Source: an optimization exercise on an open RTL-to-GDS flow (aim: small area). Production flows keep margins and buffers that such runs may drop.
At most, simulation tests tie the RTL to the original design; equivalence was not proved.
Some runs may be left out. An edit can pass the tests and still lose a function that they never use.
Only the layout flow was run in runs 3 to 7 and 10; the RTL was not checked for function there.
The flow treats the clock pin as an ideal source, which a real chip does not have.
Power figures rest on the tool's default switching activity, not on a simulated workload.

==> run_1/final_ir_drop.png <==
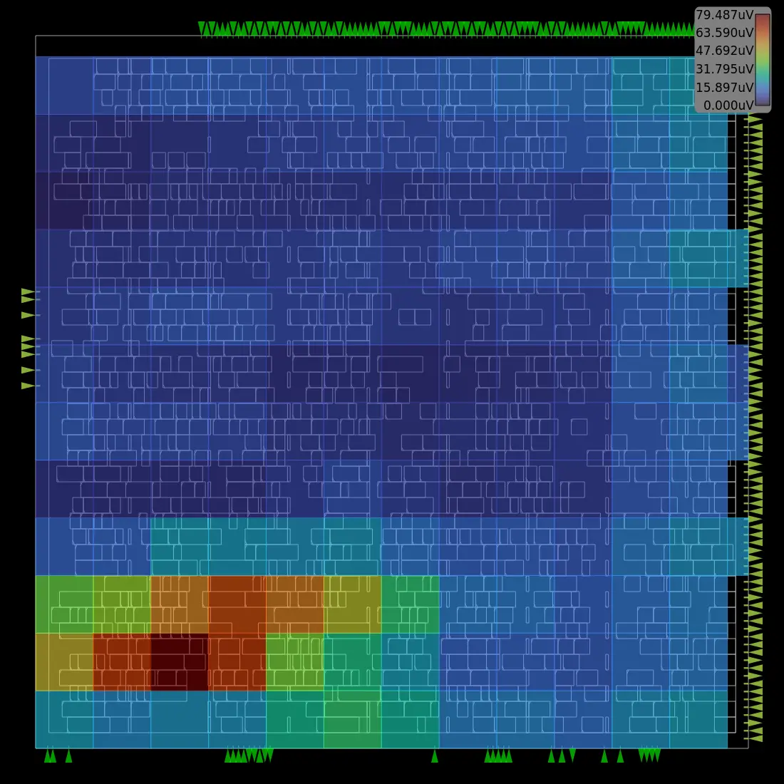
==> run_1/metal_stack.png <==
Scale: 4 px per um. Only two layers are drawn.
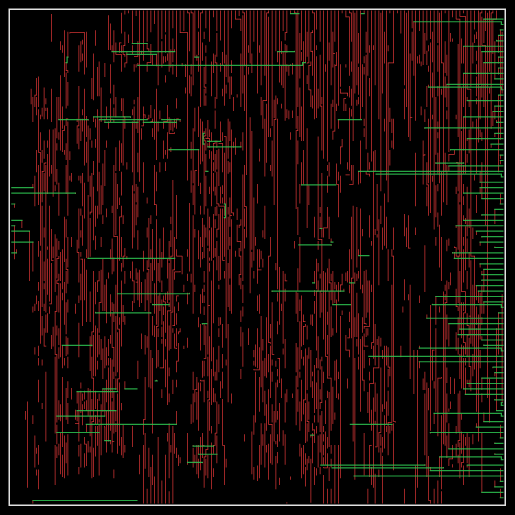
==> run_1/met2.png <==
Scale: 4 px per um.
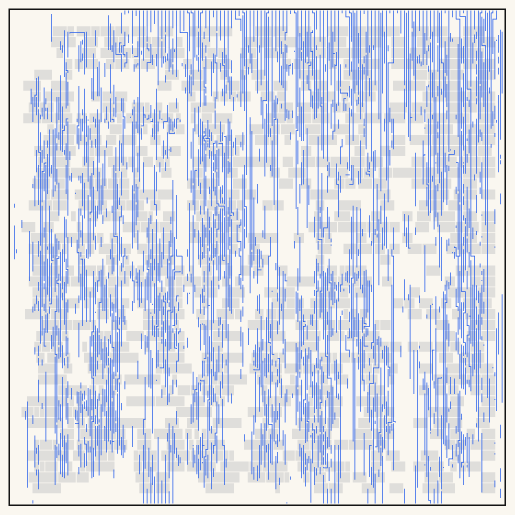
==> run_1/clock_map.png <==
Scale: 6 px per um.
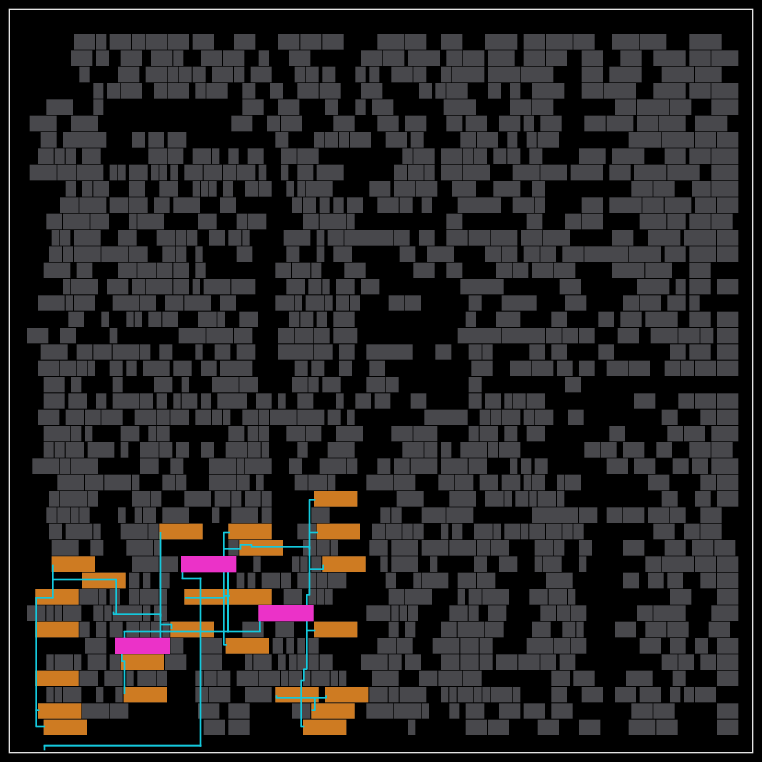
==> design.v <==
`timescale 1ns / 1ps
module CF_cross
  #(
    parameter NPPC = 4,
    parameter DATA_WIDTH = 24,
    parameter POSITION_WIDTH = 12,
    parameter FFT_LENGTH = 64,
    parameter HEIGHT = 2160
    )
   (
    input [NPPC * DATA_WIDTH-1:0]  VIDEO_IN_tdata,
    input 			   VIDEO_IN_tvalid,
    input 			   VIDEO_IN_tuser,
    input 			   VIDEO_IN_tlast,
    output 			   VIDEO_IN_tready,
    input [POSITION_WIDTH - 1 : 0] xStart,
    input [POSITION_WIDTH - 1 : 0] yStart,
    output [NPPC * DATA_WIDTH-1:0] VIDEO_OUT_tdata,
    output 			   VIDEO_OUT_tvalid,
    output 			   VIDEO_OUT_tuser,
    output 			   VIDEO_OUT_tlast,
    input 			   VIDEO_OUT_tready,
    input 			   s_axis_video_aclk,
    input 			   s_axis_video_aresetn
    );
   wire 			   PixelValid = VIDEO_IN_tvalid && VIDEO_IN_tready;
   wire 			   LastPixel = VIDEO_IN_tvalid && VIDEO_IN_tready && VIDEO_IN_tlast;
   wire 			   yLine;
   wire 			   xLine;
   wire 			   yLeftBorder;
   wire 			   yRightBorder;
   wire 			   xBorder;
   wire [DATA_WIDTH - 1 : 0] 	   IN_PX3 = VIDEO_IN_tdata[4 * DATA_WIDTH-1-:DATA_WIDTH];
   wire [DATA_WIDTH - 1 : 0] 	   IN_PX2 = VIDEO_IN_tdata[3 * DATA_WIDTH-1-:DATA_WIDTH];
   wire [DATA_WIDTH - 1 : 0] 	   IN_PX1 = VIDEO_IN_tdata[2 * DATA_WIDTH-1-:DATA_WIDTH];
   wire [DATA_WIDTH - 1 : 0] 	   IN_PX0 = VIDEO_IN_tdata[1 * DATA_WIDTH-1-:DATA_WIDTH];
   wire [DATA_WIDTH - 1 : 0] 	   R = 24'hff0000;
   wire [DATA_WIDTH - 1 : 0] 	   B = 24'h000000;
   reg [POSITION_WIDTH - 1 : 0]    xPos;
   reg [POSITION_WIDTH - 1 : 0]    yPos;
   always @(posedge s_axis_video_aclk)
     begin
	if (PixelValid) xPos <= xPos + 1;
	if (LastPixel)
	  begin
	     xPos <= 12'b0;
	     if (yPos == HEIGHT - 1) yPos <= 12'b0;
	     else yPos <= yPos + 1;
	  end
	if (VIDEO_IN_tuser) yPos <= 12'b0;
	if (!s_axis_video_aresetn)
	  begin
	     xPos <= 12'b0;
	     yPos <= 12'b0;
	  end
     end  
   assign xLine = xPos == (xStart + FFT_LENGTH/2)/NPPC;
   assign yLine = (yPos >= (yStart + FFT_LENGTH/2 - 2)) && (yPos < (yStart + FFT_LENGTH/2 + 2));
   assign xBorder = (xPos >= xStart/NPPC) && (xPos < xStart/NPPC + FFT_LENGTH/NPPC) && ((yPos == yStart) || (yPos == yStart + FFT_LENGTH - 1));
   assign yLeftBorder = (yPos >= yStart) && (yPos < yStart + FFT_LENGTH) && (xPos == xStart/NPPC);
   assign yRightBorder = (yPos >= yStart) && (yPos < yStart + FFT_LENGTH) && (xPos == xStart/NPPC + FFT_LENGTH/NPPC - 1);
   assign VIDEO_OUT_tdata = (xBorder || xLine || yLine) ? {R, R, R, R} :
			    yLeftBorder ? {IN_PX3, IN_PX2, IN_PX1, R}:
			    yRightBorder ? {R, IN_PX2, IN_PX1, IN_PX0} :
			    {IN_PX3, IN_PX2, IN_PX1, IN_PX0};
   assign VIDEO_OUT_tvalid = VIDEO_IN_tvalid;
   assign VIDEO_OUT_tuser = VIDEO_IN_tuser;
   assign VIDEO_OUT_tlast = VIDEO_IN_tlast;
   assign VIDEO_IN_tready = VIDEO_OUT_tready;
endmodule
==> run.sh <==
#!/bin/bash
# synth_recipe.tcl (not shown) runs the flow's synth.tcl, then flattens the netlist and writes it again
# the make line also repeats each setting of config.mk as NAME=value (left out here)
make -C /OpenROAD-flow-scripts/flow DESIGN_CONFIG=/design/flow/config.mk WORK_HOME=/design/flow/orfs CLKGATE_MAP_FILE= SYNTH_SCRIPT=/design/flow/synth_recipe.tcl finish
==> config.mk <==
export PLATFORM = sky130hd
export DESIGN_NAME = CF_cross
export DESIGN_NICKNAME = CF_cross
export VERILOG_FILES = /design/flow/design.v
export SDC_FILE = /design/flow/constraint.sdc
export NUM_CORES = 4
export LEC_CHECK = 0
export CAP_MARGIN = 20
export CORE_MARGIN = 2
export CORE_UTILIZATION = 40
export SLEW_MARGIN = 20
==> constraint.sdc <==
create_clock -name core_clock -period 7.0 [get_ports {s_axis_video_aclk}]
set_input_delay 1.4000 -clock core_clock [delete_from_list [all_inputs] [get_ports {s_axis_video_aclk}]]
set_output_delay 1.4000 -clock core_clock [all_outputs]
set_load 0.01 [all_outputs]
==> impl_summary.txt, run 1 <==
----------------------------------------------------
[Run status]
  Run status ... complete, no violations

[Global route]
  Largest net degree at the start of global routing ... 50
  GRT met3 Usage ... under 10%
  Global-route wire length before repair ... roughly 32 mm
  Via count of the first global-routing pass ... 6255
  Layer carrying the most global-route usage ... met2
  Sum of overflow across all layers after global routing ... 0
  Met1 track utilization from global routing ... roughly 33%
  Antenna violations before repair ... 2

[Floorplan]
  Initial Util ... between 40 and 50%
  Die boundary width ... approximately 120 um
  Height of the chip ... between 100 and 150 um
  Core region area ... about 14000 sq um
  # Taps ... 180
  I/O pin total ... 226
  Area of the die ... ~15000 sq um
  Row Count ... 43

[Clock tree]
  Post-cts resize count ... 2
  Clock sinks ... 24
  Clk root buf ... sky130_fd_sc_hd__clkbuf_16
  H-tree lvl count ... 1
  CTS tree ... yes
  CTS Hold Buffers Added ... 0
  Post-CTS Repair Setup Buffers ... 0
  Number of buffers created by CTS ... 3
  Buffer depth of the longest clock path ... 2
  Clock transition at the registers of the reported paths ... 60 ps

[Place]
  Count of input and output buffers ... ~220
  DP HPWL ... ~17 mm
  Total instance count after detailed placement ... ~1100
  Post-Place Worst Slack ... approximately 21 ps
  Routability-driven placement congestion ratio ... roughly 0.9
  Placed standard-cell area ... ~8400 sq um

[Pwr]
  Top pwr grp ... combinational cells
  Sw power ... 0.1922 mW
  Maximum vdd drop ... 115.7 uV
  Total power ... around 0.6 mW
  Portion of total power attributed to sequential cells ... between 20% and 30%
  Switching power as a share of total power ... a little under a third
  Combinational power ... between 0.3 and 0.4 mW
  Leakage dissipation ... between 3 and 4 nW
  Fraction of power consumed by combinational cells ... approximately 55%
  Sequential power ... 0.139 mW

[Finish]
  Commonest cells after routing, fill and taps aside ... sky130_fd_sc_hd__clkdlybuf4s50_1 (189), sky130_fd_sc_hd__ha_1 (74), sky130_fd_sc_hd__xnor2_1 (58), sky130_fd_sc_hd__o21ai_0 (53), sky130_fd_sc_hd__buf_4 (51)
  Proportion of cell area occupied by multi-input gates ... 56.15%
  Synthesis-to-layout area growth ... 50.22%
  Final Instance Area ... between 8000 and 9000 sq um
  Non-clock buffering overhead in the final layout ... between 30% and 40%
  Proportion of cell area occupied by registers ... under 10%
  Non-filler instance count after layout ... about 1100
  Most common library cell in the layout ignoring fill and taps ... sky130_fd_sc_hd__clkdlybuf4s50_1
  FFs & Latches ... 24
  Inverters, non-clock ... 36
  Clock buffer count ... 4
  Largest registers in the final layout ... xPos: 12 flops, yPos: 12 flops
  Biggest Area Class ... multi-input gates
  Total number of nets in the final design ... 1168
  Share of cells above drive strength 1 ... a little under an eighth
  Area taken by flip-flops and latches ... between 400 and 500 sq um
  Portion of the layout cell area used by clock cells ... 1.033%
  Multi-input combinational cell count ... between 600 and 700
  Count of plain and timing-repair buffers ... between 200 and 300
  Area taken by multi-input logic gates ... approximately 4800 sq um
  Finished Core Util ... 61.72%
  Number of diodes ... 1
  Fillers ... roughly 1300

[Route]
  Final routed DRC violation total ... 0
  Number of DRC markers in iteration 0 ... between 400 and 500
  First-pass iteration count of the detailed router ... 5
  Highest signal layer in the routed design ... met5
  Met2 wire length ... approximately 11 mm
  Routed WL per cell ... 19.01 um
  Count of nets left with antenna violations after detail routing ... 0
  Vias/cell ... between 5 and 6
  Metal3 WL ... around 1.3 mm
  Routed met1 length ... about 9.1 mm

[Timing]
  Remaining max-slew budget at the tightest pin ... 45.87%
  Number of max-slew violations in the final report ... 0
  Upper clock frequency limit ... ~0.15 GHz
  Post-route setup slack ... between 100 and 150 ps
  Fin Setup TNS ... 0 ps
  Ratio of final minimum period to clock period ... between 90 and 100%
  Min Hold Slack ... roughly 580 ps
  Fin. Hold Viols ... 0
  Actual slew at the worst max-slew pin ... roughly 800 ps
  Count of final setup violators ... 0
  Minimum period implied by the final worst setup slack ... around 7000 ps

[Logic synthesis]
  Area share of xor/xnor cells in the synthesized design ... roughly an eighth
  Simple-Gate Fraction of Synth Area ... 35.95%
  Dominant cell type by area after synthesis ... sky130_fd_sc_hd__ha_1
  Avg Cell Area, Syn ... ~7.6 sq um
  Combinational family with the most area after synthesis ... simple AND/OR/NAND/NOR gates
  Async set-reset flop share out of synthesis ... 0%
  Area share of fa/ha/maj cells after synthesis ... 16.17%
  Area share of the largest cell type after synthesis ... 16.17%
  Leading post-synthesis cells by instance count ... sky130_fd_sc_hd__ha_1 (74), sky130_fd_sc_hd__xnor2_1 (59), sky130_fd_sc_hd__o21ai_0 (54)
  Cells after Synth ... approximately 750
  Sequential share of the synthesized area ... roughly 8.4%
  Most frequently used cell type in the post-synthesis netlist ... sky130_fd_sc_hd__ha_1
  Most common flop cell mapped by yosys ... sky130_fd_sc_hd__dfxtp_1
  Compound-cell area share of the yosys netlist ... between 15 and 20%
  Number of flops mapped to enable cells by yosys ... 0
  Multiplexer fraction of the synthesized cell area ... less than 1%
  Post-Synthesis Cell Area ... around 5700 sq um
  YS warnings ... 1
  Main area contributors after synthesis ... sky130_fd_sc_hd__ha_1 (16%), sky130_fd_sc_hd__xnor2_1 (9.0%), sky130_fd_sc_hd__dfxtp_1 (8.4%), sky130_fd_sc_hd__nor4b_2 (7.9%), sky130_fd_sc_hd__o21ai_0 (4.7%)
  Cell variety after synth ... between 60 and 70
  Post-synthesis net count ... 951
  Number of flip-flops and latches in the synthesized netlist ... 24

[Setup path]
  End point of the critical path ... VIDEO_OUT_tdata[65]
  Worst endpoint required time ... between 5000 and 6000 ps
  Type of origin of the critical path ... input port
  Cell-by-cell listing of the critical path ... clkdlybuf4s50_1 > ha_1 > and2_1 > xnor2_1 > or2_2 > nor3b_2 > a21oi_1 > xnor2_1 > ha_1 > o21ai_0 > o21ai_0 > o211ai_1 > a21oi_2 > a211oi_4 > buf_12 > or4_1 > clkdlybuf4s50_1
  Setup slack of the worst register-to-register path ... ~5200 ps
  Critical path fanouts, max ... 34
  Critical path launch point ... yStart[6]
  CP Class ... in -> out
  Worst path arrival time ... 5460 ps
  Number of gates on the worst path with buffers counted ... 17
  Delay of the slowest cell on the worst path ... about 540 ps
  Worst flop-to-flop path endpoint ... yPos[11]
  Master of the slowest instance on the critical path ... sky130_fd_sc_hd__or4_1
  Number of cells on the worst reg-to-reg path ... 3
  Cell family with most CP delay ... simple AND/OR/NAND/NOR gates
  Endpoint kind of the worst setup timing path ... output pin
  FF-to-FF Start ... yPos[11]
  Number of buffer and inverter stages on the critical path ... 3

[Min path]
  Class of the tightest hold or removal check ... reg -> reg
  Worst min-delay path endpoint ... yPos[0]
  Start point of the worst min-delay path ... yPos[0]
  Worst hold stages ... 2

[Run]
  Max-cap viol count ... 0

----------------------------------------------------
About final_ir_drop.png:
Power per Cell Area: 70.69 nW/um^2
Internal: 0.4158 mW

About metal_stack.png:
legend:
  met2:
    color: red
    wire_length: 11000 um
  met3:
    color: green
    wire_length: 1260 um
Total Routed Length: 21.82 mm
Global Route Usage Sum: 26.56%

About met2.png:
nets with wire on the layer: 1005
main direction: vertical
share of all routed wire: 50%
wire length on this layer: 11000 um
M2 GR Usage: 48.90%
total number of vias: 6604

About clock_map.png:
legend:
  flip-flops:
    color: orange
    count: 24
  clock wires:
    color: cyan
    length: 291 um
  cells driving clock nets:
    color: magenta
    count: 3
routed clock nets: 4
power drawn by the clock network: 0.133 mW
portion of total power attributed to the clock network: 21.9%
Worst-Skew Late Latency: 250 ps
Post-Route Skew: 1.796 ps

--- run 2 (diff from run 1) ---
==> design.v (replaced) <==
`timescale 1ns / 1ps
module CF_cross
  #(
    parameter NPPC = 4,
    parameter DATA_WIDTH = 24,
    parameter POSITION_WIDTH = 12,
    parameter FFT_LENGTH = 64,
    parameter HEIGHT = 2160
    )
   (
    input [NPPC * DATA_WIDTH-1:0]  VIDEO_IN_tdata,
    input 			   VIDEO_IN_tvalid,
    input 			   VIDEO_IN_tuser,
    input 			   VIDEO_IN_tlast,
    output 			   VIDEO_IN_tready,
    input [POSITION_WIDTH - 1 : 0] xStart,
    input [POSITION_WIDTH - 1 : 0] yStart,
    output [NPPC * DATA_WIDTH-1:0] VIDEO_OUT_tdata,
    output 			   VIDEO_OUT_tvalid,
    output 			   VIDEO_OUT_tuser,
    output 			   VIDEO_OUT_tlast,
    input 			   VIDEO_OUT_tready,
    input 			   s_axis_video_aclk,
    input 			   s_axis_video_aresetn
    );
   reg [11:0] xPos;
   reg [11:0] yPos;
   wire       acc  = VIDEO_IN_tvalid & VIDEO_OUT_tready;
   wire       last = acc & VIDEO_IN_tlast;
   wire       yWrap = (yPos == HEIGHT - 1);
   wire       xClr  = ~s_axis_video_aresetn | last;
   wire       yClr  = ~s_axis_video_aresetn | VIDEO_IN_tuser | (last & yWrap);
   always @(posedge s_axis_video_aclk) begin
      xPos <= xClr ? 12'd0 : xPos + {11'd0, acc};
      yPos <= yClr ? 12'd0 : yPos + {11'd0, last};
   end
   wire [9:0] xs = xStart[11:2];
   wire [4:0] dxl = {1'b0, xPos[3:0]} - {1'b0, xs[3:0]};    
   wire       xIn = ({1'b0, xPos[11:4]} == {3'b0, xs[9:4]} + {8'd0, dxl[4]});  
   wire       xEq0  = xIn & (dxl[3:0] == 4'd0);
   wire       xEq8  = xIn & (dxl[3:0] == 4'd8);
   wire       xEq15 = xIn & (dxl[3:0] == 4'd15);
   wire [6:0] dyl = {1'b0, yPos[5:0]} - {1'b0, yStart[5:0]};  
   wire       yIn = ({1'b0, yPos[11:6]} == {1'b0, yStart[11:6]} + {6'd0, dyl[6]});  
   wire       yEq0  = yIn & (dyl[5:0] == 6'd0);
   wire       yEq63 = yIn & (dyl[5:0] == 6'd63);
   wire       yMid  = yIn & ((dyl[5:1] == 5'd15) | (dyl[5:1] == 5'd16));  
   wire       allRed = xEq8 | yMid | (xIn & (yEq0 | yEq63));
   wire       red0 = allRed | (yIn & xEq0);
   wire       red3 = allRed | (yIn & xEq15);
   CF_cross_paint p0 (.px(VIDEO_IN_tdata[23:0]),  .red(red0),   .out(VIDEO_OUT_tdata[23:0]));
   CF_cross_paint p1 (.px(VIDEO_IN_tdata[47:24]), .red(allRed), .out(VIDEO_OUT_tdata[47:24]));
   CF_cross_paint p2 (.px(VIDEO_IN_tdata[71:48]), .red(allRed), .out(VIDEO_OUT_tdata[71:48]));
   CF_cross_paint p3 (.px(VIDEO_IN_tdata[95:72]), .red(red3),   .out(VIDEO_OUT_tdata[95:72]));
   assign VIDEO_OUT_tvalid = VIDEO_IN_tvalid;
   assign VIDEO_OUT_tuser = VIDEO_IN_tuser;
   assign VIDEO_OUT_tlast = VIDEO_IN_tlast;
   assign VIDEO_IN_tready = VIDEO_OUT_tready;
endmodule
module CF_cross_paint
  (
   input [23:0]  px,
   input 	 red,
   output [23:0] out
   );
   assign out = red ? 24'hff0000 : px;
endmodule
==> flow/run.sh (new file) <==
#!/bin/bash
# Standard ORFS layout (standard.sh), with the port buffers that buffer_ports inserts
# made from the smallest buffer cell instead of its default choice.
set -euo pipefail
bash standard.sh "BUFFER_PORTS_ARGS=-buffer_cell sky130_fd_sc_hd__buf_1" finish > standard_flow.log 2>&1
==> standard.sh (new file) <==
#!/bin/bash
# synth_recipe.tcl (not shown) runs the flow's synth.tcl, then flattens the netlist and writes it again
# the make line also repeats each setting of config.mk as NAME=value (left out here)
make -C /OpenROAD-flow-scripts/flow DESIGN_CONFIG=/design/flow/config.mk WORK_HOME=/design/flow/orfs CLKGATE_MAP_FILE= SYNTH_SCRIPT=/design/flow/synth_recipe.tcl "${@:-finish}"
--- a/config.mk
+++ b/config.mk
@@ -11 +11,2 @@
 export SLEW_MARGIN = 20
+export SYNTH_HIERARCHICAL = 1
removed: run.sh
==> run 2 against run 1 <==
  * Flip-flop and latch count is the same
  * Still clean
  * Clock-buffer cell count shrank 1
  * Setup slack better by 320 ps
  * Core utilization decreased by 7.6 points
  * Wire length decreased by 57%
==> impl_summary.txt, run 2 <==
----------------------------------------------------
[Timing]
  Actual slew at the worst max-slew pin ... 858.4 ps (was 805.0 ps)
  Fin. Hold Viols ... 0 (unchanged)
  Post-Route Skew ... 1.260 ps (was 1.796 ps)
  Minimum period implied by the final worst setup slack ... 6538 ps (was 6856 ps)
  Min Hold Slack ... 521.8 ps (was 579.4 ps)
  Fin Setup TNS ... 0 ps (unchanged)
  Post-route setup slack ... 462.3 ps (was 143.5 ps)
  Ratio of final minimum period to clock period ... 93.40% (was 97.95%)
  Count of final setup violators ... 0 (unchanged)
  Upper clock frequency limit ... 0.1530 GHz (was 0.1458 GHz)

[Logic synthesis]
  Post-Synthesis Cell Area ... 2711 sq um (was 5725 sq um)
  Async set-reset flop share out of synthesis ... 0% (unchanged)
  Compound-cell area share of the yosys netlist ... 11.21% (was 17.02%)
  Most common flop cell mapped by yosys ... sky130_fd_sc_hd__dfxtp_1 (unchanged)
  Main area contributors after synthesis ... sky130_fd_sc_hd__dfxtp_1 (18%), sky130_fd_sc_hd__nor2b_1 (15%), sky130_fd_sc_hd__ha_1 (8.3%), sky130_fd_sc_hd__or2_1 (7.4%), sky130_fd_sc_hd__xor2_1 (6.5%) (was sky130_fd_sc_hd__ha_1 (16%), sky130_fd_sc_hd__xnor2_1 (9.0%), sky130_fd_sc_hd__dfxtp_1 (8.4%), sky130_fd_sc_hd__nor4b_2 (7.9%), sky130_fd_sc_hd__o21ai_0 (4.7%))
  Post-synthesis net count ... 496 (was 951)
  Sequential share of the synthesized area ... 17.72% (was 8.392%)
  Area share of fa/ha/maj cells after synthesis ... 9.783% (was 16.17%)
  Number of flip-flops and latches in the synthesized netlist ... 24 (unchanged)
  Area share of the largest cell type after synthesis ... 17.72% (was 16.17%)
  Cells after Synth ... 350 (was 751)
  Combinational family with the most area after synthesis ... simple AND/OR/NAND/NOR gates (unchanged)
  Leading post-synthesis cells by instance count ... sky130_fd_sc_hd__nor2b_1 (63), sky130_fd_sc_hd__nor2_1 (33), sky130_fd_sc_hd__or2_1 (32) (was sky130_fd_sc_hd__ha_1 (74), sky130_fd_sc_hd__xnor2_1 (59), sky130_fd_sc_hd__o21ai_0 (54))
  Dominant cell type by area after synthesis ... sky130_fd_sc_hd__dfxtp_1 (was sky130_fd_sc_hd__ha_1)
  Avg Cell Area, Syn ... 7.747 sq um (was 7.624 sq um)

[Route]
  Vias/cell ... 4.879 (was 5.753)
  Routed met1 length ... 4.522 mm (was 9.121 mm)
  Final routed DRC violation total ... 0 (unchanged)
  Met2 wire length ... 4.094 mm (was 11.01 mm)
  Total Routed Length ... 9.345 mm (was 21.82 mm)
  First-pass iteration count of the detailed router ... 5 (unchanged)
  Routed WL per cell ... 14.49 um (was 19.01 um)
  Metal3 WL ... 613 um (was 1.257 mm)
  Count of nets left with antenna violations after detail routing ... 0 (unchanged)

[Pwr]
  Switching power as a share of total power ... 34.11% (was 31.62%)
  Sw power ... 0.1223 mW (was 0.1922 mW)
  Leakage dissipation ... 1.440 nW (was 3.749 nW)
  Sequential power ... 0.138 mW (was 0.139 mW)
  Top pwr grp ... combinational cells (unchanged)
  Power per Cell Area ... 99.26 nW/um^2 (was 70.69 nW/um^2)
  Maximum vdd drop ... 102.4 uV (was 115.7 uV)
  Combinational power ... 0.139 mW (was 0.336 mW)
  Internal ... 0.2363 mW (was 0.4158 mW)
  Fraction of power consumed by combinational cells ... 38.6% (was 55.3%)
  Power drawn by the clock network ... 0.0824 mW (was 0.133 mW)
  Portion of total power attributed to sequential cells ... 38.4% (was 22.8%)
  Portion of total power attributed to the clock network ... 23.0% (was 21.9%)
  Total power ... 0.3587 mW (was 0.6080 mW)

[Finish]
  Number of diodes ... 0 (was 1)
  Area taken by multi-input logic gates ... 2029 sq um (was 4830 sq um)
  Largest registers in the final layout ... xPos: 12 flops, yPos: 12 flops (unchanged)
  Area taken by flip-flops and latches ... 480.5 sq um (unchanged)
  Share of cells above drive strength 1 ... 2.655% (was 12.00%)
  Proportion of cell area occupied by multi-input gates ... 56.16% (was 56.15%)
  Inverters, non-clock ... 24 (was 36)
  FFs & Latches ... 24 (unchanged)
  Total number of nets in the final design ... 713 (was 1168)
  Portion of the layout cell area used by clock cells ... 1.143% (was 1.033%)
  Clock buffer count ... 3 (was 4)
  Most common library cell in the layout ignoring fill and taps ... sky130_fd_sc_hd__buf_1 (was sky130_fd_sc_hd__clkdlybuf4s50_1)
  Non-filler instance count after layout ... 645 (was 1148)
  Biggest Area Class ... multi-input gates (unchanged)
  Non-clock buffering overhead in the final layout ... 24.13% (was 33.01%)
  Commonest cells after routing, fill and taps aside ... sky130_fd_sc_hd__buf_1 (223), sky130_fd_sc_hd__nor2b_1 (63), sky130_fd_sc_hd__nor2_1 (33), sky130_fd_sc_hd__or2_1 (32) (was sky130_fd_sc_hd__clkdlybuf4s50_1 (189), sky130_fd_sc_hd__ha_1 (74), sky130_fd_sc_hd__xnor2_1 (58), sky130_fd_sc_hd__o21ai_0 (53), sky130_fd_sc_hd__buf_4 (51))
  Fillers ... 707 (was 1252)
  Count of plain and timing-repair buffers ... 226 (was 282)
  Proportion of cell area occupied by registers ... 13.30% (was 5.586%)
  Multi-input combinational cell count ... 288 (was 621)
  Synthesis-to-layout area growth ... 33.27% (was 50.22%)

[Clock tree]
  Post-cts resize count ... 0 (was 2)
  Worst-Skew Late Latency ... 260 ps (was 250 ps)
  H-tree lvl count ... 1 (unchanged)
  Clock transition at the registers of the reported paths ... 80 ps (was 60 ps)
  Buffer depth of the longest clock path ... 2 (unchanged)
  CTS Hold Buffers Added ... 0 (unchanged)
  Clock sinks ... 24 (unchanged)
  Number of buffers created by CTS ... 3 (unchanged)
  Post-CTS Repair Setup Buffers ... 0 (unchanged)
  Clk root buf ... sky130_fd_sc_hd__clkbuf_8 (was sky130_fd_sc_hd__clkbuf_16)

[Floorplan]
  Height of the chip ... 86.33 um (was 123.6 um)
  Core region area ... 6681 sq um (was 13930 sq um)
  Die boundary width ... 86.33 um (was 123.6 um)
  Area of the die ... 7453 sq um (was 15290 sq um)
  I/O pin total ... 226 (unchanged)
  Initial Util ... 40.58% (was 41.09%)

[Setup path]
  Endpoint kind of the worst setup timing path ... output pin (unchanged)
  Delay of the slowest cell on the worst path ... 390 ps (was 540 ps)
  Master of the slowest instance on the critical path ... sky130_fd_sc_hd__fa_1 (was sky130_fd_sc_hd__or4_1)
  Type of origin of the critical path ... input port (unchanged)
  Cell family with most CP delay ... compound AO/OA/AOI/OAI gates (was simple AND/OR/NAND/NOR gates)
  Number of cells on the worst reg-to-reg path ... 3 (unchanged)
  Worst path arrival time ... 5140 ps (was 5460 ps)
  Worst endpoint required time ... 5600 ps (about the same)
  Worst flop-to-flop path endpoint ... yPos[3] (was yPos[11])
  Critical path launch point ... yStart[0] (was yStart[6])
  Critical path fanouts, max ... 24 (was 34)
  Cell-by-cell listing of the critical path ... buf_1 > ha_1 > inv_1 > fa_1 > a211oi_1 > nor3_1 > o21a_1 > nor2_1 > ha_1 > ha_1 > xor2_1 > a311oi_2 > o211ai_2 > a2111oi_4 > inv_1 > o211ai_2 > buf_4 > or2_1 > buf_1 (was clkdlybuf4s50_1 > ha_1 > and2_1 > xnor2_1 > or2_2 > nor3b_2 > a21oi_1 > xnor2_1 > ha_1 > o21ai_0 > o21ai_0 > o211ai_1 > a21oi_2 > a211oi_4 > buf_12 > or4_1 > clkdlybuf4s50_1)
  Cell seen most often among critical-path stages ... sky130_fd_sc_hd__ha_1
  Number of gates on the worst path with buffers counted ... 19 (was 17)
  Number of buffer and inverter stages on the critical path ... 5 (was 3)

[Global route]
  Layer carrying the most global-route usage ... met2 (unchanged)
  GRT met3 Usage ... 2.762% (was 3.755%)
  Largest net degree at the start of global routing ... 49 (was 50)
  Sum of overflow across all layers after global routing ... 0 (unchanged)
  Antenna violations before repair ... 0 (was 2)
  Global-route wire length before repair ... 13.94 mm (was 32.40 mm)
  M2 GR Usage ... 36.43% (was 48.90%)
  Via count of the first global-routing pass ... 2793 (was 6255)
  Met1 track utilization from global routing ... 34.56% (was 32.56%)

[Run]
  Max-cap viol count ... 0 (unchanged)

[Place]
  Placed standard-cell area ... 3572 sq um (was 8353 sq um)
  Post-Place Worst Slack ... 459.9 ps (was 20.86 ps)
  DP HPWL ... 7.871 mm (was 17.43 mm)
  Routability-driven placement congestion ratio ... 0.8797 (was 0.8860)

[Run status]
  Run status ... complete, no violations (unchanged)

[Min path]
  Worst min-delay path endpoint ... xPos[11] (was yPos[0])

----------------------------------------------------
==> run_2/metal_stack.png <==
Scale: 6 px per um. Only two layers are drawn.
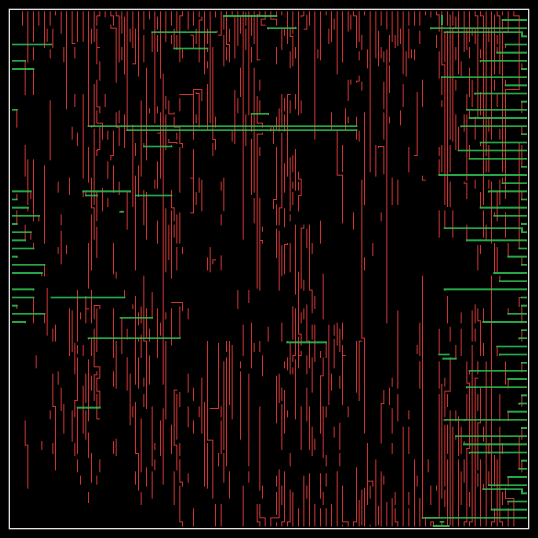
legend:
  met3:
    color: green
    wire_length: 613 um
  met2:
    color: red
    wire_length: 4090 um
total number of vias: 3147
Global Route Usage Sum: 23.35%

==> run_2/cell_classes.png <==
Scale: 4 px per um.
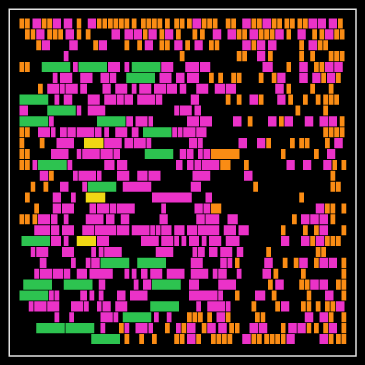
legend:
  other buffers and delay cells:
    color: orange
    cells: 226
  flip-flops:
    color: green
    cells: 24
  all other logic:
    color: magenta
    cells: 312
  cells driving clock nets:
    color: yellow
    cells: 3
Final Instance Area: 3613 sq um
Finished Core Util: 54.08%
Row Count: 30

## Run 3: files that changed since run 2, shown whole
==> design.v <==
`timescale 1ns / 1ps
module CF_cross
  #(
    parameter NPPC = 4,
    parameter DATA_WIDTH = 24,
    parameter POSITION_WIDTH = 12,
    parameter FFT_LENGTH = 64,
    parameter HEIGHT = 2160
    )
   (
    input [NPPC * DATA_WIDTH-1:0]  VIDEO_IN_tdata,
    input 			   VIDEO_IN_tvalid,
    input 			   VIDEO_IN_tuser,
    input 			   VIDEO_IN_tlast,
    output 			   VIDEO_IN_tready,
    input [POSITION_WIDTH - 1 : 0] xStart,
    input [POSITION_WIDTH - 1 : 0] yStart,
    output [NPPC * DATA_WIDTH-1:0] VIDEO_OUT_tdata,
    output 			   VIDEO_OUT_tvalid,
    output 			   VIDEO_OUT_tuser,
    output 			   VIDEO_OUT_tlast,
    input 			   VIDEO_OUT_tready,
    input 			   s_axis_video_aclk,
    input 			   s_axis_video_aresetn
    );
   reg [11:0] xPos;
   reg [11:0] yPos;
   wire [11:0] xNext;
   wire [11:0] yNext;
   always @(posedge s_axis_video_aclk) begin
      xPos <= xNext;
      yPos <= yNext;
   end
   wire acc, nlast, xClr, xInA, xInB, xL0, xL15N, xL8, xPos_c11, xPos_c3, xPos_c4, xPos_c7, xPos_c8, xPos_m23, xPos_m67, xPos_nc1, xPos_nc10, xPos_nc2, xPos_nc5, xPos_nc6, xPos_nc9, xPos_t0, xPos_t1, xPos_t10, xPos_t11, xPos_t2, xPos_t3, xPos_t4, xPos_t5, xPos_t6, xPos_t7, xPos_t8, xPos_t9, xh_D0, xh_D1, xh_D2, xh_D3, xh_D4, xh_D5, xh_nc0, xh_nc1, xh_nc2, xh_nc3, xh_nc4, xh_nc5, xh_nc6, xh_nq4, xh_q1, xh_q2, xh_q3, xh_q5, xh_q6, xh_z23, xl_d0, xl_d1, xl_d2, xl_d3, xl_k1, xl_k2, xl_k3, xl_k4, xl_nb1, xl_nb2, xl_nb3, yClr, yClrN, yInA, yInB, yL0, yL63, yLmidN, yPos_c1, yPos_c11, yPos_c4, yPos_c7, yPos_c8, yPos_m67, yPos_nc10, yPos_nc2, yPos_nc3, yPos_nc5, yPos_nc6, yPos_nc9, yPos_t0, yPos_t1, yPos_t10, yPos_t11, yPos_t2, yPos_t3, yPos_t4, yPos_t5, yPos_t6, yPos_t7, yPos_t8, yPos_t9, yh_D0, yh_D1, yh_D2, yh_D3, yh_D4, yh_D5, yh_nc0, yh_nc1, yh_nc2, yh_nc3, yh_nc4, yh_nc5, yh_nq4, yh_q1, yh_q2, yh_q3, yh_q5, yh_q6, yh_z23, yl_d0, yl_d1, yl_d2, yl_d3, yl_d4, yl_d5, yl_k1, yl_k2, yl_k3, yl_k4, yl_k5, yl_k6, yl_nb1, yl_nb2, yl_nb3, yl_nb4, yl_nb5, ym0, ym1N, ymA, yw1, yw2, yw3;
   CF_cross_and2 u1 (.a(VIDEO_IN_tvalid), .b(VIDEO_OUT_tready), .y(acc));
   CF_cross_nand3 u2 (.a(VIDEO_IN_tvalid), .b(VIDEO_OUT_tready), .c(VIDEO_IN_tlast), .y(nlast));
   CF_cross_nand2 u3 (.a(s_axis_video_aresetn), .b(nlast), .y(xClr));
   CF_cross_xnor2 u4 (.a(xPos[0]), .b(acc), .y(xPos_t0));
   CF_cross_nor2 u5 (.a(xClr), .b(xPos_t0), .y(xNext[0]));
   CF_cross_nand2 u6 (.a(acc), .b(xPos[0]), .y(xPos_nc1));
   CF_cross_nand3 u7 (.a(acc), .b(xPos[0]), .c(xPos[1]), .y(xPos_nc2));
   CF_cross_nor2b u8 (.a(xPos_nc2), .bn(xPos[2]), .y(xPos_c3));
   CF_cross_nand2 u9 (.a(xPos[2]), .b(xPos[3]), .y(xPos_m23));
   CF_cross_nor2 u10 (.a(xPos_nc2), .b(xPos_m23), .y(xPos_c4));
   CF_cross_nand2 u11 (.a(xPos_c4), .b(xPos[4]), .y(xPos_nc5));
   CF_cross_nand3 u12 (.a(xPos_c4), .b(xPos[4]), .c(xPos[5]), .y(xPos_nc6));
   CF_cross_nor2b u13 (.a(xPos_nc6), .bn(xPos[6]), .y(xPos_c7));
   CF_cross_nand2 u14 (.a(xPos[6]), .b(xPos[7]), .y(xPos_m67));
   CF_cross_nor2 u15 (.a(xPos_nc6), .b(xPos_m67), .y(xPos_c8));
   CF_cross_nand2 u16 (.a(xPos_c8), .b(xPos[8]), .y(xPos_nc9));
   CF_cross_nand3 u17 (.a(xPos_c8), .b(xPos[8]), .c(xPos[9]), .y(xPos_nc10));
   CF_cross_nor2b u18 (.a(xPos_nc10), .bn(xPos[10]), .y(xPos_c11));
   CF_cross_xor2 u19 (.a(xPos[1]), .b(xPos_nc1), .y(xPos_t1));
   CF_cross_nor2 u20 (.a(xClr), .b(xPos_t1), .y(xNext[1]));
   CF_cross_xor2 u21 (.a(xPos[2]), .b(xPos_nc2), .y(xPos_t2));
   CF_cross_nor2 u22 (.a(xClr), .b(xPos_t2), .y(xNext[2]));
   CF_cross_xnor2 u23 (.a(xPos[3]), .b(xPos_c3), .y(xPos_t3));
   CF_cross_nor2 u24 (.a(xClr), .b(xPos_t3), .y(xNext[3]));
   CF_cross_xnor2 u25 (.a(xPos[4]), .b(xPos_c4), .y(xPos_t4));
   CF_cross_nor2 u26 (.a(xClr), .b(xPos_t4), .y(xNext[4]));
   CF_cross_xor2 u27 (.a(xPos[5]), .b(xPos_nc5), .y(xPos_t5));
   CF_cross_nor2 u28 (.a(xClr), .b(xPos_t5), .y(xNext[5]));
   CF_cross_xor2 u29 (.a(xPos[6]), .b(xPos_nc6), .y(xPos_t6));
   CF_cross_nor2 u30 (.a(xClr), .b(xPos_t6), .y(xNext[6]));
   CF_cross_xnor2 u31 (.a(xPos[7]), .b(xPos_c7), .y(xPos_t7));
   CF_cross_nor2 u32 (.a(xClr), .b(xPos_t7), .y(xNext[7]));
   CF_cross_xnor2 u33 (.a(xPos[8]), .b(xPos_c8), .y(xPos_t8));
   CF_cross_nor2 u34 (.a(xClr), .b(xPos_t8), .y(xNext[8]));
   CF_cross_xor2 u35 (.a(xPos[9]), .b(xPos_nc9), .y(xPos_t9));
   CF_cross_nor2 u36 (.a(xClr), .b(xPos_t9), .y(xNext[9]));
   CF_cross_xor2 u37 (.a(xPos[10]), .b(xPos_nc10), .y(xPos_t10));
   CF_cross_nor2 u38 (.a(xClr), .b(xPos_t10), .y(xNext[10]));
   CF_cross_xnor2 u39 (.a(xPos[11]), .b(xPos_c11), .y(xPos_t11));
   CF_cross_nor2 u40 (.a(xClr), .b(xPos_t11), .y(xNext[11]));
   CF_cross_xor2 u41 (.a(yPos[0]), .b(nlast), .y(yPos_t0));
   CF_cross_nor2 u42 (.a(yClr), .b(yPos_t0), .y(yNext[0]));
   CF_cross_nor2b u43 (.a(nlast), .bn(yPos[0]), .y(yPos_c1));
   CF_cross_nand2 u44 (.a(yPos_c1), .b(yPos[1]), .y(yPos_nc2));
   CF_cross_nand3 u45 (.a(yPos_c1), .b(yPos[1]), .c(yPos[2]), .y(yPos_nc3));
   CF_cross_nor2b u46 (.a(yPos_nc3), .bn(yPos[3]), .y(yPos_c4));
   CF_cross_nand2 u47 (.a(yPos_c4), .b(yPos[4]), .y(yPos_nc5));
   CF_cross_nand3 u48 (.a(yPos_c4), .b(yPos[4]), .c(yPos[5]), .y(yPos_nc6));
   CF_cross_nor2b u49 (.a(yPos_nc6), .bn(yPos[6]), .y(yPos_c7));
   CF_cross_nand2 u50 (.a(yPos[6]), .b(yPos[7]), .y(yPos_m67));
   CF_cross_nor2 u51 (.a(yPos_nc6), .b(yPos_m67), .y(yPos_c8));
   CF_cross_nand2 u52 (.a(yPos_c8), .b(yPos[8]), .y(yPos_nc9));
   CF_cross_nand3 u53 (.a(yPos_c8), .b(yPos[8]), .c(yPos[9]), .y(yPos_nc10));
   CF_cross_nor2b u54 (.a(yPos_nc10), .bn(yPos[10]), .y(yPos_c11));
   CF_cross_xnor2 u55 (.a(yPos[1]), .b(yPos_c1), .y(yPos_t1));
   CF_cross_nor2 u56 (.a(yClr), .b(yPos_t1), .y(yNext[1]));
   CF_cross_xor2 u57 (.a(yPos[2]), .b(yPos_nc2), .y(yPos_t2));
   CF_cross_nor2 u58 (.a(yClr), .b(yPos_t2), .y(yNext[2]));
   CF_cross_xor2 u59 (.a(yPos[3]), .b(yPos_nc3), .y(yPos_t3));
   CF_cross_nor2 u60 (.a(yClr), .b(yPos_t3), .y(yNext[3]));
   CF_cross_xnor2 u61 (.a(yPos[4]), .b(yPos_c4), .y(yPos_t4));
   CF_cross_nor2 u62 (.a(yClr), .b(yPos_t4), .y(yNext[4]));
   CF_cross_xor2 u63 (.a(yPos[5]), .b(yPos_nc5), .y(yPos_t5));
   CF_cross_nor2 u64 (.a(yClr), .b(yPos_t5), .y(yNext[5]));
   CF_cross_xor2 u65 (.a(yPos[6]), .b(yPos_nc6), .y(yPos_t6));
   CF_cross_nor2 u66 (.a(yClr), .b(yPos_t6), .y(yNext[6]));
   CF_cross_xnor2 u67 (.a(yPos[7]), .b(yPos_c7), .y(yPos_t7));
   CF_cross_nor2 u68 (.a(yClr), .b(yPos_t7), .y(yNext[7]));
   CF_cross_xnor2 u69 (.a(yPos[8]), .b(yPos_c8), .y(yPos_t8));
   CF_cross_nor2 u70 (.a(yClr), .b(yPos_t8), .y(yNext[8]));
   CF_cross_xor2 u71 (.a(yPos[9]), .b(yPos_nc9), .y(yPos_t9));
   CF_cross_nor2 u72 (.a(yClr), .b(yPos_t9), .y(yNext[9]));
   CF_cross_xor2 u73 (.a(yPos[10]), .b(yPos_nc10), .y(yPos_t10));
   CF_cross_nor2 u74 (.a(yClr), .b(yPos_t10), .y(yNext[10]));
   CF_cross_xnor2 u75 (.a(yPos[11]), .b(yPos_c11), .y(yPos_t11));
   CF_cross_nor2 u76 (.a(yClr), .b(yPos_t11), .y(yNext[11]));
   CF_cross_nor4 u77 (.a(yPos[4]), .b(yPos[7]), .c(yPos[8]), .d(yPos[9]), .y(yw1));
   CF_cross_nand4 u78 (.a(yPos[5]), .b(yPos[6]), .c(yPos[11]), .d(yw1), .y(yw2));
   CF_cross_nor2 u79 (.a(yPos[10]), .b(yw2), .y(yw3));
   CF_cross_a21oi u80 (.a1(yw3), .a2(yPos_c4), .b1(VIDEO_IN_tuser), .y(yClrN));
   CF_cross_nand2 u81 (.a(s_axis_video_aresetn), .b(yClrN), .y(yClr));
   CF_cross_xor2 u82 (.a(xPos[0]), .b(xStart[2]), .y(xl_d0));
   CF_cross_nand2b u83 (.an(xPos[0]), .b(xStart[2]), .y(xl_k1));
   CF_cross_inv u84 (.a(xStart[3]), .y(xl_nb1));
   CF_cross_fa u85 (.a(xPos[1]), .b(xl_nb1), .ci(xl_k1), .s(xl_d1), .co(xl_k2));
   CF_cross_inv u86 (.a(xStart[4]), .y(xl_nb2));
   CF_cross_fa u87 (.a(xPos[2]), .b(xl_nb2), .ci(xl_k2), .s(xl_d2), .co(xl_k3));
   CF_cross_inv u88 (.a(xStart[5]), .y(xl_nb3));
   CF_cross_fa u89 (.a(xPos[3]), .b(xl_nb3), .ci(xl_k3), .s(xl_d3), .co(xl_k4));
   CF_cross_nor2 u90 (.a(xl_k4), .b(xPos[4]), .y(xh_q1));
   CF_cross_nor3 u91 (.a(xl_k4), .b(xPos[4]), .c(xPos[5]), .y(xh_q2));
   CF_cross_nor4 u92 (.a(xl_k4), .b(xPos[4]), .c(xPos[5]), .d(xPos[6]), .y(xh_q3));
   CF_cross_nor2 u93 (.a(xPos[6]), .b(xPos[7]), .y(xh_z23));
   CF_cross_nand2 u94 (.a(xh_q2), .b(xh_z23), .y(xh_nq4));
   CF_cross_nor2 u95 (.a(xh_nq4), .b(xPos[8]), .y(xh_q5));
   CF_cross_nor3 u96 (.a(xh_nq4), .b(xPos[8]), .c(xPos[9]), .y(xh_q6));
   CF_cross_xor2 u97 (.a(xPos[4]), .b(xStart[6]), .y(xh_D0));
   CF_cross_xnor2 u98 (.a(xh_D0), .b(xl_k4), .y(xh_nc0));
   CF_cross_xor2 u99 (.a(xPos[5]), .b(xStart[7]), .y(xh_D1));
   CF_cross_xor2 u100 (.a(xh_D1), .b(xh_q1), .y(xh_nc1));
   CF_cross_xor2 u101 (.a(xPos[6]), .b(xStart[8]), .y(xh_D2));
   CF_cross_xor2 u102 (.a(xh_D2), .b(xh_q2), .y(xh_nc2));
   CF_cross_xor2 u103 (.a(xPos[7]), .b(xStart[9]), .y(xh_D3));
   CF_cross_xor2 u104 (.a(xh_D3), .b(xh_q3), .y(xh_nc3));
   CF_cross_xor2 u105 (.a(xPos[8]), .b(xStart[10]), .y(xh_D4));
   CF_cross_xnor2 u106 (.a(xh_D4), .b(xh_nq4), .y(xh_nc4));
   CF_cross_xor2 u107 (.a(xPos[9]), .b(xStart[11]), .y(xh_D5));
   CF_cross_xor2 u108 (.a(xh_D5), .b(xh_q5), .y(xh_nc5));
   CF_cross_xor2 u109 (.a(xPos[10]), .b(xh_q6), .y(xh_nc6));
   CF_cross_nor4 u110 (.a(xh_nc0), .b(xh_nc1), .c(xh_nc2), .d(xh_nc3), .y(xInA));
   CF_cross_nor4 u111 (.a(xh_nc4), .b(xh_nc5), .c(xh_nc6), .d(xPos[11]), .y(xInB));
   CF_cross_nor4 u112 (.a(xl_d0), .b(xl_d1), .c(xl_d2), .d(xl_d3), .y(xL0));
   CF_cross_nor4b u113 (.a(xl_d0), .b(xl_d1), .c(xl_d2), .dn(xl_d3), .y(xL8));
   CF_cross_nand4 u114 (.a(xl_d0), .b(xl_d1), .c(xl_d2), .d(xl_d3), .y(xL15N));
   CF_cross_xor2 u115 (.a(yPos[0]), .b(yStart[0]), .y(yl_d0));
   CF_cross_nand2b u116 (.an(yPos[0]), .b(yStart[0]), .y(yl_k1));
   CF_cross_inv u117 (.a(yStart[1]), .y(yl_nb1));
   CF_cross_fa u118 (.a(yPos[1]), .b(yl_nb1), .ci(yl_k1), .s(yl_d1), .co(yl_k2));
   CF_cross_inv u119 (.a(yStart[2]), .y(yl_nb2));
   CF_cross_fa u120 (.a(yPos[2]), .b(yl_nb2), .ci(yl_k2), .s(yl_d2), .co(yl_k3));
   CF_cross_inv u121 (.a(yStart[3]), .y(yl_nb3));
   CF_cross_fa u122 (.a(yPos[3]), .b(yl_nb3), .ci(yl_k3), .s(yl_d3), .co(yl_k4));
   CF_cross_inv u123 (.a(yStart[4]), .y(yl_nb4));
   CF_cross_fa u124 (.a(yPos[4]), .b(yl_nb4), .ci(yl_k4), .s(yl_d4), .co(yl_k5));
   CF_cross_inv u125 (.a(yStart[5]), .y(yl_nb5));
   CF_cross_fa u126 (.a(yPos[5]), .b(yl_nb5), .ci(yl_k5), .s(yl_d5), .co(yl_k6));
   CF_cross_nor2 u127 (.a(yl_k6), .b(yPos[6]), .y(yh_q1));
   CF_cross_nor3 u128 (.a(yl_k6), .b(yPos[6]), .c(yPos[7]), .y(yh_q2));
   CF_cross_nor4 u129 (.a(yl_k6), .b(yPos[6]), .c(yPos[7]), .d(yPos[8]), .y(yh_q3));
   CF_cross_nor2 u130 (.a(yPos[8]), .b(yPos[9]), .y(yh_z23));
   CF_cross_nand2 u131 (.a(yh_q2), .b(yh_z23), .y(yh_nq4));
   CF_cross_nor2 u132 (.a(yh_nq4), .b(yPos[10]), .y(yh_q5));
   CF_cross_nor3 u133 (.a(yh_nq4), .b(yPos[10]), .c(yPos[11]), .y(yh_q6));
   CF_cross_xor2 u134 (.a(yPos[6]), .b(yStart[6]), .y(yh_D0));
   CF_cross_xnor2 u135 (.a(yh_D0), .b(yl_k6), .y(yh_nc0));
   CF_cross_xor2 u136 (.a(yPos[7]), .b(yStart[7]), .y(yh_D1));
   CF_cross_xor2 u137 (.a(yh_D1), .b(yh_q1), .y(yh_nc1));
   CF_cross_xor2 u138 (.a(yPos[8]), .b(yStart[8]), .y(yh_D2));
   CF_cross_xor2 u139 (.a(yh_D2), .b(yh_q2), .y(yh_nc2));
   CF_cross_xor2 u140 (.a(yPos[9]), .b(yStart[9]), .y(yh_D3));
   CF_cross_xor2 u141 (.a(yh_D3), .b(yh_q3), .y(yh_nc3));
   CF_cross_xor2 u142 (.a(yPos[10]), .b(yStart[10]), .y(yh_D4));
   CF_cross_xnor2 u143 (.a(yh_D4), .b(yh_nq4), .y(yh_nc4));
   CF_cross_xor2 u144 (.a(yPos[11]), .b(yStart[11]), .y(yh_D5));
   CF_cross_xor2 u145 (.a(yh_D5), .b(yh_q5), .y(yh_nc5));
   CF_cross_nor4 u146 (.a(yh_nc0), .b(yh_nc1), .c(yh_nc2), .d(yh_nc3), .y(yInA));
   CF_cross_nor3 u147 (.a(yh_nc4), .b(yh_nc5), .c(yh_q6), .y(yInB));
   CF_cross_nor4 u148 (.a(yl_d1), .b(yl_d2), .c(yl_d3), .d(yl_d4), .y(ym0));
   CF_cross_nand4 u149 (.a(yl_d1), .b(yl_d2), .c(yl_d3), .d(yl_d4), .y(ym1N));
   CF_cross_nor3b u150 (.a(yl_d0), .b(yl_d5), .cn(ym0), .y(yL0));
   CF_cross_and3b u151 (.an(ym1N), .b(yl_d0), .c(yl_d5), .y(yL63));
   CF_cross_nor2 u152 (.a(yl_d5), .b(ym1N), .y(ymA));
   CF_cross_a21oi u153 (.a1(yl_d5), .a2(ym0), .b1(ymA), .y(yLmidN));
   wire       xIn = xInA & xInB;
   wire       yIn = yInA & yInB;
   wire       allRed = (xIn & xL8) | (yIn & ~yLmidN) | (xIn & yIn & (yL0 | yL63));
   wire       red0 = allRed | (xIn & yIn & xL0);
   wire       red3 = allRed | (xIn & yIn & ~xL15N);
   CF_cross_paint p0 (.px(VIDEO_IN_tdata[23:0]),  .red(red0),   .out(VIDEO_OUT_tdata[23:0]));
   CF_cross_paint p1 (.px(VIDEO_IN_tdata[47:24]), .red(allRed), .out(VIDEO_OUT_tdata[47:24]));
   CF_cross_paint p2 (.px(VIDEO_IN_tdata[71:48]), .red(allRed), .out(VIDEO_OUT_tdata[71:48]));
   CF_cross_paint p3 (.px(VIDEO_IN_tdata[95:72]), .red(red3),   .out(VIDEO_OUT_tdata[95:72]));
   assign VIDEO_OUT_tvalid = VIDEO_IN_tvalid;
   assign VIDEO_OUT_tuser = VIDEO_IN_tuser;
   assign VIDEO_OUT_tlast = VIDEO_IN_tlast;
   assign VIDEO_IN_tready = VIDEO_OUT_tready;
endmodule
module CF_cross_paint
  (
   input [23:0]  px,
   input 	 red,
   output [23:0] out
   );
   assign out = red ? 24'hff0000 : px;
endmodule
module CF_cross_a21oi (input a1, input a2, input b1, output y);
   assign y = ~((a1 & a2) | b1);
endmodule
module CF_cross_and2 (input a, input b, output y);
   assign y = a & b;
endmodule
module CF_cross_and3b (input an, input b, input c, output y);
   assign y = ~an & b & c;
endmodule
module CF_cross_fa (input a, input b, input ci, output s, output co);
   assign {co, s} = a + b + ci;
endmodule
module CF_cross_inv (input a, output y);
   assign y = ~a;
endmodule
module CF_cross_nand2 (input a, input b, output y);
   assign y = ~(a & b);
endmodule
module CF_cross_nand2b (input an, input b, output y);
   assign y = an | ~b;
endmodule
module CF_cross_nand3 (input a, input b, input c, output y);
   assign y = ~(a & b & c);
endmodule
module CF_cross_nand4 (input a, input b, input c, input d, output y);
   assign y = ~(a & b & c & d);
endmodule
module CF_cross_nor2 (input a, input b, output y);
   assign y = ~(a | b);
endmodule
module CF_cross_nor2b (input a, input bn, output y);
   assign y = ~a & bn;
endmodule
module CF_cross_nor3 (input a, input b, input c, output y);
   assign y = ~(a | b | c);
endmodule
module CF_cross_nor3b (input a, input b, input cn, output y);
   assign y = ~a & ~b & cn;
endmodule
module CF_cross_nor4 (input a, input b, input c, input d, output y);
   assign y = ~(a | b | c | d);
endmodule
module CF_cross_nor4b (input a, input b, input c, input dn, output y);
   assign y = ~a & ~b & ~c & dn;
endmodule
module CF_cross_xnor2 (input a, input b, output y);
   assign y = ~(a ^ b);
endmodule
module CF_cross_xor2 (input a, input b, output y);
   assign y = a ^ b;
endmodule
==> run 3 against run 2 <==
  * Area after synthesis decreased by 10%
  * Die area decreased by 9.7%
  * Critical path depth down 2
  * Clock-buffer cell count stayed put
  * Clock skew is 0.93 ps higher
  * Total power down 4.5%
  * Combinational power is 12% lower
  * Maximum frequency down 4.4%
  * Largest cell class unchanged
  * Highest routed layer unchanged
==> impl_summary.txt, run 3 <==
----------------------------------------------------
[Run status]
  Run status ... complete, no violations (unchanged)

[Logic synthesis]
  Async set-reset flop share out of synthesis ... 0% (unchanged)
  Simple-Gate Fraction of Synth Area ... 48.41% (was 41.90%)
  Multiplexer fraction of the synthesized cell area ... 0% (unchanged)
  Most frequently used cell type in the post-synthesis netlist ... sky130_fd_sc_hd__nor2b_1 (unchanged)
  Dominant cell type by area after synthesis ... sky130_fd_sc_hd__dfxtp_1 (unchanged)
  Most common flop cell mapped by yosys ... sky130_fd_sc_hd__dfxtp_1 (unchanged)
  Sequential share of the synthesized area ... 19.73% (was 17.72%)
  Area share of fa/ha/maj cells after synthesis ... 6.578% (was 9.783%)
  Number of flops mapped to enable cells by yosys ... 0 (unchanged)
  Cell variety after synth ... 28 (was 55)
  Leading post-synthesis cells by instance count ... sky130_fd_sc_hd__nor2b_1 (60), sky130_fd_sc_hd__nor2_1 (36), sky130_fd_sc_hd__xor2_1 (36) (was sky130_fd_sc_hd__nor2b_1 (63), sky130_fd_sc_hd__nor2_1 (33), sky130_fd_sc_hd__or2_1 (32))
  Area share of xor/xnor cells in the synthesized design ... 18.35% (was 11.95%)
  Post-Synthesis Cell Area ... 2435 sq um (was 2711 sq um)
  YS warnings ... 7 (unchanged)
  Post-synthesis net count ... 428 (was 496)
  Compound-cell area share of the yosys netlist ... 1.799% (was 11.21%)

[Setup path]
  Worst endpoint required time ... 5600 ps (about the same)
  Number of gates on the worst path with buffers counted ... 17 (was 19)
  Number of buffer and inverter stages on the critical path ... 3 (was 5)
  Delay of the slowest cell on the worst path ... 460 ps (was 390 ps)
  Critical path fanouts, max ... 24 (unchanged)
  Number of cells on the worst reg-to-reg path ... 9 (was 3)
  End point of the critical path ... VIDEO_OUT_tdata[0] (was VIDEO_OUT_tdata[90])
  Worst flop-to-flop path endpoint ... yPos[11] (was yPos[3])
  Setup slack of the worst register-to-register path ... 4900 ps (was 5080 ps)
  Type of origin of the critical path ... input port (unchanged)
  Critical path launch point ... yStart[0] (unchanged)
  CP Class ... in -> out (unchanged)

[Route]
  Routed WL per cell ... 14.10 um (was 14.49 um)
  Count of nets left with antenna violations after detail routing ... 0 (unchanged)
  Vias/cell ... 4.587 (was 4.879)
  Number of DRC markers in iteration 0 ... 92 (was 95)
  Routed met1 length ... 3.712 mm (was 4.522 mm)
  First-pass iteration count of the detailed router ... 4 (was 5)

[Pwr]
  Switching power as a share of total power ... 32.93% (was 34.11%)
  Fraction of power consumed by combinational cells ... 35.9% (was 38.6%)
  Power per Cell Area ... 100.6 nW/um^2 (was 99.26 nW/um^2)
  Maximum vdd drop ... 84.58 uV (was 102.4 uV)
  Total power ... 0.3427 mW (was 0.3587 mW)
  Combinational power ... 0.123 mW (was 0.139 mW)
  Top pwr grp ... registers (was combinational cells)
  Leakage dissipation ... 1.181 nW (was 1.440 nW)

[Floorplan]
  I/O pin total ... 226 (unchanged)
  Area of the die ... 6727 sq um (was 7453 sq um)
  Core region area ... 5886 sq um (was 6681 sq um)

[Clock tree]
  Post-cts resize count ... 0 (unchanged)
  H-tree lvl count ... 1 (unchanged)
  Clock sinks ... 24 (unchanged)
  CTS Hold Buffers Added ... 0 (unchanged)
  Buffer depth of the longest clock path ... 2 (unchanged)
  Clock transition at the registers of the reported paths ... 90 ps (was 80 ps)

[Timing]
  Count of final setup violators ... 0 (unchanged)
  Post-route setup slack ... 158.5 ps (was 462.3 ps)
  Upper clock frequency limit ... 0.1462 GHz (was 0.1530 GHz)
  Number of max-slew violations in the final report ... 0 (unchanged)
  Fin. Hold Viols ... 0 (unchanged)
  Ratio of final minimum period to clock period ... 97.74% (was 93.40%)
  Minimum period implied by the final worst setup slack ... 6841 ps (was 6538 ps)

[Finish]
  Fillers ... 588 (was 707)
  FFs & Latches ... 24 (unchanged)
  Count of plain and timing-repair buffers ... 227 (was 226)
  Commonest cells after routing, fill and taps aside ... sky130_fd_sc_hd__buf_1 (223), sky130_fd_sc_hd__nor2b_1 (60), sky130_fd_sc_hd__nor2_1 (36), sky130_fd_sc_hd__xor2_1 (36), sky130_fd_sc_hd__or2_1 (32) (was sky130_fd_sc_hd__buf_1 (223), sky130_fd_sc_hd__nor2b_1 (63), sky130_fd_sc_hd__nor2_1 (33), sky130_fd_sc_hd__or2_1 (32))
  Largest registers in the final layout ... xPos: 12 flops, yPos: 12 flops (unchanged)
  Non-clock buffering overhead in the final layout ... 26.80% (was 24.13%)
  Clock buffer count ... 3 (unchanged)
  Non-filler instance count after layout ... 588 (was 645)
  Multi-input combinational cell count ... 250 (was 288)
  Synthesis-to-layout area growth ... 39.98% (was 33.27%)
  Share of cells above drive strength 1 ... 6.445% (was 2.655%)

[Place]
  DP HPWL ... 6.914 mm (was 7.871 mm)
  Post-Place Worst Slack ... 107.7 ps (was 459.9 ps)
  Routability-driven placement congestion ratio ... 0.8564 (was 0.8797)

[Min path]
  Worst hold stages ... 2 (unchanged)
  Worst min-delay path endpoint ... xPos[11] (unchanged)

[Global route]
  Met1 track utilization from global routing ... 30.70% (was 34.56%)
  Layer carrying the most global-route usage ... met2 (unchanged)
  Sum of overflow across all layers after global routing ... 0 (unchanged)
  Global-route wire length before repair ... 10.96 mm (was 13.94 mm)

[Run]
  Max-cap viol count ... 0 (unchanged)

----------------------------------------------------
==> run_3/met2.png <==
Scale: 6 px per um.
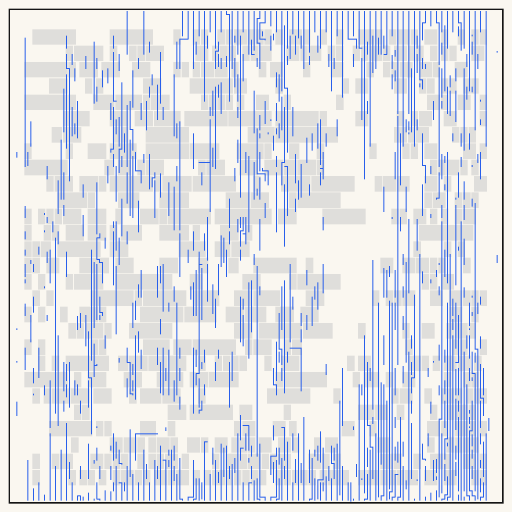
nets with wire on the layer: 546
wire length on this layer: 3760 um
total number of vias: 2697
M2 GR Usage: 35.04%
Total Routed Length: 8.291 mm

==> run_3/clock_map.png <==
Scale: 8 px per um.
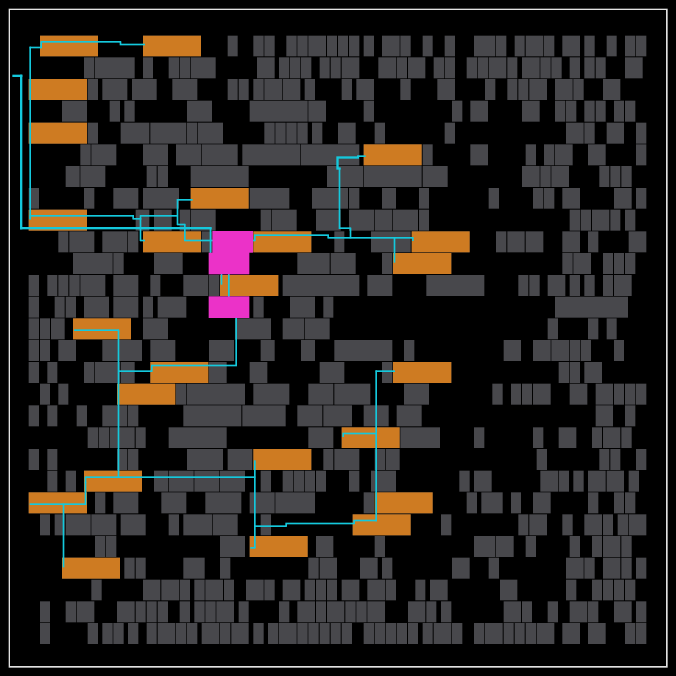
legend:
  clock wires:
    color: cyan
    length: 320 um
  cells driving clock nets:
    color: magenta
    count: 3
  flip-flops:
    color: orange
    count: 24
routed clock nets: 4
power drawn by the clock network: 0.0815 mW
portion of total power attributed to the clock network: 23.8%
Worst-Skew Late Latency: 260 ps
Post-Route Skew: 2.186 ps

--- run 4: outline of the changes from run 3 ---
design.v: 260 -> 366 lines; modules unchanged: 17
  CF_cross: edited, 200 -> 300 lines
  CF_cross_red: new, 11 lines
  CF_cross_mux2i: new, 3 lines
  removed: CF_cross_paint
==> module CF_cross_red as of run 4 <==
module CF_cross_red
  (
   input  xIn, xEq0hn, xL0, xL8, xL15n,
   input  yIn, yEq0hn, yL0, yL63, yLmidn,
   output rA, rB, e0, e15
   );
   assign rA = (xIn & xL8) | (yIn & ~yLmidn);
   assign rB = xIn & ((~yEq0hn & yL0) | (yIn & yL63));
   assign e0  = yIn & ~xEq0hn & xL0;
   assign e15 = yIn & xIn & ~xL15n;
endmodule
==> module CF_cross_mux2i as of run 4 <==
module CF_cross_mux2i (input a0, input a1, input s, output y);
   assign y = ~(s ? a1 : a0);
endmodule
==> flow/run.sh (replaced) <==
#!/bin/bash
# Standard ORFS layout (standard.sh) with two changes:
#  - the port buffers that buffer_ports inserts use the smallest buffer cell;
#  - after floorplan, combinational cells are swapped for their smallest drive strength
#    (flow/downsize.tcl); the later repair steps upsize where timing needs it.
set -euo pipefail
here=$(pwd)
bash standard.sh "BUFFER_PORTS_ARGS=-buffer_cell sky130_fd_sc_hd__buf_1" \
  "POST_FLOORPLAN_TCL=$here/flow/downsize.tcl" finish > standard_flow.log 2>&1
==> flow/downsize.tcl (new file) <==
# Swap every combinational cell for the smallest-area cell of the same family and function
# (drive strength only). Registers keep their cells. Later repair steps upsize where timing,
# slew or capacitance call for it.
set dont_use_pats $::env(DONT_USE_CELLS)
proc ds_dont_use { name pats } {
  foreach p $pats {
    if { [string match $p $name] } { return 1 }
  }
  return 0
}
set n_swapped 0
set saved 0.0
foreach inst [get_cells *] {
  set lc [get_lib_cells -of_objects $inst]
  if { $lc == "" } { continue }
  set name [get_name $lc]
  if { ![regexp {^(sky130_fd_sc_hd__[a-z0-9]+)_[0-9]+$} $name -> base] } { continue }
  # registers, latches, taps and fillers keep their cells
  if { [regexp {__(s?df|s?edf|dl|sdl|tap|fill|decap|conb|diode)} $name] } { continue }
  set best $lc
  set best_area [get_property $lc area]
  foreach e [get_lib_cells */${base}_*] {
    set en [get_name $e]
    if { ![regexp {^sky130_fd_sc_hd__[a-z0-9]+_[0-9]+$} $en] } { continue }
    if { [ds_dont_use $en $dont_use_pats] } { continue }
    set a [get_property $e area]
    if { $a < $best_area - 1e-6 && [sta::equiv_cells $lc $e] } {
      set best $e
      set best_area $a
    }
  }
  if { $best != $lc } {
    set saved [expr { $saved + [get_property $lc area] - $best_area }]
    replace_cell $inst $best
    incr n_swapped
  }
}
puts "downsize: swapped $n_swapped cells, saved [format %.1f $saved] um2"
--- a/config.mk
+++ b/config.mk
@@ -9,4 +9,5 @@
 export CORE_MARGIN = 2
 export CORE_UTILIZATION = 40
+export CTS_BUF_LIST = sky130_fd_sc_hd__clkbuf_2 sky130_fd_sc_hd__clkbuf_4
 export SLEW_MARGIN = 20
 export SYNTH_HIERARCHICAL = 1
==> run 4 against run 3 <==
  * Clock-buffer cell count unchanged
  * Worst hold slack improved by 12 ps
  * Maximum frequency grew 3.4%
  * Setup slack improved by 230 ps
  * Critical path depth fell by 4
  * Largest power group unchanged
==> impl_summary.txt, run 4 <==
----------------------------------------------------
[Logic synthesis]
  Post-synthesis net count ... 431 (was 428)
  Area share of xor/xnor cells in the synthesized design ... 17.53% (was 18.35%)
  Post-Synthesis Cell Area ... 2449 sq um (was 2435 sq um)
  Avg Cell Area, Syn ... 8.244 sq um (was 8.282 sq um)
  Number of flip-flops and latches in the synthesized netlist ... 24 (unchanged)
  Multiplexer fraction of the synthesized cell area ... 0.8176% (was 0%)
  Area share of the largest cell type after synthesis ... 19.62% (was 19.73%)
  Compound-cell area share of the yosys netlist ... 1.226% (was 1.799%)
  Combinational family with the most area after synthesis ... simple AND/OR/NAND/NOR gates (unchanged)
  Cells after Synth ... 297 (was 294)
  Leading post-synthesis cells by instance count ... sky130_fd_sc_hd__and2_1 (65), sky130_fd_sc_hd__xor2_1 (38), sky130_fd_sc_hd__nor2_1 (36) (was sky130_fd_sc_hd__nor2b_1 (60), sky130_fd_sc_hd__nor2_1 (36), sky130_fd_sc_hd__xor2_1 (36))
  Async set-reset flop share out of synthesis ... 0% (unchanged)

[Pwr]
  Power drawn by the clock network ... 0.0580 mW (was 0.0815 mW)
  Portion of total power attributed to sequential cells ... 44.9% (was 40.3%)
  Sequential power ... 0.138 mW (about the same)
  Leakage dissipation ... 1.100 nW (was 1.181 nW)
  Sw power ... 0.09963 mW (was 0.1128 mW)
  Combinational power ... 0.112 mW (was 0.123 mW)

[Floorplan]
  Height of the chip ... 82.24 um (was 82.02 um)
  Initial Util ... 41.36% (was 41.37%)
  Die boundary width ... 82.24 um (was 82.02 um)
  Area of the die ... 6763 sq um (was 6727 sq um)

[Setup path]
  Type of origin of the critical path ... input port (unchanged)
  Cell-by-cell listing of the critical path ... buf_1 > nand2b_1 > fa_1 > fa_1 > fa_1 > fa_1 > fa_1 > nor2_1 > a21oi_1 > o21ai_1 > nor3_4 > and2_1 > buf_1 (was buf_1 > nand2b_1 > fa_1 > fa_1 > fa_1 > fa_1 > fa_1 > nor3_2 > nand2_1 > nor2_1 > xor2_1 > nor3_2 > nand4_2 > o221ai_1 > buf_12 > and2b_1 > buf_1)
  Worst path arrival time ... 5210 ps (was 5440 ps)
  Critical path launch point ... yStart[0] (unchanged)
  FF-to-FF Start ... yPos[0] (unchanged)
  Number of cells on the worst reg-to-reg path ... 9 (unchanged)
  CP Class ... in -> out (unchanged)
  Cell family with most CP delay ... adder cells (unchanged)
  Master of the slowest instance on the critical path ... sky130_fd_sc_hd__nor3_4 (was sky130_fd_sc_hd__fa_1)
  Delay of the slowest cell on the worst path ... 640 ps (was 460 ps)
  Critical path fanouts, max ... 24 (unchanged)
  Cell seen most often among critical-path stages ... sky130_fd_sc_hd__fa_1 (unchanged)
  Number of buffer and inverter stages on the critical path ... 2 (was 3)
  End point of the critical path ... VIDEO_OUT_tdata[72] (was VIDEO_OUT_tdata[0])
  Worst endpoint required time ... 5600 ps (about the same)

[Global route]
  Via count of the first global-routing pass ... 2238 (was 2208)
  Antenna violations before repair ... 0 (was 1)
  Layer carrying the most global-route usage ... met2 (unchanged)
  Sum of overflow across all layers after global routing ... 0 (unchanged)
  Met1 track utilization from global routing ... 28.67% (was 30.70%)
  GRT met3 Usage ... 3.152% (was 4.396%)
  Global-route wire length before repair ... 10.60 mm (was 10.96 mm)

[Run status]
  Run status ... complete, no violations (unchanged)

[Route]
  Final routed DRC violation total ... 0 (unchanged)
  Highest signal layer in the routed design ... met4 (unchanged)
  Vias/cell ... 4.436 (was 4.587)
  Routed WL per cell ... 12.79 um (was 14.10 um)
  First-pass iteration count of the detailed router ... 4 (unchanged)
  Metal3 WL ... 560 um (was 797 um)

[Finish]
  Inverters, non-clock ... 11 (was 8)
  FFs & Latches ... 24 (unchanged)
  Final Instance Area ... 3209 sq um (was 3408 sq um)
  Area taken by flip-flops and latches ... 480.5 sq um (unchanged)
  Synthesis-to-layout area growth ... 31.07% (was 39.98%)
  Number of diodes ... 0 (was 1)
  Non-clock buffering overhead in the final layout ... 26.08% (was 26.80%)
  Non-filler instance count after layout ... 594 (was 588)
  Total number of nets in the final design ... 655 (was 648)
  Multi-input combinational cell count ... 258 (was 250)
  Portion of the layout cell area used by clock cells ... 0.7018% (was 1.211%)
  Biggest Area Class ... multi-input gates (unchanged)
  Clock buffer count ... 3 (unchanged)
  Share of cells above drive strength 1 ... 1.349% (was 6.445%)
  Most common library cell in the layout ignoring fill and taps ... sky130_fd_sc_hd__buf_1 (unchanged)

[Clock tree]
  H-tree lvl count ... 1 (unchanged)
  Buffer depth of the longest clock path ... 2 (unchanged)
  Worst-Skew Late Latency ... 300 ps (was 260 ps)
  Post-cts resize count ... 0 (unchanged)

[Place]
  Total instance count after detailed placement ... 591 (was 583)
  DP HPWL ... 6.468 mm (was 6.914 mm)
  Post-Place Worst Slack ... 164.0 ps (was 107.7 ps)
  Count of input and output buffers ... 223 (unchanged)

[Min path]
  Class of the tightest hold or removal check ... reg -> reg (unchanged)
  Start point of the worst min-delay path ... xPos[11] (unchanged)

[Run]
  Max-cap viol count ... 0 (unchanged)

[Timing]
  Upper clock frequency limit ... 0.1512 GHz (was 0.1462 GHz)
  Actual slew at the worst max-slew pin ... 691.6 ps (was 442.6 ps)
  Fin Setup TNS ... 0 ps (unchanged)
  Post-Route Skew ... 5.624 ps (was 2.186 ps)

----------------------------------------------------
==> run_4/cell_classes.png <==
Scale: 4 px per um.
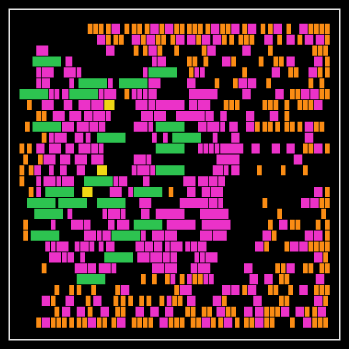
legend:
  other buffers and delay cells:
    color: orange
    cells: 223
  flip-flops:
    color: green
    cells: 24
  all other logic:
    color: magenta
    cells: 269
  cells driving clock nets:
    color: yellow
    cells: 3
core region area: 5921 sq um
Row Count: 28
Finished Core Util: 54.21%
proportion of cell area occupied by registers: 14.97%

==> run_4/met2.png <==
Scale: 6 px per um.
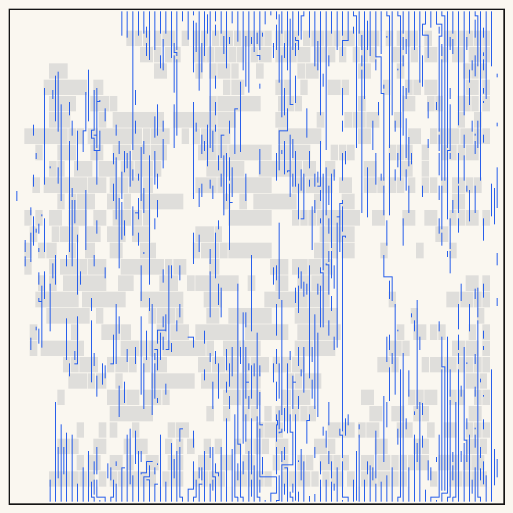
nets with wire on the layer: 522
longest straight run: 32.5 um
wire length on this layer: 3470 um
main direction: vertical
Total Routed Length: 7.600 mm
M2 GR Usage: 32.50%

--- run 5 (diff from run 4) ---
--- a/config.mk
+++ b/config.mk
@@ -11,2 +11,3 @@
 export CTS_BUF_LIST = sky130_fd_sc_hd__clkbuf_2 sky130_fd_sc_hd__clkbuf_4
+export CTS_CLUSTER_SIZE = 8
 export SLEW_MARGIN = 20
==> run 5 against run 4 <==
  * Still clean
  * Flip-flop and latch count is the same
  * Clock skew is the same
  * Register-to-register slack is essentially flat
  * Non-clock buffer count is the same
  * First-iteration DRC count is the same
  * Total power is the same
  * Maximum frequency is the same
  * Area after synthesis is the same
  * Core utilization is the same
  * Design area is the same
  * Critical endpoint unchanged
==> impl_summary.txt, run 5 <==
----------------------------------------------------
[Min path]
  Class of the tightest hold or removal check ... reg -> reg (unchanged)
  Start point of the worst min-delay path ... xPos[11] (unchanged)
  Worst min-delay path endpoint ... xPos[11] (unchanged)
  Worst hold stages ... 2 (unchanged)

[Clock tree]
  CTS Hold Buffers Added ... 0 (unchanged)
  Clock transition at the registers of the reported paths ... 120 ps (about the same)
  Number of buffers created by CTS ... 3 (unchanged)
  Clock sinks ... 24 (unchanged)
  Post-cts resize count ... 0 (unchanged)
  H-tree lvl count ... 1 (unchanged)
  Buffer depth of the longest clock path ... 2 (unchanged)
  CTS tree ... yes (unchanged)
  Post-CTS Repair Setup Buffers ... 0 (unchanged)
  Clk root buf ... sky130_fd_sc_hd__clkbuf_4 (unchanged)

[Floorplan]
  Die boundary width ... 82.24 um (unchanged)
  Core region area ... 5921 sq um (unchanged)
  Initial Util ... 41.36% (unchanged)
  Area of the die ... 6763 sq um (unchanged)
  Height of the chip ... 82.24 um (unchanged)
  # Taps ... 75 (unchanged)
  Row Count ... 28 (unchanged)
  I/O pin total ... 226 (unchanged)

[Logic synthesis]
  Number of flip-flops and latches in the synthesized netlist ... 24 (unchanged)
  Cells after Synth ... 297 (unchanged)
  Most frequently used cell type in the post-synthesis netlist ... sky130_fd_sc_hd__and2_1 (unchanged)
  Number of flops mapped to enable cells by yosys ... 0 (unchanged)
  Compound-cell area share of the yosys netlist ... 1.226% (unchanged)
  Dominant cell type by area after synthesis ... sky130_fd_sc_hd__dfxtp_1 (unchanged)
  Avg Cell Area, Syn ... 8.244 sq um (unchanged)
  YS warnings ... 7 (unchanged)
  Area share of fa/ha/maj cells after synthesis ... 6.541% (unchanged)
  Post-synthesis net count ... 431 (unchanged)
  Post-Synthesis Cell Area ... 2449 sq um (unchanged)
  Async set-reset flop share out of synthesis ... 0% (unchanged)
  Sequential share of the synthesized area ... 19.62% (unchanged)
  Area share of xor/xnor cells in the synthesized design ... 17.53% (unchanged)
  Main area contributors after synthesis ... sky130_fd_sc_hd__dfxtp_1 (20%), sky130_fd_sc_hd__and2_1 (17%), sky130_fd_sc_hd__xor2_1 (14%), sky130_fd_sc_hd__nand2b_1 (8.9%), sky130_fd_sc_hd__fa_1 (6.5%) (unchanged)
  Combinational family with the most area after synthesis ... simple AND/OR/NAND/NOR gates (unchanged)
  Multiplexer fraction of the synthesized cell area ... 0.8176% (unchanged)
  Leading post-synthesis cells by instance count ... sky130_fd_sc_hd__and2_1 (65), sky130_fd_sc_hd__xor2_1 (38), sky130_fd_sc_hd__nor2_1 (36) (unchanged)
  Area share of the largest cell type after synthesis ... 19.62% (unchanged)
  Most common flop cell mapped by yosys ... sky130_fd_sc_hd__dfxtp_1 (unchanged)
  Cell variety after synth ... 22 (unchanged)
  Simple-Gate Fraction of Synth Area ... 51.35% (unchanged)

[Finish]
  Multi-input combinational cell count ... 258 (unchanged)
  Fillers ... 615 (unchanged)
  Most common library cell in the layout ignoring fill and taps ... sky130_fd_sc_hd__buf_1 (unchanged)
  Area taken by multi-input logic gates ... 1734 sq um (unchanged)
  FFs & Latches ... 24 (unchanged)
  Largest registers in the final layout ... xPos: 12 flops, yPos: 12 flops (unchanged)
  Total number of nets in the final design ... 655 (unchanged)
  Synthesis-to-layout area growth ... 31.07% (unchanged)
  Area taken by flip-flops and latches ... 480.5 sq um (unchanged)
  Commonest cells after routing, fill and taps aside ... sky130_fd_sc_hd__buf_1 (223), sky130_fd_sc_hd__and2_1 (65), sky130_fd_sc_hd__xor2_1 (38), sky130_fd_sc_hd__nand2b_1 (35), sky130_fd_sc_hd__nor2_1 (34) (unchanged)
  Number of diodes ... 0 (unchanged)
  Inverters, non-clock ... 11 (unchanged)
  Clock buffer count ... 3 (unchanged)
  Non-clock buffering overhead in the final layout ... 26.08% (unchanged)
  Proportion of cell area occupied by multi-input gates ... 54.03% (unchanged)
  Portion of the layout cell area used by clock cells ... 0.7018% (unchanged)
  Share of cells above drive strength 1 ... 1.349% (unchanged)
  Proportion of cell area occupied by registers ... 14.97% (unchanged)
  Non-filler instance count after layout ... 594 (unchanged)
  Biggest Area Class ... multi-input gates (unchanged)
  Count of plain and timing-repair buffers ... 223 (unchanged)
  Finished Core Util ... 54.21% (unchanged)
  Final Instance Area ... 3209 sq um (unchanged)

[Global route]
  Global-route wire length before repair ... 10.60 mm (unchanged)
  Largest net degree at the start of global routing ... 25 (unchanged)
  Sum of overflow across all layers after global routing ... 0 (unchanged)
  Layer carrying the most global-route usage ... met2 (unchanged)
  Met1 track utilization from global routing ... 28.67% (unchanged)
  Antenna violations before repair ... 0 (unchanged)
  Global Route Usage Sum ... 20.15% (unchanged)
  Via count of the first global-routing pass ... 2238 (unchanged)
  GRT met3 Usage ... 3.152% (unchanged)
  M2 GR Usage ... 32.50% (unchanged)

[Setup path]
  Cell family with most CP delay ... adder cells (unchanged)
  Type of origin of the critical path ... input port (unchanged)
  Setup slack of the worst register-to-register path ... 4870 ps (about the same)
  Cell seen most often among critical-path stages ... sky130_fd_sc_hd__fa_1 (unchanged)
  Number of gates on the worst path with buffers counted ... 13 (unchanged)
  Worst path arrival time ... 5210 ps (about the same)
  Master of the slowest instance on the critical path ... sky130_fd_sc_hd__nor3_4 (unchanged)
  Delay of the slowest cell on the worst path ... 640 ps (about the same)
  Number of cells on the worst reg-to-reg path ... 9 (unchanged)
  Worst endpoint required time ... 5600 ps (about the same)
  Endpoint kind of the worst setup timing path ... output pin (unchanged)
  Cell-by-cell listing of the critical path ... buf_1 > nand2b_1 > fa_1 > fa_1 > fa_1 > fa_1 > fa_1 > nor2_1 > a21oi_1 > o21ai_1 > nor3_4 > and2_1 > buf_1 (unchanged)
  Critical path launch point ... yStart[0] (unchanged)
  CP Class ... in -> out (unchanged)
  Worst flop-to-flop path endpoint ... yPos[11] (unchanged)
  Critical path fanouts, max ... 24 (unchanged)
  End point of the critical path ... VIDEO_OUT_tdata[72] (unchanged)
  Number of buffer and inverter stages on the critical path ... 2 (unchanged)
  FF-to-FF Start ... yPos[0] (unchanged)

[Timing]
  Number of max-slew violations in the final report ... 0 (unchanged)
  Min Hold Slack ... 562.4 ps (unchanged)
  Fin Setup TNS ... 0 ps (unchanged)
  Remaining max-slew budget at the tightest pin ... 53.74% (unchanged)
  RSZ-0062 raised after global routing ... no (unchanged)
  Fin. Hold Viols ... 0 (unchanged)
  Count of final setup violators ... 0 (unchanged)
  Upper clock frequency limit ... 0.1512 GHz (unchanged)
  Ratio of final minimum period to clock period ... 94.48% (unchanged)
  Minimum period implied by the final worst setup slack ... 6613 ps (unchanged)
  Post-route setup slack ... 386.6 ps (unchanged)
  Actual slew at the worst max-slew pin ... 691.6 ps (unchanged)

[Pwr]
  Switching power as a share of total power ... 32.29% (unchanged)
  Portion of total power attributed to sequential cells ... 44.9% (about the same)
  Sequential power ... 0.138 mW (about the same)
  Combinational power ... 0.112 mW (about the same)
  Fraction of power consumed by combinational cells ... 36.3% (about the same)
  Top pwr grp ... registers (unchanged)
  Maximum vdd drop ... 101.3 uV (unchanged)
  Leakage dissipation ... 1.100 nW (unchanged)

[Place]
  Count of input and output buffers ... 223 (unchanged)
  Routability-driven placement congestion ratio ... 0.8034 (unchanged)
  Post-Place Worst Slack ... 164.0 ps (unchanged)
  Placed standard-cell area ... 3169 sq um (unchanged)
  DP HPWL ... 6.468 mm (unchanged)
  Total instance count after detailed placement ... 591 (unchanged)

[Route]
  Routed met1 length ... 3.542 mm (unchanged)
  Highest signal layer in the routed design ... met4 (unchanged)
  Number of DRC markers in iteration 0 ... 94 (unchanged)
  First-pass iteration count of the detailed router ... 4 (unchanged)
  Final routed DRC violation total ... 0 (unchanged)
  Total number of vias ... 2635 (unchanged)
  Routed WL per cell ... 12.79 um (unchanged)
  Met2 wire length ... 3.473 mm (unchanged)
  Total Routed Length ... 7.600 mm (unchanged)
  Vias/cell ... 4.436 (unchanged)
  Count of nets left with antenna violations after detail routing ... 0 (unchanged)
  Metal3 WL ... 560 um (unchanged)

[Run status]
  Run status ... complete, no violations (unchanged)

[Run]
  Max-cap viol count ... 0 (unchanged)

----------------------------------------------------
==> run_5/final_ir_drop.png <==
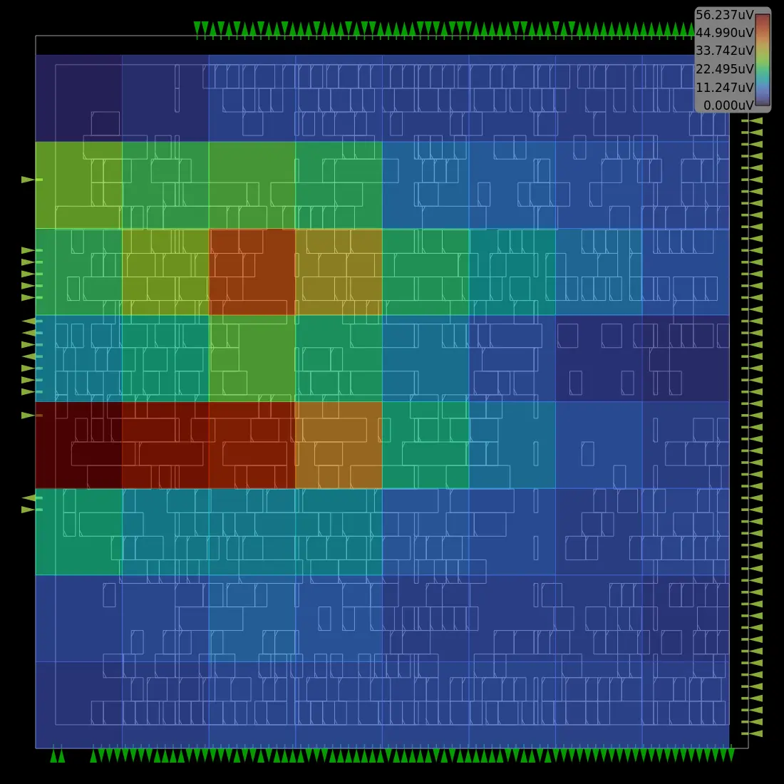
total power: 0.3085 mW
Power per Cell Area: 96.13 nW/um^2
sw power: 0.09963 mW
Internal: 0.2089 mW

==> run_5/clock_map.png <==
Scale: 8 px per um.
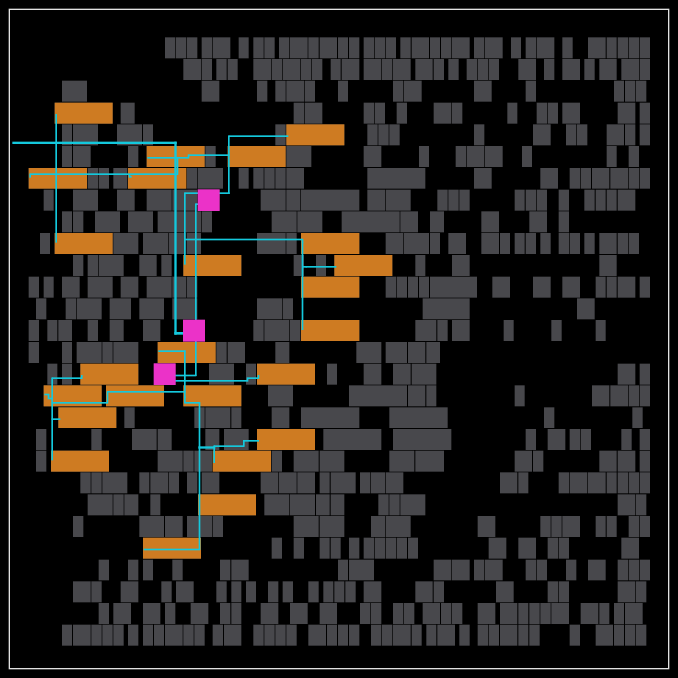
legend:
  clock wires:
    color: cyan
    length: 272 um
  cells driving clock nets:
    color: magenta
    count: 3
  flip-flops:
    color: orange
    count: 24
routed clock nets: 4
power drawn by the clock network: 0.0580 mW
Post-Route Skew: 5.624 ps
Worst-Skew Late Latency: 300 ps
portion of total power attributed to the clock network: 18.8%

--- run 6 (diff from run 5) ---
--- a/config.mk
+++ b/config.mk
@@ -10,4 +10,3 @@
 export CORE_UTILIZATION = 40
-export CTS_BUF_LIST = sky130_fd_sc_hd__clkbuf_2 sky130_fd_sc_hd__clkbuf_4
-export CTS_CLUSTER_SIZE = 8
+export CTS_BUF_LIST = sky130_fd_sc_hd__clkbuf_4 sky130_fd_sc_hd__clkbuf_8
 export SLEW_MARGIN = 20
==> run 6 against run 5 <==
  * Still clean on timing, DRC and antenna
  * Clock-buffer cell count did not move
  * First-iteration DRC count fell by 6.4%
  * Critical path depth did not move
  * Total power rose by 6.3%
  * Critical path type unchanged
  * Critical endpoint unchanged
  * Largest cell class unchanged
  * Largest power group unchanged
==> impl_summary.txt, run 6 <==
----------------------------------------------------
[Run status]
  Run status ... complete, no violations (unchanged)

[Finish]
  Inverters, non-clock ... 11 (unchanged)
  Most common library cell in the layout ignoring fill and taps ... sky130_fd_sc_hd__buf_1 (unchanged)
  Non-clock buffering overhead in the final layout ... 25.93% (was 26.08%)
  Number of diodes ... 0 (unchanged)
  Fillers ... 611 (was 615)
  Clock buffer count ... 3 (unchanged)
  Total number of nets in the final design ... 655 (unchanged)
  Synthesis-to-layout area growth ... 31.83% (was 31.07%)
  Proportion of cell area occupied by multi-input gates ... 53.72% (was 54.03%)
  Finished Core Util ... 54.52% (was 54.21%)
  Biggest Area Class ... multi-input gates (unchanged)
  Non-filler instance count after layout ... 594 (unchanged)
  Portion of the layout cell area used by clock cells ... 1.279% (was 0.7018%)
  Largest registers in the final layout ... xPos: 12 flops, yPos: 12 flops (unchanged)
  Multi-input combinational cell count ... 258 (unchanged)
  Share of cells above drive strength 1 ... 1.349% (unchanged)
  FFs & Latches ... 24 (unchanged)
  Proportion of cell area occupied by registers ... 14.88% (was 14.97%)
  Final Instance Area ... 3228 sq um (was 3209 sq um)
  Commonest cells after routing, fill and taps aside ... sky130_fd_sc_hd__buf_1 (223), sky130_fd_sc_hd__and2_1 (65), sky130_fd_sc_hd__xor2_1 (38), sky130_fd_sc_hd__nand2b_1 (35), sky130_fd_sc_hd__nor2_1 (34) (unchanged)
  Count of plain and timing-repair buffers ... 223 (unchanged)
  Area taken by flip-flops and latches ... 480.5 sq um (unchanged)
  Area taken by multi-input logic gates ... 1734 sq um (unchanged)

[Pwr]
  Power drawn by the clock network ... 0.0776 mW (was 0.0580 mW)
  Leakage dissipation ... 1.108 nW (was 1.100 nW)
  Sw power ... 0.1008 mW (was 0.09963 mW)
  Combinational power ... 0.112 mW (about the same)
  Maximum vdd drop ... 107.4 uV (was 101.3 uV)
  Power per Cell Area ... 101.6 nW/um^2 (was 96.13 nW/um^2)
  Internal ... 0.2270 mW (was 0.2089 mW)
  Top pwr grp ... registers (unchanged)
  Switching power as a share of total power ... 30.76% (was 32.29%)
  Portion of total power attributed to the clock network ... 23.7% (was 18.8%)
  Total power ... 0.3278 mW (was 0.3085 mW)
  Portion of total power attributed to sequential cells ... 42.2% (was 44.9%)
  Sequential power ... 0.138 mW (about the same)
  Fraction of power consumed by combinational cells ... 34.1% (was 36.3%)

[Route]
  Routed met1 length ... 3.539 mm (was 3.542 mm)
  First-pass iteration count of the detailed router ... 4 (unchanged)
  Number of DRC markers in iteration 0 ... 88 (was 94)
  Routed WL per cell ... 12.79 um (about the same)
  Count of nets left with antenna violations after detail routing ... 0 (unchanged)
  Vias/cell ... 4.436 (unchanged)
  Met2 wire length ... 3.497 mm (was 3.473 mm)
  Metal3 WL ... 543 um (was 560 um)
  Final routed DRC violation total ... 0 (unchanged)
  Highest signal layer in the routed design ... met4 (unchanged)

[Timing]
  Fin. Hold Viols ... 0 (unchanged)
  Min Hold Slack ... 561.8 ps (was 562.4 ps)
  Count of final setup violators ... 0 (unchanged)
  Actual slew at the worst max-slew pin ... 691.6 ps (unchanged)
  Remaining max-slew budget at the tightest pin ... 53.74% (unchanged)
  Fin Setup TNS ... 0 ps (unchanged)
  Minimum period implied by the final worst setup slack ... 6613 ps (about the same)
  Post-route setup slack ... 386.6 ps (about the same)
  Number of max-slew violations in the final report ... 0 (unchanged)
  RSZ-0062 raised after global routing ... no (unchanged)
  Post-Route Skew ... 3.043 ps (was 5.624 ps)
  Ratio of final minimum period to clock period ... 94.48% (about the same)
  Upper clock frequency limit ... 0.1512 GHz (unchanged)

[Logic synthesis]
  Area share of xor/xnor cells in the synthesized design ... 17.53% (unchanged)
  Most frequently used cell type in the post-synthesis netlist ... sky130_fd_sc_hd__and2_1 (unchanged)
  Area share of fa/ha/maj cells after synthesis ... 6.541% (unchanged)
  Avg Cell Area, Syn ... 8.244 sq um (unchanged)
  Async set-reset flop share out of synthesis ... 0% (unchanged)
  Combinational family with the most area after synthesis ... simple AND/OR/NAND/NOR gates (unchanged)
  Compound-cell area share of the yosys netlist ... 1.226% (unchanged)
  YS warnings ... 7 (unchanged)
  Post-synthesis net count ... 431 (unchanged)
  Cells after Synth ... 297 (unchanged)
  Cell variety after synth ... 22 (unchanged)
  Sequential share of the synthesized area ... 19.62% (unchanged)
  Number of flops mapped to enable cells by yosys ... 0 (unchanged)
  Multiplexer fraction of the synthesized cell area ... 0.8176% (unchanged)
  Most common flop cell mapped by yosys ... sky130_fd_sc_hd__dfxtp_1 (unchanged)
  Post-Synthesis Cell Area ... 2449 sq um (unchanged)
  Leading post-synthesis cells by instance count ... sky130_fd_sc_hd__and2_1 (65), sky130_fd_sc_hd__xor2_1 (38), sky130_fd_sc_hd__nor2_1 (36) (unchanged)
  Main area contributors after synthesis ... sky130_fd_sc_hd__dfxtp_1 (20%), sky130_fd_sc_hd__and2_1 (17%), sky130_fd_sc_hd__xor2_1 (14%), sky130_fd_sc_hd__nand2b_1 (8.9%), sky130_fd_sc_hd__fa_1 (6.5%) (unchanged)
  Simple-Gate Fraction of Synth Area ... 51.35% (unchanged)
  Number of flip-flops and latches in the synthesized netlist ... 24 (unchanged)
  Area share of the largest cell type after synthesis ... 19.62% (unchanged)
  Dominant cell type by area after synthesis ... sky130_fd_sc_hd__dfxtp_1 (unchanged)

[Setup path]
  Number of buffer and inverter stages on the critical path ... 2 (unchanged)
  FF-to-FF Start ... yPos[0] (unchanged)
  Delay of the slowest cell on the worst path ... 640 ps (about the same)
  Number of cells on the worst reg-to-reg path ... 9 (unchanged)
  CP Class ... in -> out (unchanged)
  Master of the slowest instance on the critical path ... sky130_fd_sc_hd__nor3_4 (unchanged)
  End point of the critical path ... VIDEO_OUT_tdata[72] (unchanged)
  Cell seen most often among critical-path stages ... sky130_fd_sc_hd__fa_1 (unchanged)
  Worst endpoint required time ... 5600 ps (about the same)
  Worst path arrival time ... 5210 ps (about the same)
  Critical path fanouts, max ... 24 (unchanged)
  Number of gates on the worst path with buffers counted ... 13 (unchanged)
  Worst flop-to-flop path endpoint ... yPos[11] (unchanged)
  Type of origin of the critical path ... input port (unchanged)
  Cell-by-cell listing of the critical path ... buf_1 > nand2b_1 > fa_1 > fa_1 > fa_1 > fa_1 > fa_1 > nor2_1 > a21oi_1 > o21ai_1 > nor3_4 > and2_1 > buf_1 (unchanged)
  Endpoint kind of the worst setup timing path ... output pin (unchanged)
  Critical path launch point ... yStart[0] (unchanged)
  Cell family with most CP delay ... adder cells (unchanged)
  Setup slack of the worst register-to-register path ... 4880 ps (was 4870 ps)

[Floorplan]
  Die boundary width ... 82.24 um (unchanged)
  Area of the die ... 6763 sq um (unchanged)
  I/O pin total ... 226 (unchanged)
  Row Count ... 28 (unchanged)
  # Taps ... 75 (unchanged)
  Initial Util ... 41.36% (unchanged)
  Core region area ... 5921 sq um (unchanged)
  Height of the chip ... 82.24 um (unchanged)

[Global route]
  GRT met3 Usage ... 3.152% (unchanged)
  Met1 track utilization from global routing ... 28.67% (unchanged)
  Antenna violations before repair ... 0 (unchanged)
  Sum of overflow across all layers after global routing ... 0 (unchanged)
  Largest net degree at the start of global routing ... 25 (unchanged)
  M2 GR Usage ... 32.50% (unchanged)
  Layer carrying the most global-route usage ... met2 (unchanged)
  Via count of the first global-routing pass ... 2240 (was 2238)
  Global-route wire length before repair ... 10.61 mm (was 10.60 mm)

[Clock tree]
  Post-cts resize count ... 0 (unchanged)
  CTS tree ... yes (unchanged)
  Clock sinks ... 24 (unchanged)
  H-tree lvl count ... 1 (unchanged)
  Buffer depth of the longest clock path ... 2 (unchanged)
  Clk root buf ... sky130_fd_sc_hd__clkbuf_8 (was sky130_fd_sc_hd__clkbuf_4)
  Worst-Skew Late Latency ... 260 ps (was 300 ps)
  Clock transition at the registers of the reported paths ... 80 ps (was 120 ps)
  Post-CTS Repair Setup Buffers ... 0 (unchanged)
  Number of buffers created by CTS ... 3 (unchanged)
  CTS Hold Buffers Added ... 0 (unchanged)

[Min path]
  Class of the tightest hold or removal check ... reg -> reg (unchanged)
  Start point of the worst min-delay path ... xPos[11] (unchanged)
  Worst hold stages ... 2 (unchanged)
  Worst min-delay path endpoint ... xPos[11] (unchanged)

[Place]
  Placed standard-cell area ... 3169 sq um (unchanged)
  Total instance count after detailed placement ... 591 (unchanged)
  Post-Place Worst Slack ... 164.0 ps (unchanged)
  DP HPWL ... 6.468 mm (unchanged)
  Routability-driven placement congestion ratio ... 0.8034 (unchanged)
  Count of input and output buffers ... 223 (unchanged)

[Run]
  Max-cap viol count ... 0 (unchanged)

----------------------------------------------------
==> run_6/metal_stack.png <==
Scale: 6 px per um. Only two layers are drawn.
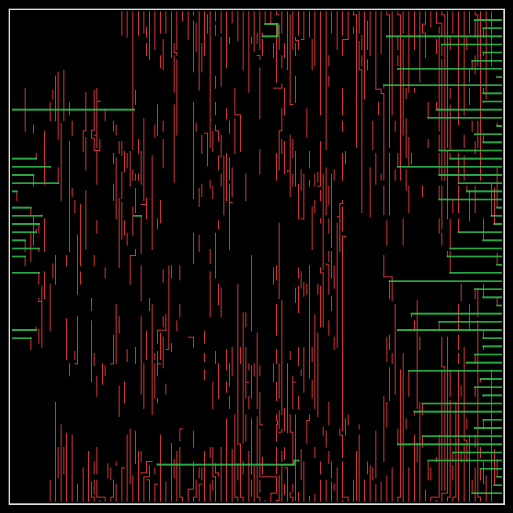
legend:
  met2:
    color: red
    wire_length: 3500 um
  met3:
    color: green
    wire_length: 543 um
Total Routed Length: 7.597 mm
total number of vias: 2635
Global Route Usage Sum: 20.15%

==> run_6/met2.png <==
Scale: 6 px per um.
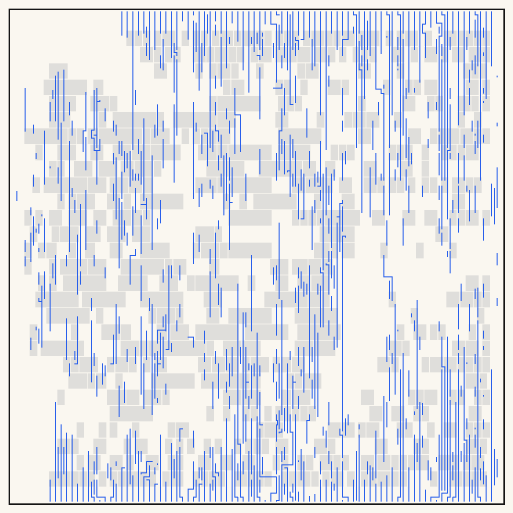
nets with wire on the layer: 522
longest straight run: 32.5 um
wire length on this layer: 3500 um

--- run 7 (diff from run 6) ---
==> flow/downsize.tcl (replaced) <==
# Swap every combinational cell for the smallest-area cell of the same function and pins
# (drive strength only). Registers keep their cells. Later repair steps upsize where timing,
# slew or capacitance call for it.
set dont_use_pats $::env(DONT_USE_CELLS)
proc ds_dont_use { name pats } {
  foreach p $pats {
    if { [string match $p $name] } { return 1 }
  }
  return 0
}
set n_swapped 0
set saved 0.0
foreach inst [get_cells *] {
  set lc [get_lib_cells -of_objects $inst]
  if { $lc == "" } { continue }
  if { [get_property $lc is_sequential] } { continue }
  set name [get_name $lc]
  if { ![string match "sky130_fd_sc_hd__*" $name] } { continue }
  if { [string match "*tap*" $name] || [string match "*fill*" $name] } { continue }
  set equivs [sta::equiv_cells $lc]
  if { $equivs == "" } { continue }
  set best $lc
  set best_area [get_property $lc area]
  foreach e $equivs {
    set en [get_name $e]
    if { [ds_dont_use $en $dont_use_pats] } { continue }
    if { ![string match "sky130_fd_sc_hd__*" $en] } { continue }
    set a [get_property $e area]
    if { $a < $best_area - 1e-6 } {
      set best $e
      set best_area $a
    }
  }
  if { $best != $lc } {
    set saved [expr { $saved + [get_property $lc area] - $best_area }]
    replace_cell $inst $best
    incr n_swapped
  }
}
puts "downsize: swapped $n_swapped cells, saved [format %.1f $saved] um2"
--- a/config.mk
+++ b/config.mk
@@ -10,3 +10,3 @@
 export CORE_UTILIZATION = 40
-export CTS_BUF_LIST = sky130_fd_sc_hd__clkbuf_4 sky130_fd_sc_hd__clkbuf_8
+export CTS_BUF_LIST = sky130_fd_sc_hd__clkbuf_2 sky130_fd_sc_hd__clkbuf_4
 export SLEW_MARGIN = 20
==> run 7 against run 6 <==
  * The flow now stops in floorplan
  * Synthesized cell count unchanged
  * Area after synthesis unchanged
==> impl_summary.txt, run 7 <==
----------------------------------------------------
[Floorplan]
  Die boundary width ... 82.24 um (unchanged)
  Row Count ... 28 (unchanged)
  Height of the chip ... 82.24 um (unchanged)
  Initial Util ... 41.36% (unchanged)

[Logic synthesis]
  Avg Cell Area, Syn ... 8.244 sq um (unchanged)
  Most frequently used cell type in the post-synthesis netlist ... sky130_fd_sc_hd__and2_1 (unchanged)
  Number of flip-flops and latches in the synthesized netlist ... 24 (unchanged)
  Area share of the largest cell type after synthesis ... 19.62% (unchanged)
  Leading post-synthesis cells by instance count ... sky130_fd_sc_hd__and2_1 (65), sky130_fd_sc_hd__xor2_1 (38), sky130_fd_sc_hd__nor2_1 (36) (unchanged)
  Post-synthesis net count ... 431 (unchanged)
  Cells after Synth ... 297 (unchanged)
  Number of flops mapped to enable cells by yosys ... 0 (unchanged)
  Post-Synthesis Cell Area ... 2449 sq um (unchanged)
  Area share of fa/ha/maj cells after synthesis ... 6.541% (unchanged)
  Combinational family with the most area after synthesis ... simple AND/OR/NAND/NOR gates (unchanged)
  Multiplexer fraction of the synthesized cell area ... 0.8176% (unchanged)
  Compound-cell area share of the yosys netlist ... 1.226% (unchanged)
  Cell variety after synth ... 22 (unchanged)
  Main area contributors after synthesis ... sky130_fd_sc_hd__dfxtp_1 (20%), sky130_fd_sc_hd__and2_1 (17%), sky130_fd_sc_hd__xor2_1 (14%), sky130_fd_sc_hd__nand2b_1 (8.9%), sky130_fd_sc_hd__fa_1 (6.5%) (unchanged)
  Sequential share of the synthesized area ... 19.62% (unchanged)
  YS warnings ... 7 (unchanged)
  Async set-reset flop share out of synthesis ... 0% (unchanged)
  Most common flop cell mapped by yosys ... sky130_fd_sc_hd__dfxtp_1 (unchanged)
  Simple-Gate Fraction of Synth Area ... 51.35% (unchanged)
  Dominant cell type by area after synthesis ... sky130_fd_sc_hd__dfxtp_1 (unchanged)
  Area share of xor/xnor cells in the synthesized design ... 17.53% (unchanged)

[Run status]
  Run status ... stopped before the end (was complete, no violations)
  Tool error ... Error: floorplan.tcl, 161 liberty_cell objects do not have a is_sequential property.
  Halt point of the flow ... floorplan

----------------------------------------------------
--- run 8: outline of the changes from run 7 ---
design.v: 366 -> 376 lines; modules unchanged: 13
  CF_cross: edited, 300 -> 313 lines
  CF_cross_red: edited, 11 -> 11 lines
  CF_cross_ha: new, 3 lines
  CF_cross_nand3b: new, 3 lines
  CF_cross_nand4b: new, 3 lines
  CF_cross_or2: new, 3 lines
  removed: CF_cross_a21oi, CF_cross_and2, CF_cross_and3b, CF_cross_nand2b, CF_cross_nor4b
==> module CF_cross_nand3b as of run 8 <==
module CF_cross_nand3b (input an, input b, input c, output y);
   assign y = ~(~an & b & c);
endmodule
==> module CF_cross_or2 as of run 8 <==
module CF_cross_or2 (input a, input b, output y);
   assign y = a | b;
endmodule
==> module CF_cross_ha as of run 8 <==
module CF_cross_ha (input a, input b, output s, output co);
   assign {co, s} = a + b;
endmodule
==> module CF_cross_nand4b as of run 8 <==
module CF_cross_nand4b (input an, input b, input c, input d, output y);
   assign y = ~(~an & b & c & d);
endmodule
==> module CF_cross_red as of run 8 <==
module CF_cross_red
  (
   input  xIn, xL0, xL8, xL15,
   input  yIn, yL0, yL63, yLmid,
   output rAn, rBn, e0n, e15n
   );
   assign rAn = ~((xIn & xL8) | (yIn & yLmid));
   assign rBn = ~(xIn & yIn & (yL0 | yL63));
   assign e0n  = ~(xIn & yIn & xL0);
   assign e15n = ~(xIn & yIn & xL15);
endmodule
==> flow/run.sh (replaced) <==
#!/bin/bash
# Standard ORFS layout (standard.sh) with these changes:
#  - the port buffers that buffer_ports inserts use the smallest buffer cell;
#  - after floorplan, combinational cells are swapped for their smallest drive strength
#    (flow/downsize.tcl); the later repair steps upsize where timing needs it;
#  - after clock tree synthesis, the clock buffers that drive registers are made clkbuf_8
#    (flow/cts_leaves.tcl) to keep the register clock slew low.
set -euo pipefail
here=$(pwd)
bash standard.sh "BUFFER_PORTS_ARGS=-buffer_cell sky130_fd_sc_hd__buf_1" \
  "POST_FLOORPLAN_TCL=$here/flow/downsize.tcl" \
  "POST_CTS_TCL=$here/flow/cts_leaves.tcl" finish > standard_flow.log 2>&1
==> flow/cts_leaves.tcl (new file) <==
# After clock tree synthesis: clock buffers that drive register clock pins are made
# sky130_fd_sc_hd__clkbuf_8, so the clock slew at the registers stays well under the limit.
set n 0
set big [get_lib_cells */sky130_fd_sc_hd__clkbuf_8]
foreach inst [[ord::get_db_block] getInsts] {
  set mname [[$inst getMaster] getName]
  if { ![string match "sky130_fd_sc_hd__clkbuf_*" $mname] } { continue }
  if { $mname == "sky130_fd_sc_hd__clkbuf_8" } { continue }
  set drives_reg 0
  foreach it [$inst getITerms] {
    if { ![$it isOutputSignal] } { continue }
    set net [$it getNet]
    if { $net == "NULL" } { continue }
    foreach load [$net getITerms] {
      if { [[$load getMTerm] getName] == "CLK" } { set drives_reg 1 }
    }
  }
  if { $drives_reg } {
    replace_cell [get_cells [$inst getName]] $big
    incr n
  }
}
puts "cts_leaves: resized $n clock buffers"
if { $n > 0 } {
  detailed_placement
  check_placement -verbose
  estimate_parasitics -placement
}
==> flow/downsize.tcl (replaced) <==
# Swap every combinational cell for the smallest-area cell of the same family and function
# (drive strength only). Registers keep their cells. Later repair steps upsize where timing,
# slew or capacitance call for it.
set dont_use_pats $::env(DONT_USE_CELLS)
proc ds_dont_use { name pats } {
  foreach p $pats {
    if { [string match $p $name] } { return 1 }
  }
  return 0
}
set n_swapped 0
set saved 0.0
foreach inst [get_cells *] {
  set lc [get_lib_cells -of_objects $inst]
  if { $lc == "" } { continue }
  set name [get_name $lc]
  if { ![regexp {^(sky130_fd_sc_hd__[a-z0-9]+)_[0-9]+$} $name -> base] } { continue }
  # registers, latches, taps and fillers keep their cells
  if { [regexp {__(s?df|s?edf|dl|sdl|tap|fill|decap|conb|diode)} $name] } { continue }
  set best $lc
  set best_area [get_property $lc area]
  foreach e [get_lib_cells */${base}_*] {
    set en [get_name $e]
    if { ![regexp {^sky130_fd_sc_hd__[a-z0-9]+_[0-9]+$} $en] } { continue }
    if { [ds_dont_use $en $dont_use_pats] } { continue }
    set a [get_property $e area]
    if { $a < $best_area - 1e-6 && [sta::equiv_cells $lc $e] } {
      set best $e
      set best_area $a
    }
  }
  if { $best != $lc } {
    set saved [expr { $saved + [get_property $lc area] - $best_area }]
    replace_cell $inst $best
    incr n_swapped
  }
}
puts "downsize: swapped $n_swapped cells, saved [format %.1f $saved] um2"
==> run 8 against run 7 <==
  * The run now finishes clean
  * Area after synthesis is 14% higher
  * Synthesized cell count is 2.7% lower
==> impl_summary.txt, run 8 <==
----------------------------------------------------
[Setup path]
  Critical path launch point ... yStart[0]
  Delay of the slowest cell on the worst path ... between 500 and 600 ps
  FF-to-FF Start ... yQ[0]
  Master of the slowest instance on the critical path ... sky130_fd_sc_hd__fa_1
  Critical path fanouts, max ... 12
  Number of gates on the worst path with buffers counted ... 15
  Number of cells on the worst reg-to-reg path ... 10
  Cell-by-cell listing of the critical path ... buf_1 > ha_1 > fa_1 > fa_1 > fa_1 > fa_1 > fa_1 > nor2_1 > nor2b_1 > inv_1 > a22oi_2 > buf_4 > nand3_1 > or2_1 > buf_1
  Setup slack of the worst register-to-register path ... around 4800 ps
  CP Class ... in -> out
  End point of the critical path ... VIDEO_OUT_tdata[22]
  Worst path arrival time ... 5230 ps

[Logic synthesis]
  Main area contributors after synthesis ... sky130_fd_sc_hd__nor2b_4 (33%), sky130_fd_sc_hd__dfxtp_1 (17%), sky130_fd_sc_hd__xnor2_1 (7.9%), sky130_fd_sc_hd__xor2_1 (7.2%), sky130_fd_sc_hd__or2_1 (7.2%) (was sky130_fd_sc_hd__dfxtp_1 (20%), sky130_fd_sc_hd__and2_1 (17%), sky130_fd_sc_hd__xor2_1 (14%), sky130_fd_sc_hd__nand2b_1 (8.9%), sky130_fd_sc_hd__fa_1 (6.5%))
  Cells after Synth ... 289 (was 297)
  Simple-Gate Fraction of Synth Area ... 57.73% (was 51.35%)
  Most frequently used cell type in the post-synthesis netlist ... sky130_fd_sc_hd__nor2b_4 (was sky130_fd_sc_hd__and2_1)
  Number of flops mapped to enable cells by yosys ... 0 (unchanged)
  Area share of fa/ha/maj cells after synthesis ... 6.655% (was 6.541%)
  Number of flip-flops and latches in the synthesized netlist ... 24 (unchanged)
  Avg Cell Area, Syn ... 9.629 sq um (was 8.244 sq um)
  Area share of xor/xnor cells in the synthesized design ... 15.11% (was 17.53%)
  Post-Synthesis Cell Area ... 2783 sq um (was 2449 sq um)
  Area share of the largest cell type after synthesis ... 32.64% (was 19.62%)
  Compound-cell area share of the yosys netlist ... 0.7194% (was 1.226%)
  Cell variety after synth ... 21 (was 22)
  Post-synthesis net count ... 425 (was 431)
  Async set-reset flop share out of synthesis ... 0% (unchanged)

[Finish]
  Synthesis-to-layout area growth ... 14.39%
  Multi-input combinational cell count ... between 200 and 300
  FFs & Latches ... 24
  Biggest Area Class ... multi-input gates
  Largest registers in the final layout ... xQ: 12 flops, yQ: 12 flops
  Clock buffer count ... 3
  Fillers ... 735
  Most common library cell in the layout ignoring fill and taps ... sky130_fd_sc_hd__buf_1
  Commonest cells after routing, fill and taps aside ... sky130_fd_sc_hd__buf_1 (223), sky130_fd_sc_hd__nor2b_1 (66), sky130_fd_sc_hd__nand2_1 (39), sky130_fd_sc_hd__or2_1 (32), sky130_fd_sc_hd__nor2_1 (27)
  Non-filler instance count after layout ... between 500 and 600
  Number of diodes ... 0
  Area taken by flip-flops and latches ... ~480 sq um
  Inverters, non-clock ... 8

[Route]
  Count of nets left with antenna violations after detail routing ... 0
  Met2 wire length ... between 3 and 4 mm
  Final routed DRC violation total ... 0

[Floorplan]
  Core region area ... around 6800 sq um
  # Taps ... 80
  Row Count ... 30 (was 28)
  Die boundary width ... 87.41 um (was 82.24 um)

[Pwr]
  Switching power as a share of total power ... between 30% and 40%
  Sequential power ... approximately 0.14 mW
  Maximum vdd drop ... slightly above 90 uV
  Sw power ... roughly 0.11 mW
  Power per Cell Area ... between 100 and 150 nW/um^2
  Top pwr grp ... registers
  Total power ... about 0.33 mW
  Combinational power ... approximately 0.12 mW
  Portion of total power attributed to sequential cells ... 42.1%
  Internal ... about 0.22 mW

[Place]
  Routability-driven placement congestion ratio ... ~0.88
  DP HPWL ... roughly 7 mm
  Total instance count after detailed placement ... between 500 and 600
  Count of input and output buffers ... ~220

[Clock tree]
  CTS tree ... yes
  Clock transition at the registers of the reported paths ... approximately 80 ps
  Clock sinks ... 24

[Timing]
  Count of final setup violators ... 0
  Minimum period implied by the final worst setup slack ... between 6000 and 7000 ps
  RSZ-0062 raised after global routing ... no
  Post-route setup slack ... 374.6 ps
  Ratio of final minimum period to clock period ... 94.65%
  Upper clock frequency limit ... around 0.15 GHz
  Fin. Hold Viols ... 0
  Actual slew at the worst max-slew pin ... roughly 570 ps
  Fin Setup TNS ... 0 ps

[Min path]
  Start point of the worst min-delay path ... xQ[11]
  Worst min-delay path endpoint ... xQ[11]
  Worst hold stages ... 2

[Global route]
  Global Route Usage Sum ... about a fifth
  Largest net degree at the start of global routing ... 14
  Sum of overflow across all layers after global routing ... 0
  GRT met3 Usage ... 2.559%
  Via count of the first global-routing pass ... between 2000 and 2500
  Global-route wire length before repair ... 11.64 mm

[Run status]
  Run status ... complete, no violations (was stopped before the end)

[Run]
  Max-cap viol count ... 0

----------------------------------------------------
==> run_8/clock_map.png <==
Scale: 8 px per um.
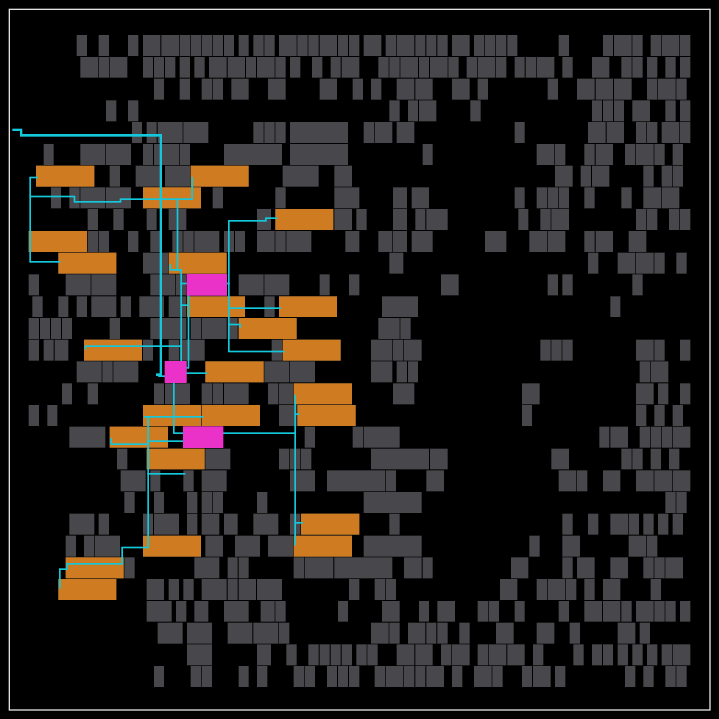
legend:
  flip-flops:
    color: orange
    count: 24
  clock wires:
    color: cyan
    length: 284 um
  cells driving clock nets:
    color: magenta
    count: 3
routed clock nets: 4
Post-Route Skew: 7.190 ps
power drawn by the clock network: 0.0747 mW
Worst-Skew Late Latency: 280 ps
portion of total power attributed to the clock network: 22.7%

==> run_8/met2.png <==
Scale: 6 px per um.
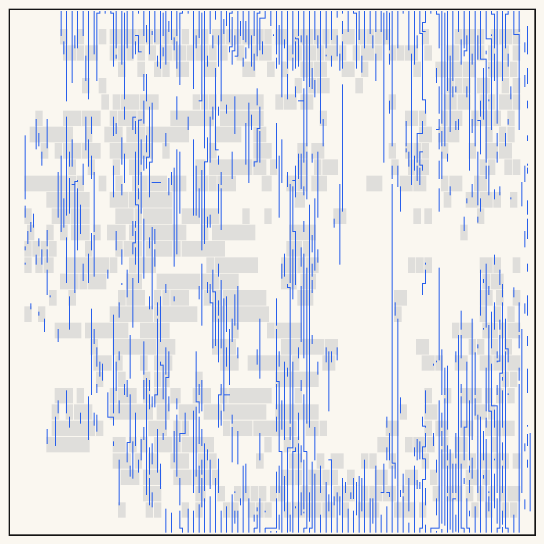
wire length on this layer: 3890 um
nets with wire on the layer: 553
M2 GR Usage: 31.61%
Total Routed Length: 8.146 mm
total number of vias: 2707

--- run 9 (diff from run 8) ---
==> flow/cts_leaves.tcl (replaced) <==
# After clock tree synthesis: clock buffers that drive register clock pins are made
# sky130_fd_sc_hd__clkbuf_8, so the clock slew at the registers stays well under the limit.
set n 0
foreach inst [get_cells *] {
  set lc [get_lib_cells -of_objects $inst]
  if { $lc == "" } { continue }
  if { ![string match "sky130_fd_sc_hd__clkbuf_*" [get_name $lc]] } { continue }
  set drives_reg 0
  foreach pin [get_pins -of_objects $inst -filter "direction == output"] {
    set net [get_nets -of_objects $pin]
    foreach load [get_pins -of_objects $net -filter "direction == input"] {
      if { [get_property $load is_register_clock] } { set drives_reg 1 }
    }
  }
  if { $drives_reg && [get_name $lc] != "sky130_fd_sc_hd__clkbuf_8" } {
    replace_cell $inst [get_lib_cells */sky130_fd_sc_hd__clkbuf_8]
    incr n
  }
}
puts "cts_leaves: resized $n clock buffers"
if { $n > 0 } {
  detailed_placement
  check_placement -verbose
  estimate_parasitics -placement
}
==> run 9 against run 8 <==
  * The run now fails in clock tree synthesis
  * Area after synthesis did not move
  * Synthesized cell count did not move
==> impl_summary.txt, run 9 <==
----------------------------------------------------
[Logic synthesis]
  Dominant cell type by area after synthesis ... sky130_fd_sc_hd__nor2b_4 (unchanged)
  Leading post-synthesis cells by instance count ... sky130_fd_sc_hd__nor2b_4 (66), sky130_fd_sc_hd__nand2_1 (39), sky130_fd_sc_hd__or2_1 (32) (unchanged)
  Number of flip-flops and latches in the synthesized netlist ... 24 (unchanged)
  Post-Synthesis Cell Area ... 2783 sq um (unchanged)
  Area share of fa/ha/maj cells after synthesis ... 6.655% (unchanged)
  Main area contributors after synthesis ... sky130_fd_sc_hd__nor2b_4 (33%), sky130_fd_sc_hd__dfxtp_1 (17%), sky130_fd_sc_hd__xnor2_1 (7.9%), sky130_fd_sc_hd__xor2_1 (7.2%), sky130_fd_sc_hd__or2_1 (7.2%) (unchanged)
  Combinational family with the most area after synthesis ... simple AND/OR/NAND/NOR gates (unchanged)
  Cells after Synth ... 289 (unchanged)
  Sequential share of the synthesized area ... 17.27% (unchanged)
  Area share of the largest cell type after synthesis ... 32.64% (unchanged)
  Most common flop cell mapped by yosys ... sky130_fd_sc_hd__dfxtp_1 (unchanged)
  Post-synthesis net count ... 425 (unchanged)
  Compound-cell area share of the yosys netlist ... 0.7194% (unchanged)
  Cell variety after synth ... 21 (unchanged)
  Async set-reset flop share out of synthesis ... 0% (unchanged)
  Multiplexer fraction of the synthesized cell area ... 0.3597% (unchanged)
  Simple-Gate Fraction of Synth Area ... 57.73% (unchanged)
  Avg Cell Area, Syn ... 9.629 sq um (unchanged)
  YS warnings ... 7 (unchanged)
  Area share of xor/xnor cells in the synthesized design ... 15.11% (unchanged)
  Most frequently used cell type in the post-synthesis netlist ... sky130_fd_sc_hd__nor2b_4 (unchanged)
  Number of flops mapped to enable cells by yosys ... 0 (unchanged)

[Floorplan]
  Height of the chip ... 87.41 um (unchanged)
  I/O pin total ... 226 (unchanged)
  Initial Util ... 41.19% (unchanged)
  Row Count ... 30 (unchanged)
  Die boundary width ... 87.41 um (unchanged)

[Place]
  Placed standard-cell area ... 3119 sq um (unchanged)
  Routability-driven placement congestion ratio ... 0.8802 (unchanged)
  DP HPWL ... 6.971 mm (unchanged)
  Post-Place Worst Slack ... 205.0 ps (unchanged)
  Total instance count after detailed placement ... 590 (unchanged)
  Count of input and output buffers ... 223 (unchanged)

[Clock tree]
  Clock sinks ... 24 (unchanged)

[Run status]
  Halt point of the flow ... clock tree synthesis
  Run status ... stopped before the end (was complete, no violations)
  Tool error ... [ERROR STA-2204] get_property NULL is not an object.

----------------------------------------------------
==> run 10: too many edits to list; what changed since run 9 <==
design.v: 376 -> 377 lines; modules unchanged: 18
  CF_cross: edited, 313 -> 311 lines
  CF_cross_or4: new, 3 lines
==> module CF_cross_or4 as of run 10 <==
module CF_cross_or4 (input a, input b, input c, input d, output y);
   assign y = a | b | c | d;
endmodule
==> flow/cts_leaves.tcl (replaced) <==
# After clock tree synthesis: clock buffers that drive register clock pins are made
# sky130_fd_sc_hd__clkbuf_8, so the clock slew at the registers stays well under the limit.
set n 0
set big [get_lib_cells */sky130_fd_sc_hd__clkbuf_8]
foreach inst [[ord::get_db_block] getInsts] {
  set mname [[$inst getMaster] getName]
  if { ![string match "sky130_fd_sc_hd__clkbuf_*" $mname] } { continue }
  if { $mname == "sky130_fd_sc_hd__clkbuf_8" } { continue }
  set drives_reg 0
  foreach it [$inst getITerms] {
    if { ![$it isOutputSignal] } { continue }
    set net [$it getNet]
    if { $net == "NULL" } { continue }
    foreach load [$net getITerms] {
      if { [[$load getMTerm] getName] == "CLK" } { set drives_reg 1 }
    }
  }
  if { $drives_reg } {
    replace_cell [get_cells [$inst getName]] $big
    incr n
  }
}
puts "cts_leaves: resized $n clock buffers"
if { $n > 0 } {
  detailed_placement
  check_placement -verbose
  estimate_parasitics -placement
}
==> run 10 against run 9 <==
  * Now clean on timing, DRC and antenna
  * Synthesized cell count fell by 1.0%
  * Area after synthesis fell by 0.81%
==> impl_summary.txt, run 10 <==
----------------------------------------------------
[Pwr]
  Total power ... 0.3677 mW
  Portion of total power attributed to sequential cells ... ~38%
  Leakage dissipation ... about 1.2 nW
  Sequential power ... around 0.14 mW
  Combinational power ... approximately 0.11 mW

[Finish]
  Total number of nets in the final design ... 647
  Proportion of cell area occupied by multi-input gates ... 52.17%
  Most common library cell in the layout ignoring fill and taps ... sky130_fd_sc_hd__buf_1
  Clock buffer count ... 3
  Commonest cells after routing, fill and taps aside ... sky130_fd_sc_hd__buf_1 (223), sky130_fd_sc_hd__nor2b_1 (65), sky130_fd_sc_hd__nand2_1 (38), sky130_fd_sc_hd__or2_1 (32), sky130_fd_sc_hd__nor2_1 (26)
  Non-clock buffering overhead in the final layout ... between 20% and 30%
  Fillers ... 743
  Share of cells above drive strength 1 ... around 1.2%
  Largest registers in the final layout ... xQ: 12 flops, yQ: 12 flops
  FFs & Latches ... 24
  Proportion of cell area occupied by registers ... between 15 and 20%
  Area taken by flip-flops and latches ... a little under 500 sq um
  Count of plain and timing-repair buffers ... 224
  Portion of the layout cell area used by clock cells ... under 10%
  Area taken by multi-input logic gates ... 1657 sq um

[Route]
  Metal3 WL ... 570 um
  Highest signal layer in the routed design ... met4
  Met2 wire length ... between 3 and 4 mm
  Routed WL per cell ... about 13 um
  Vias/cell ... around 4.5
  Count of nets left with antenna violations after detail routing ... 0
  Number of DRC markers in iteration 0 ... 55
  Final routed DRC violation total ... 0

[Timing]
  RSZ-0062 raised after global routing ... yes
  Remaining max-slew budget at the tightest pin ... between 30% and 40%
  Count of final setup violators ... 0
  Number of max-slew violations in the final report ... 0
  Min Hold Slack ... roughly 540 ps
  Actual slew at the worst max-slew pin ... between 1000 and 1500 ps
  Post-route setup slack ... 172.4 ps
  Fin Setup TNS ... 0 ps

[Min path]
  Start point of the worst min-delay path ... xQ[11]
  Class of the tightest hold or removal check ... reg -> reg
  Worst min-delay path endpoint ... xQ[11]
  Worst hold stages ... 2

[Setup path]
  Worst path arrival time ... around 5400 ps
  Master of the slowest instance on the critical path ... sky130_fd_sc_hd__o211ai_1
  Delay of the slowest cell on the worst path ... around 540 ps
  Critical path launch point ... yStart[0]
  Worst endpoint required time ... 5600 ps
  Number of buffer and inverter stages on the critical path ... 3
  Type of origin of the critical path ... input port
  End point of the critical path ... VIDEO_OUT_tdata[90]
  Worst flop-to-flop path endpoint ... yQ[10]
  Cell family with most CP delay ... adder cells
  Critical path fanouts, max ... 12
  Cell-by-cell listing of the critical path ... buf_1 > ha_1 > fa_1 > fa_1 > fa_1 > fa_1 > fa_1 > nand3b_1 > inv_1 > o211ai_1 > nand3_1 > or2_1 > buf_1
  Setup slack of the worst register-to-register path ... slightly below 5000 ps
  Endpoint kind of the worst setup timing path ... output pin
  FF-to-FF Start ... yQ[0]

[Logic synthesis]
  Area share of xor/xnor cells in the synthesized design ... 15.23% (was 15.11%)
  Dominant cell type by area after synthesis ... sky130_fd_sc_hd__nor2b_4 (unchanged)
  Leading post-synthesis cells by instance count ... sky130_fd_sc_hd__nor2b_4 (65), sky130_fd_sc_hd__nand2_1 (38), sky130_fd_sc_hd__or2_1 (32) (was sky130_fd_sc_hd__nor2b_4 (66), sky130_fd_sc_hd__nand2_1 (39), sky130_fd_sc_hd__or2_1 (32))
  Most frequently used cell type in the post-synthesis netlist ... sky130_fd_sc_hd__nor2b_4 (unchanged)
  Async set-reset flop share out of synthesis ... 0% (unchanged)
  Number of flip-flops and latches in the synthesized netlist ... 24 (unchanged)
  Cells after Synth ... 286 (was 289)
  Multiplexer fraction of the synthesized cell area ... 0.7253% (was 0.3597%)
  Area share of fa/ha/maj cells after synthesis ... 6.709% (was 6.655%)
  Simple-Gate Fraction of Synth Area ... 57.16% (was 57.73%)
  YS warnings ... 7 (unchanged)
  Post-Synthesis Cell Area ... 2760 sq um (was 2783 sq um)
  Post-synthesis net count ... 422 (was 425)
  Avg Cell Area, Syn ... 9.651 sq um (was 9.629 sq um)
  Area share of the largest cell type after synthesis ... 32.41% (was 32.64%)
  Sequential share of the synthesized area ... 17.41% (was 17.27%)

[Run status]
  Run status ... complete, no violations (was stopped before the end)

[Global route]
  Met1 track utilization from global routing ... 24.81%
  Via count of the first global-routing pass ... about 2300
  Layer carrying the most global-route usage ... met2
  Sum of overflow across all layers after global routing ... 0
  GRT met3 Usage ... about 3.6%

[Floorplan]
  Initial Util ... 41.08% (was 41.19%)
  Core region area ... 6719 sq um
  I/O pin total ... 226 (unchanged)

[Place]
  Placed standard-cell area ... 3103 sq um (was 3119 sq um)
  Total instance count after detailed placement ... 586 (was 590)
  Count of input and output buffers ... 223 (unchanged)
  Post-Place Worst Slack ... 173.6 ps (was 205.0 ps)
  Routability-driven placement congestion ratio ... 0.8101 (was 0.8802)

[Clock tree]
  CTS tree ... yes
  Clock sinks ... 24 (unchanged)
  Worst-Skew Late Latency ... between 200 and 300 ps
  Clock transition at the registers of the reported paths ... approximately 80 ps

----------------------------------------------------
==> run_10/met2.png <==
Scale: 6 px per um.
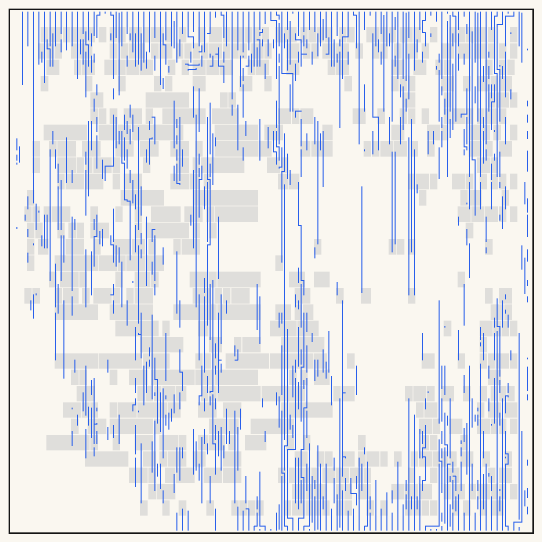
main direction: vertical
nets with wire on the layer: 554
wire length on this layer: 3740 um
total number of vias: 2686
Total Routed Length: 7.827 mm
M2 GR Usage: 30.53%

==> run_10/clock_map.png <==
Scale: 8 px per um.
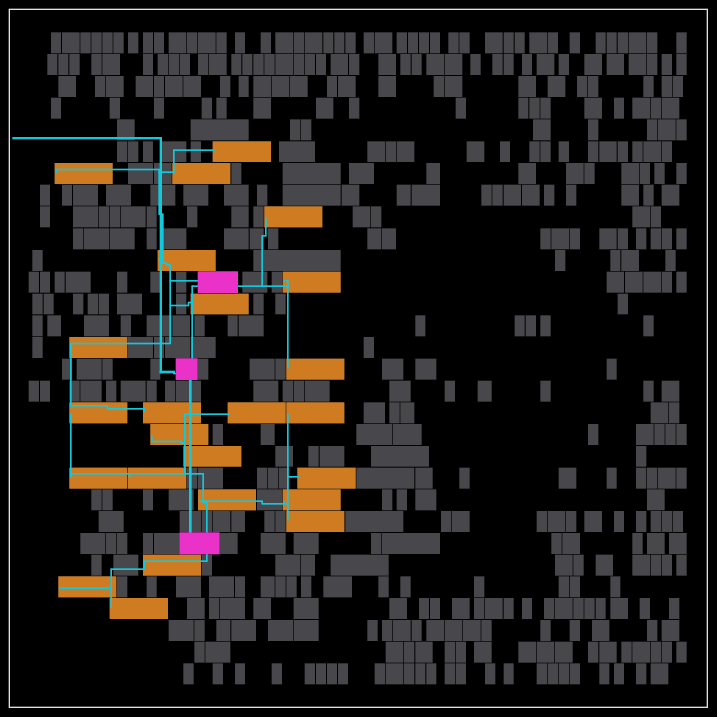
legend:
  flip-flops:
    color: orange
    count: 24
  clock wires:
    color: cyan
    length: 305 um
  cells driving clock nets:
    color: magenta
    count: 3
routed clock nets: 4
power drawn by the clock network: 0.116 mW
portion of total power attributed to the clock network: 31.5%

## separate check: timing with driven ports
Ports are ideal in the flow. The routed layouts listed here were re-timed in OpenROAD.
Step 1 assumes that a clkbuf_16 drives the clock port and a buf_2 every other input.
Step 2, shift: input delay + t, output delay - t, t = (earliest + latest rising clock arrival at the registers) / 2. This alone moves slack from input paths to output paths.
Slacks: no drivers / after step 1 / after step 2; pairs: no drivers / after step 1.
run | t, ns | slack for setup (ns) | hold slack, ns
run 1 | 0.283 | 0.144 / 0.115 / 0.115 | 0.579 / 0.579 / 0.579
run 2 | 0.291 | 0.462 / 0.432 / 0.432 | 0.522 / 0.522 / 0.522
run 3 | 0.282 | 0.159 / 0.115 / 0.115 | 0.551 / 0.551 / 0.551
run 4 | 0.323 | 0.387 / 0.340 / 0.340 | 0.562 / 0.562 / 0.562
run 5 | 0.323 | 0.387 / 0.340 / 0.340 | 0.562 / 0.562 / 0.562
run 6 | 0.279 | 0.387 / 0.340 / 0.340 | 0.562 / 0.562 / 0.562
run 8 | 0.300 | 0.375 / 0.336 / 0.336 | 0.543 / 0.543 / 0.543
run 10 | 0.312 | 0.172 / 0.148 / 0.148 | 0.539 / 0.539 / 0.539
After both steps setup and hold are still met in every run listed.
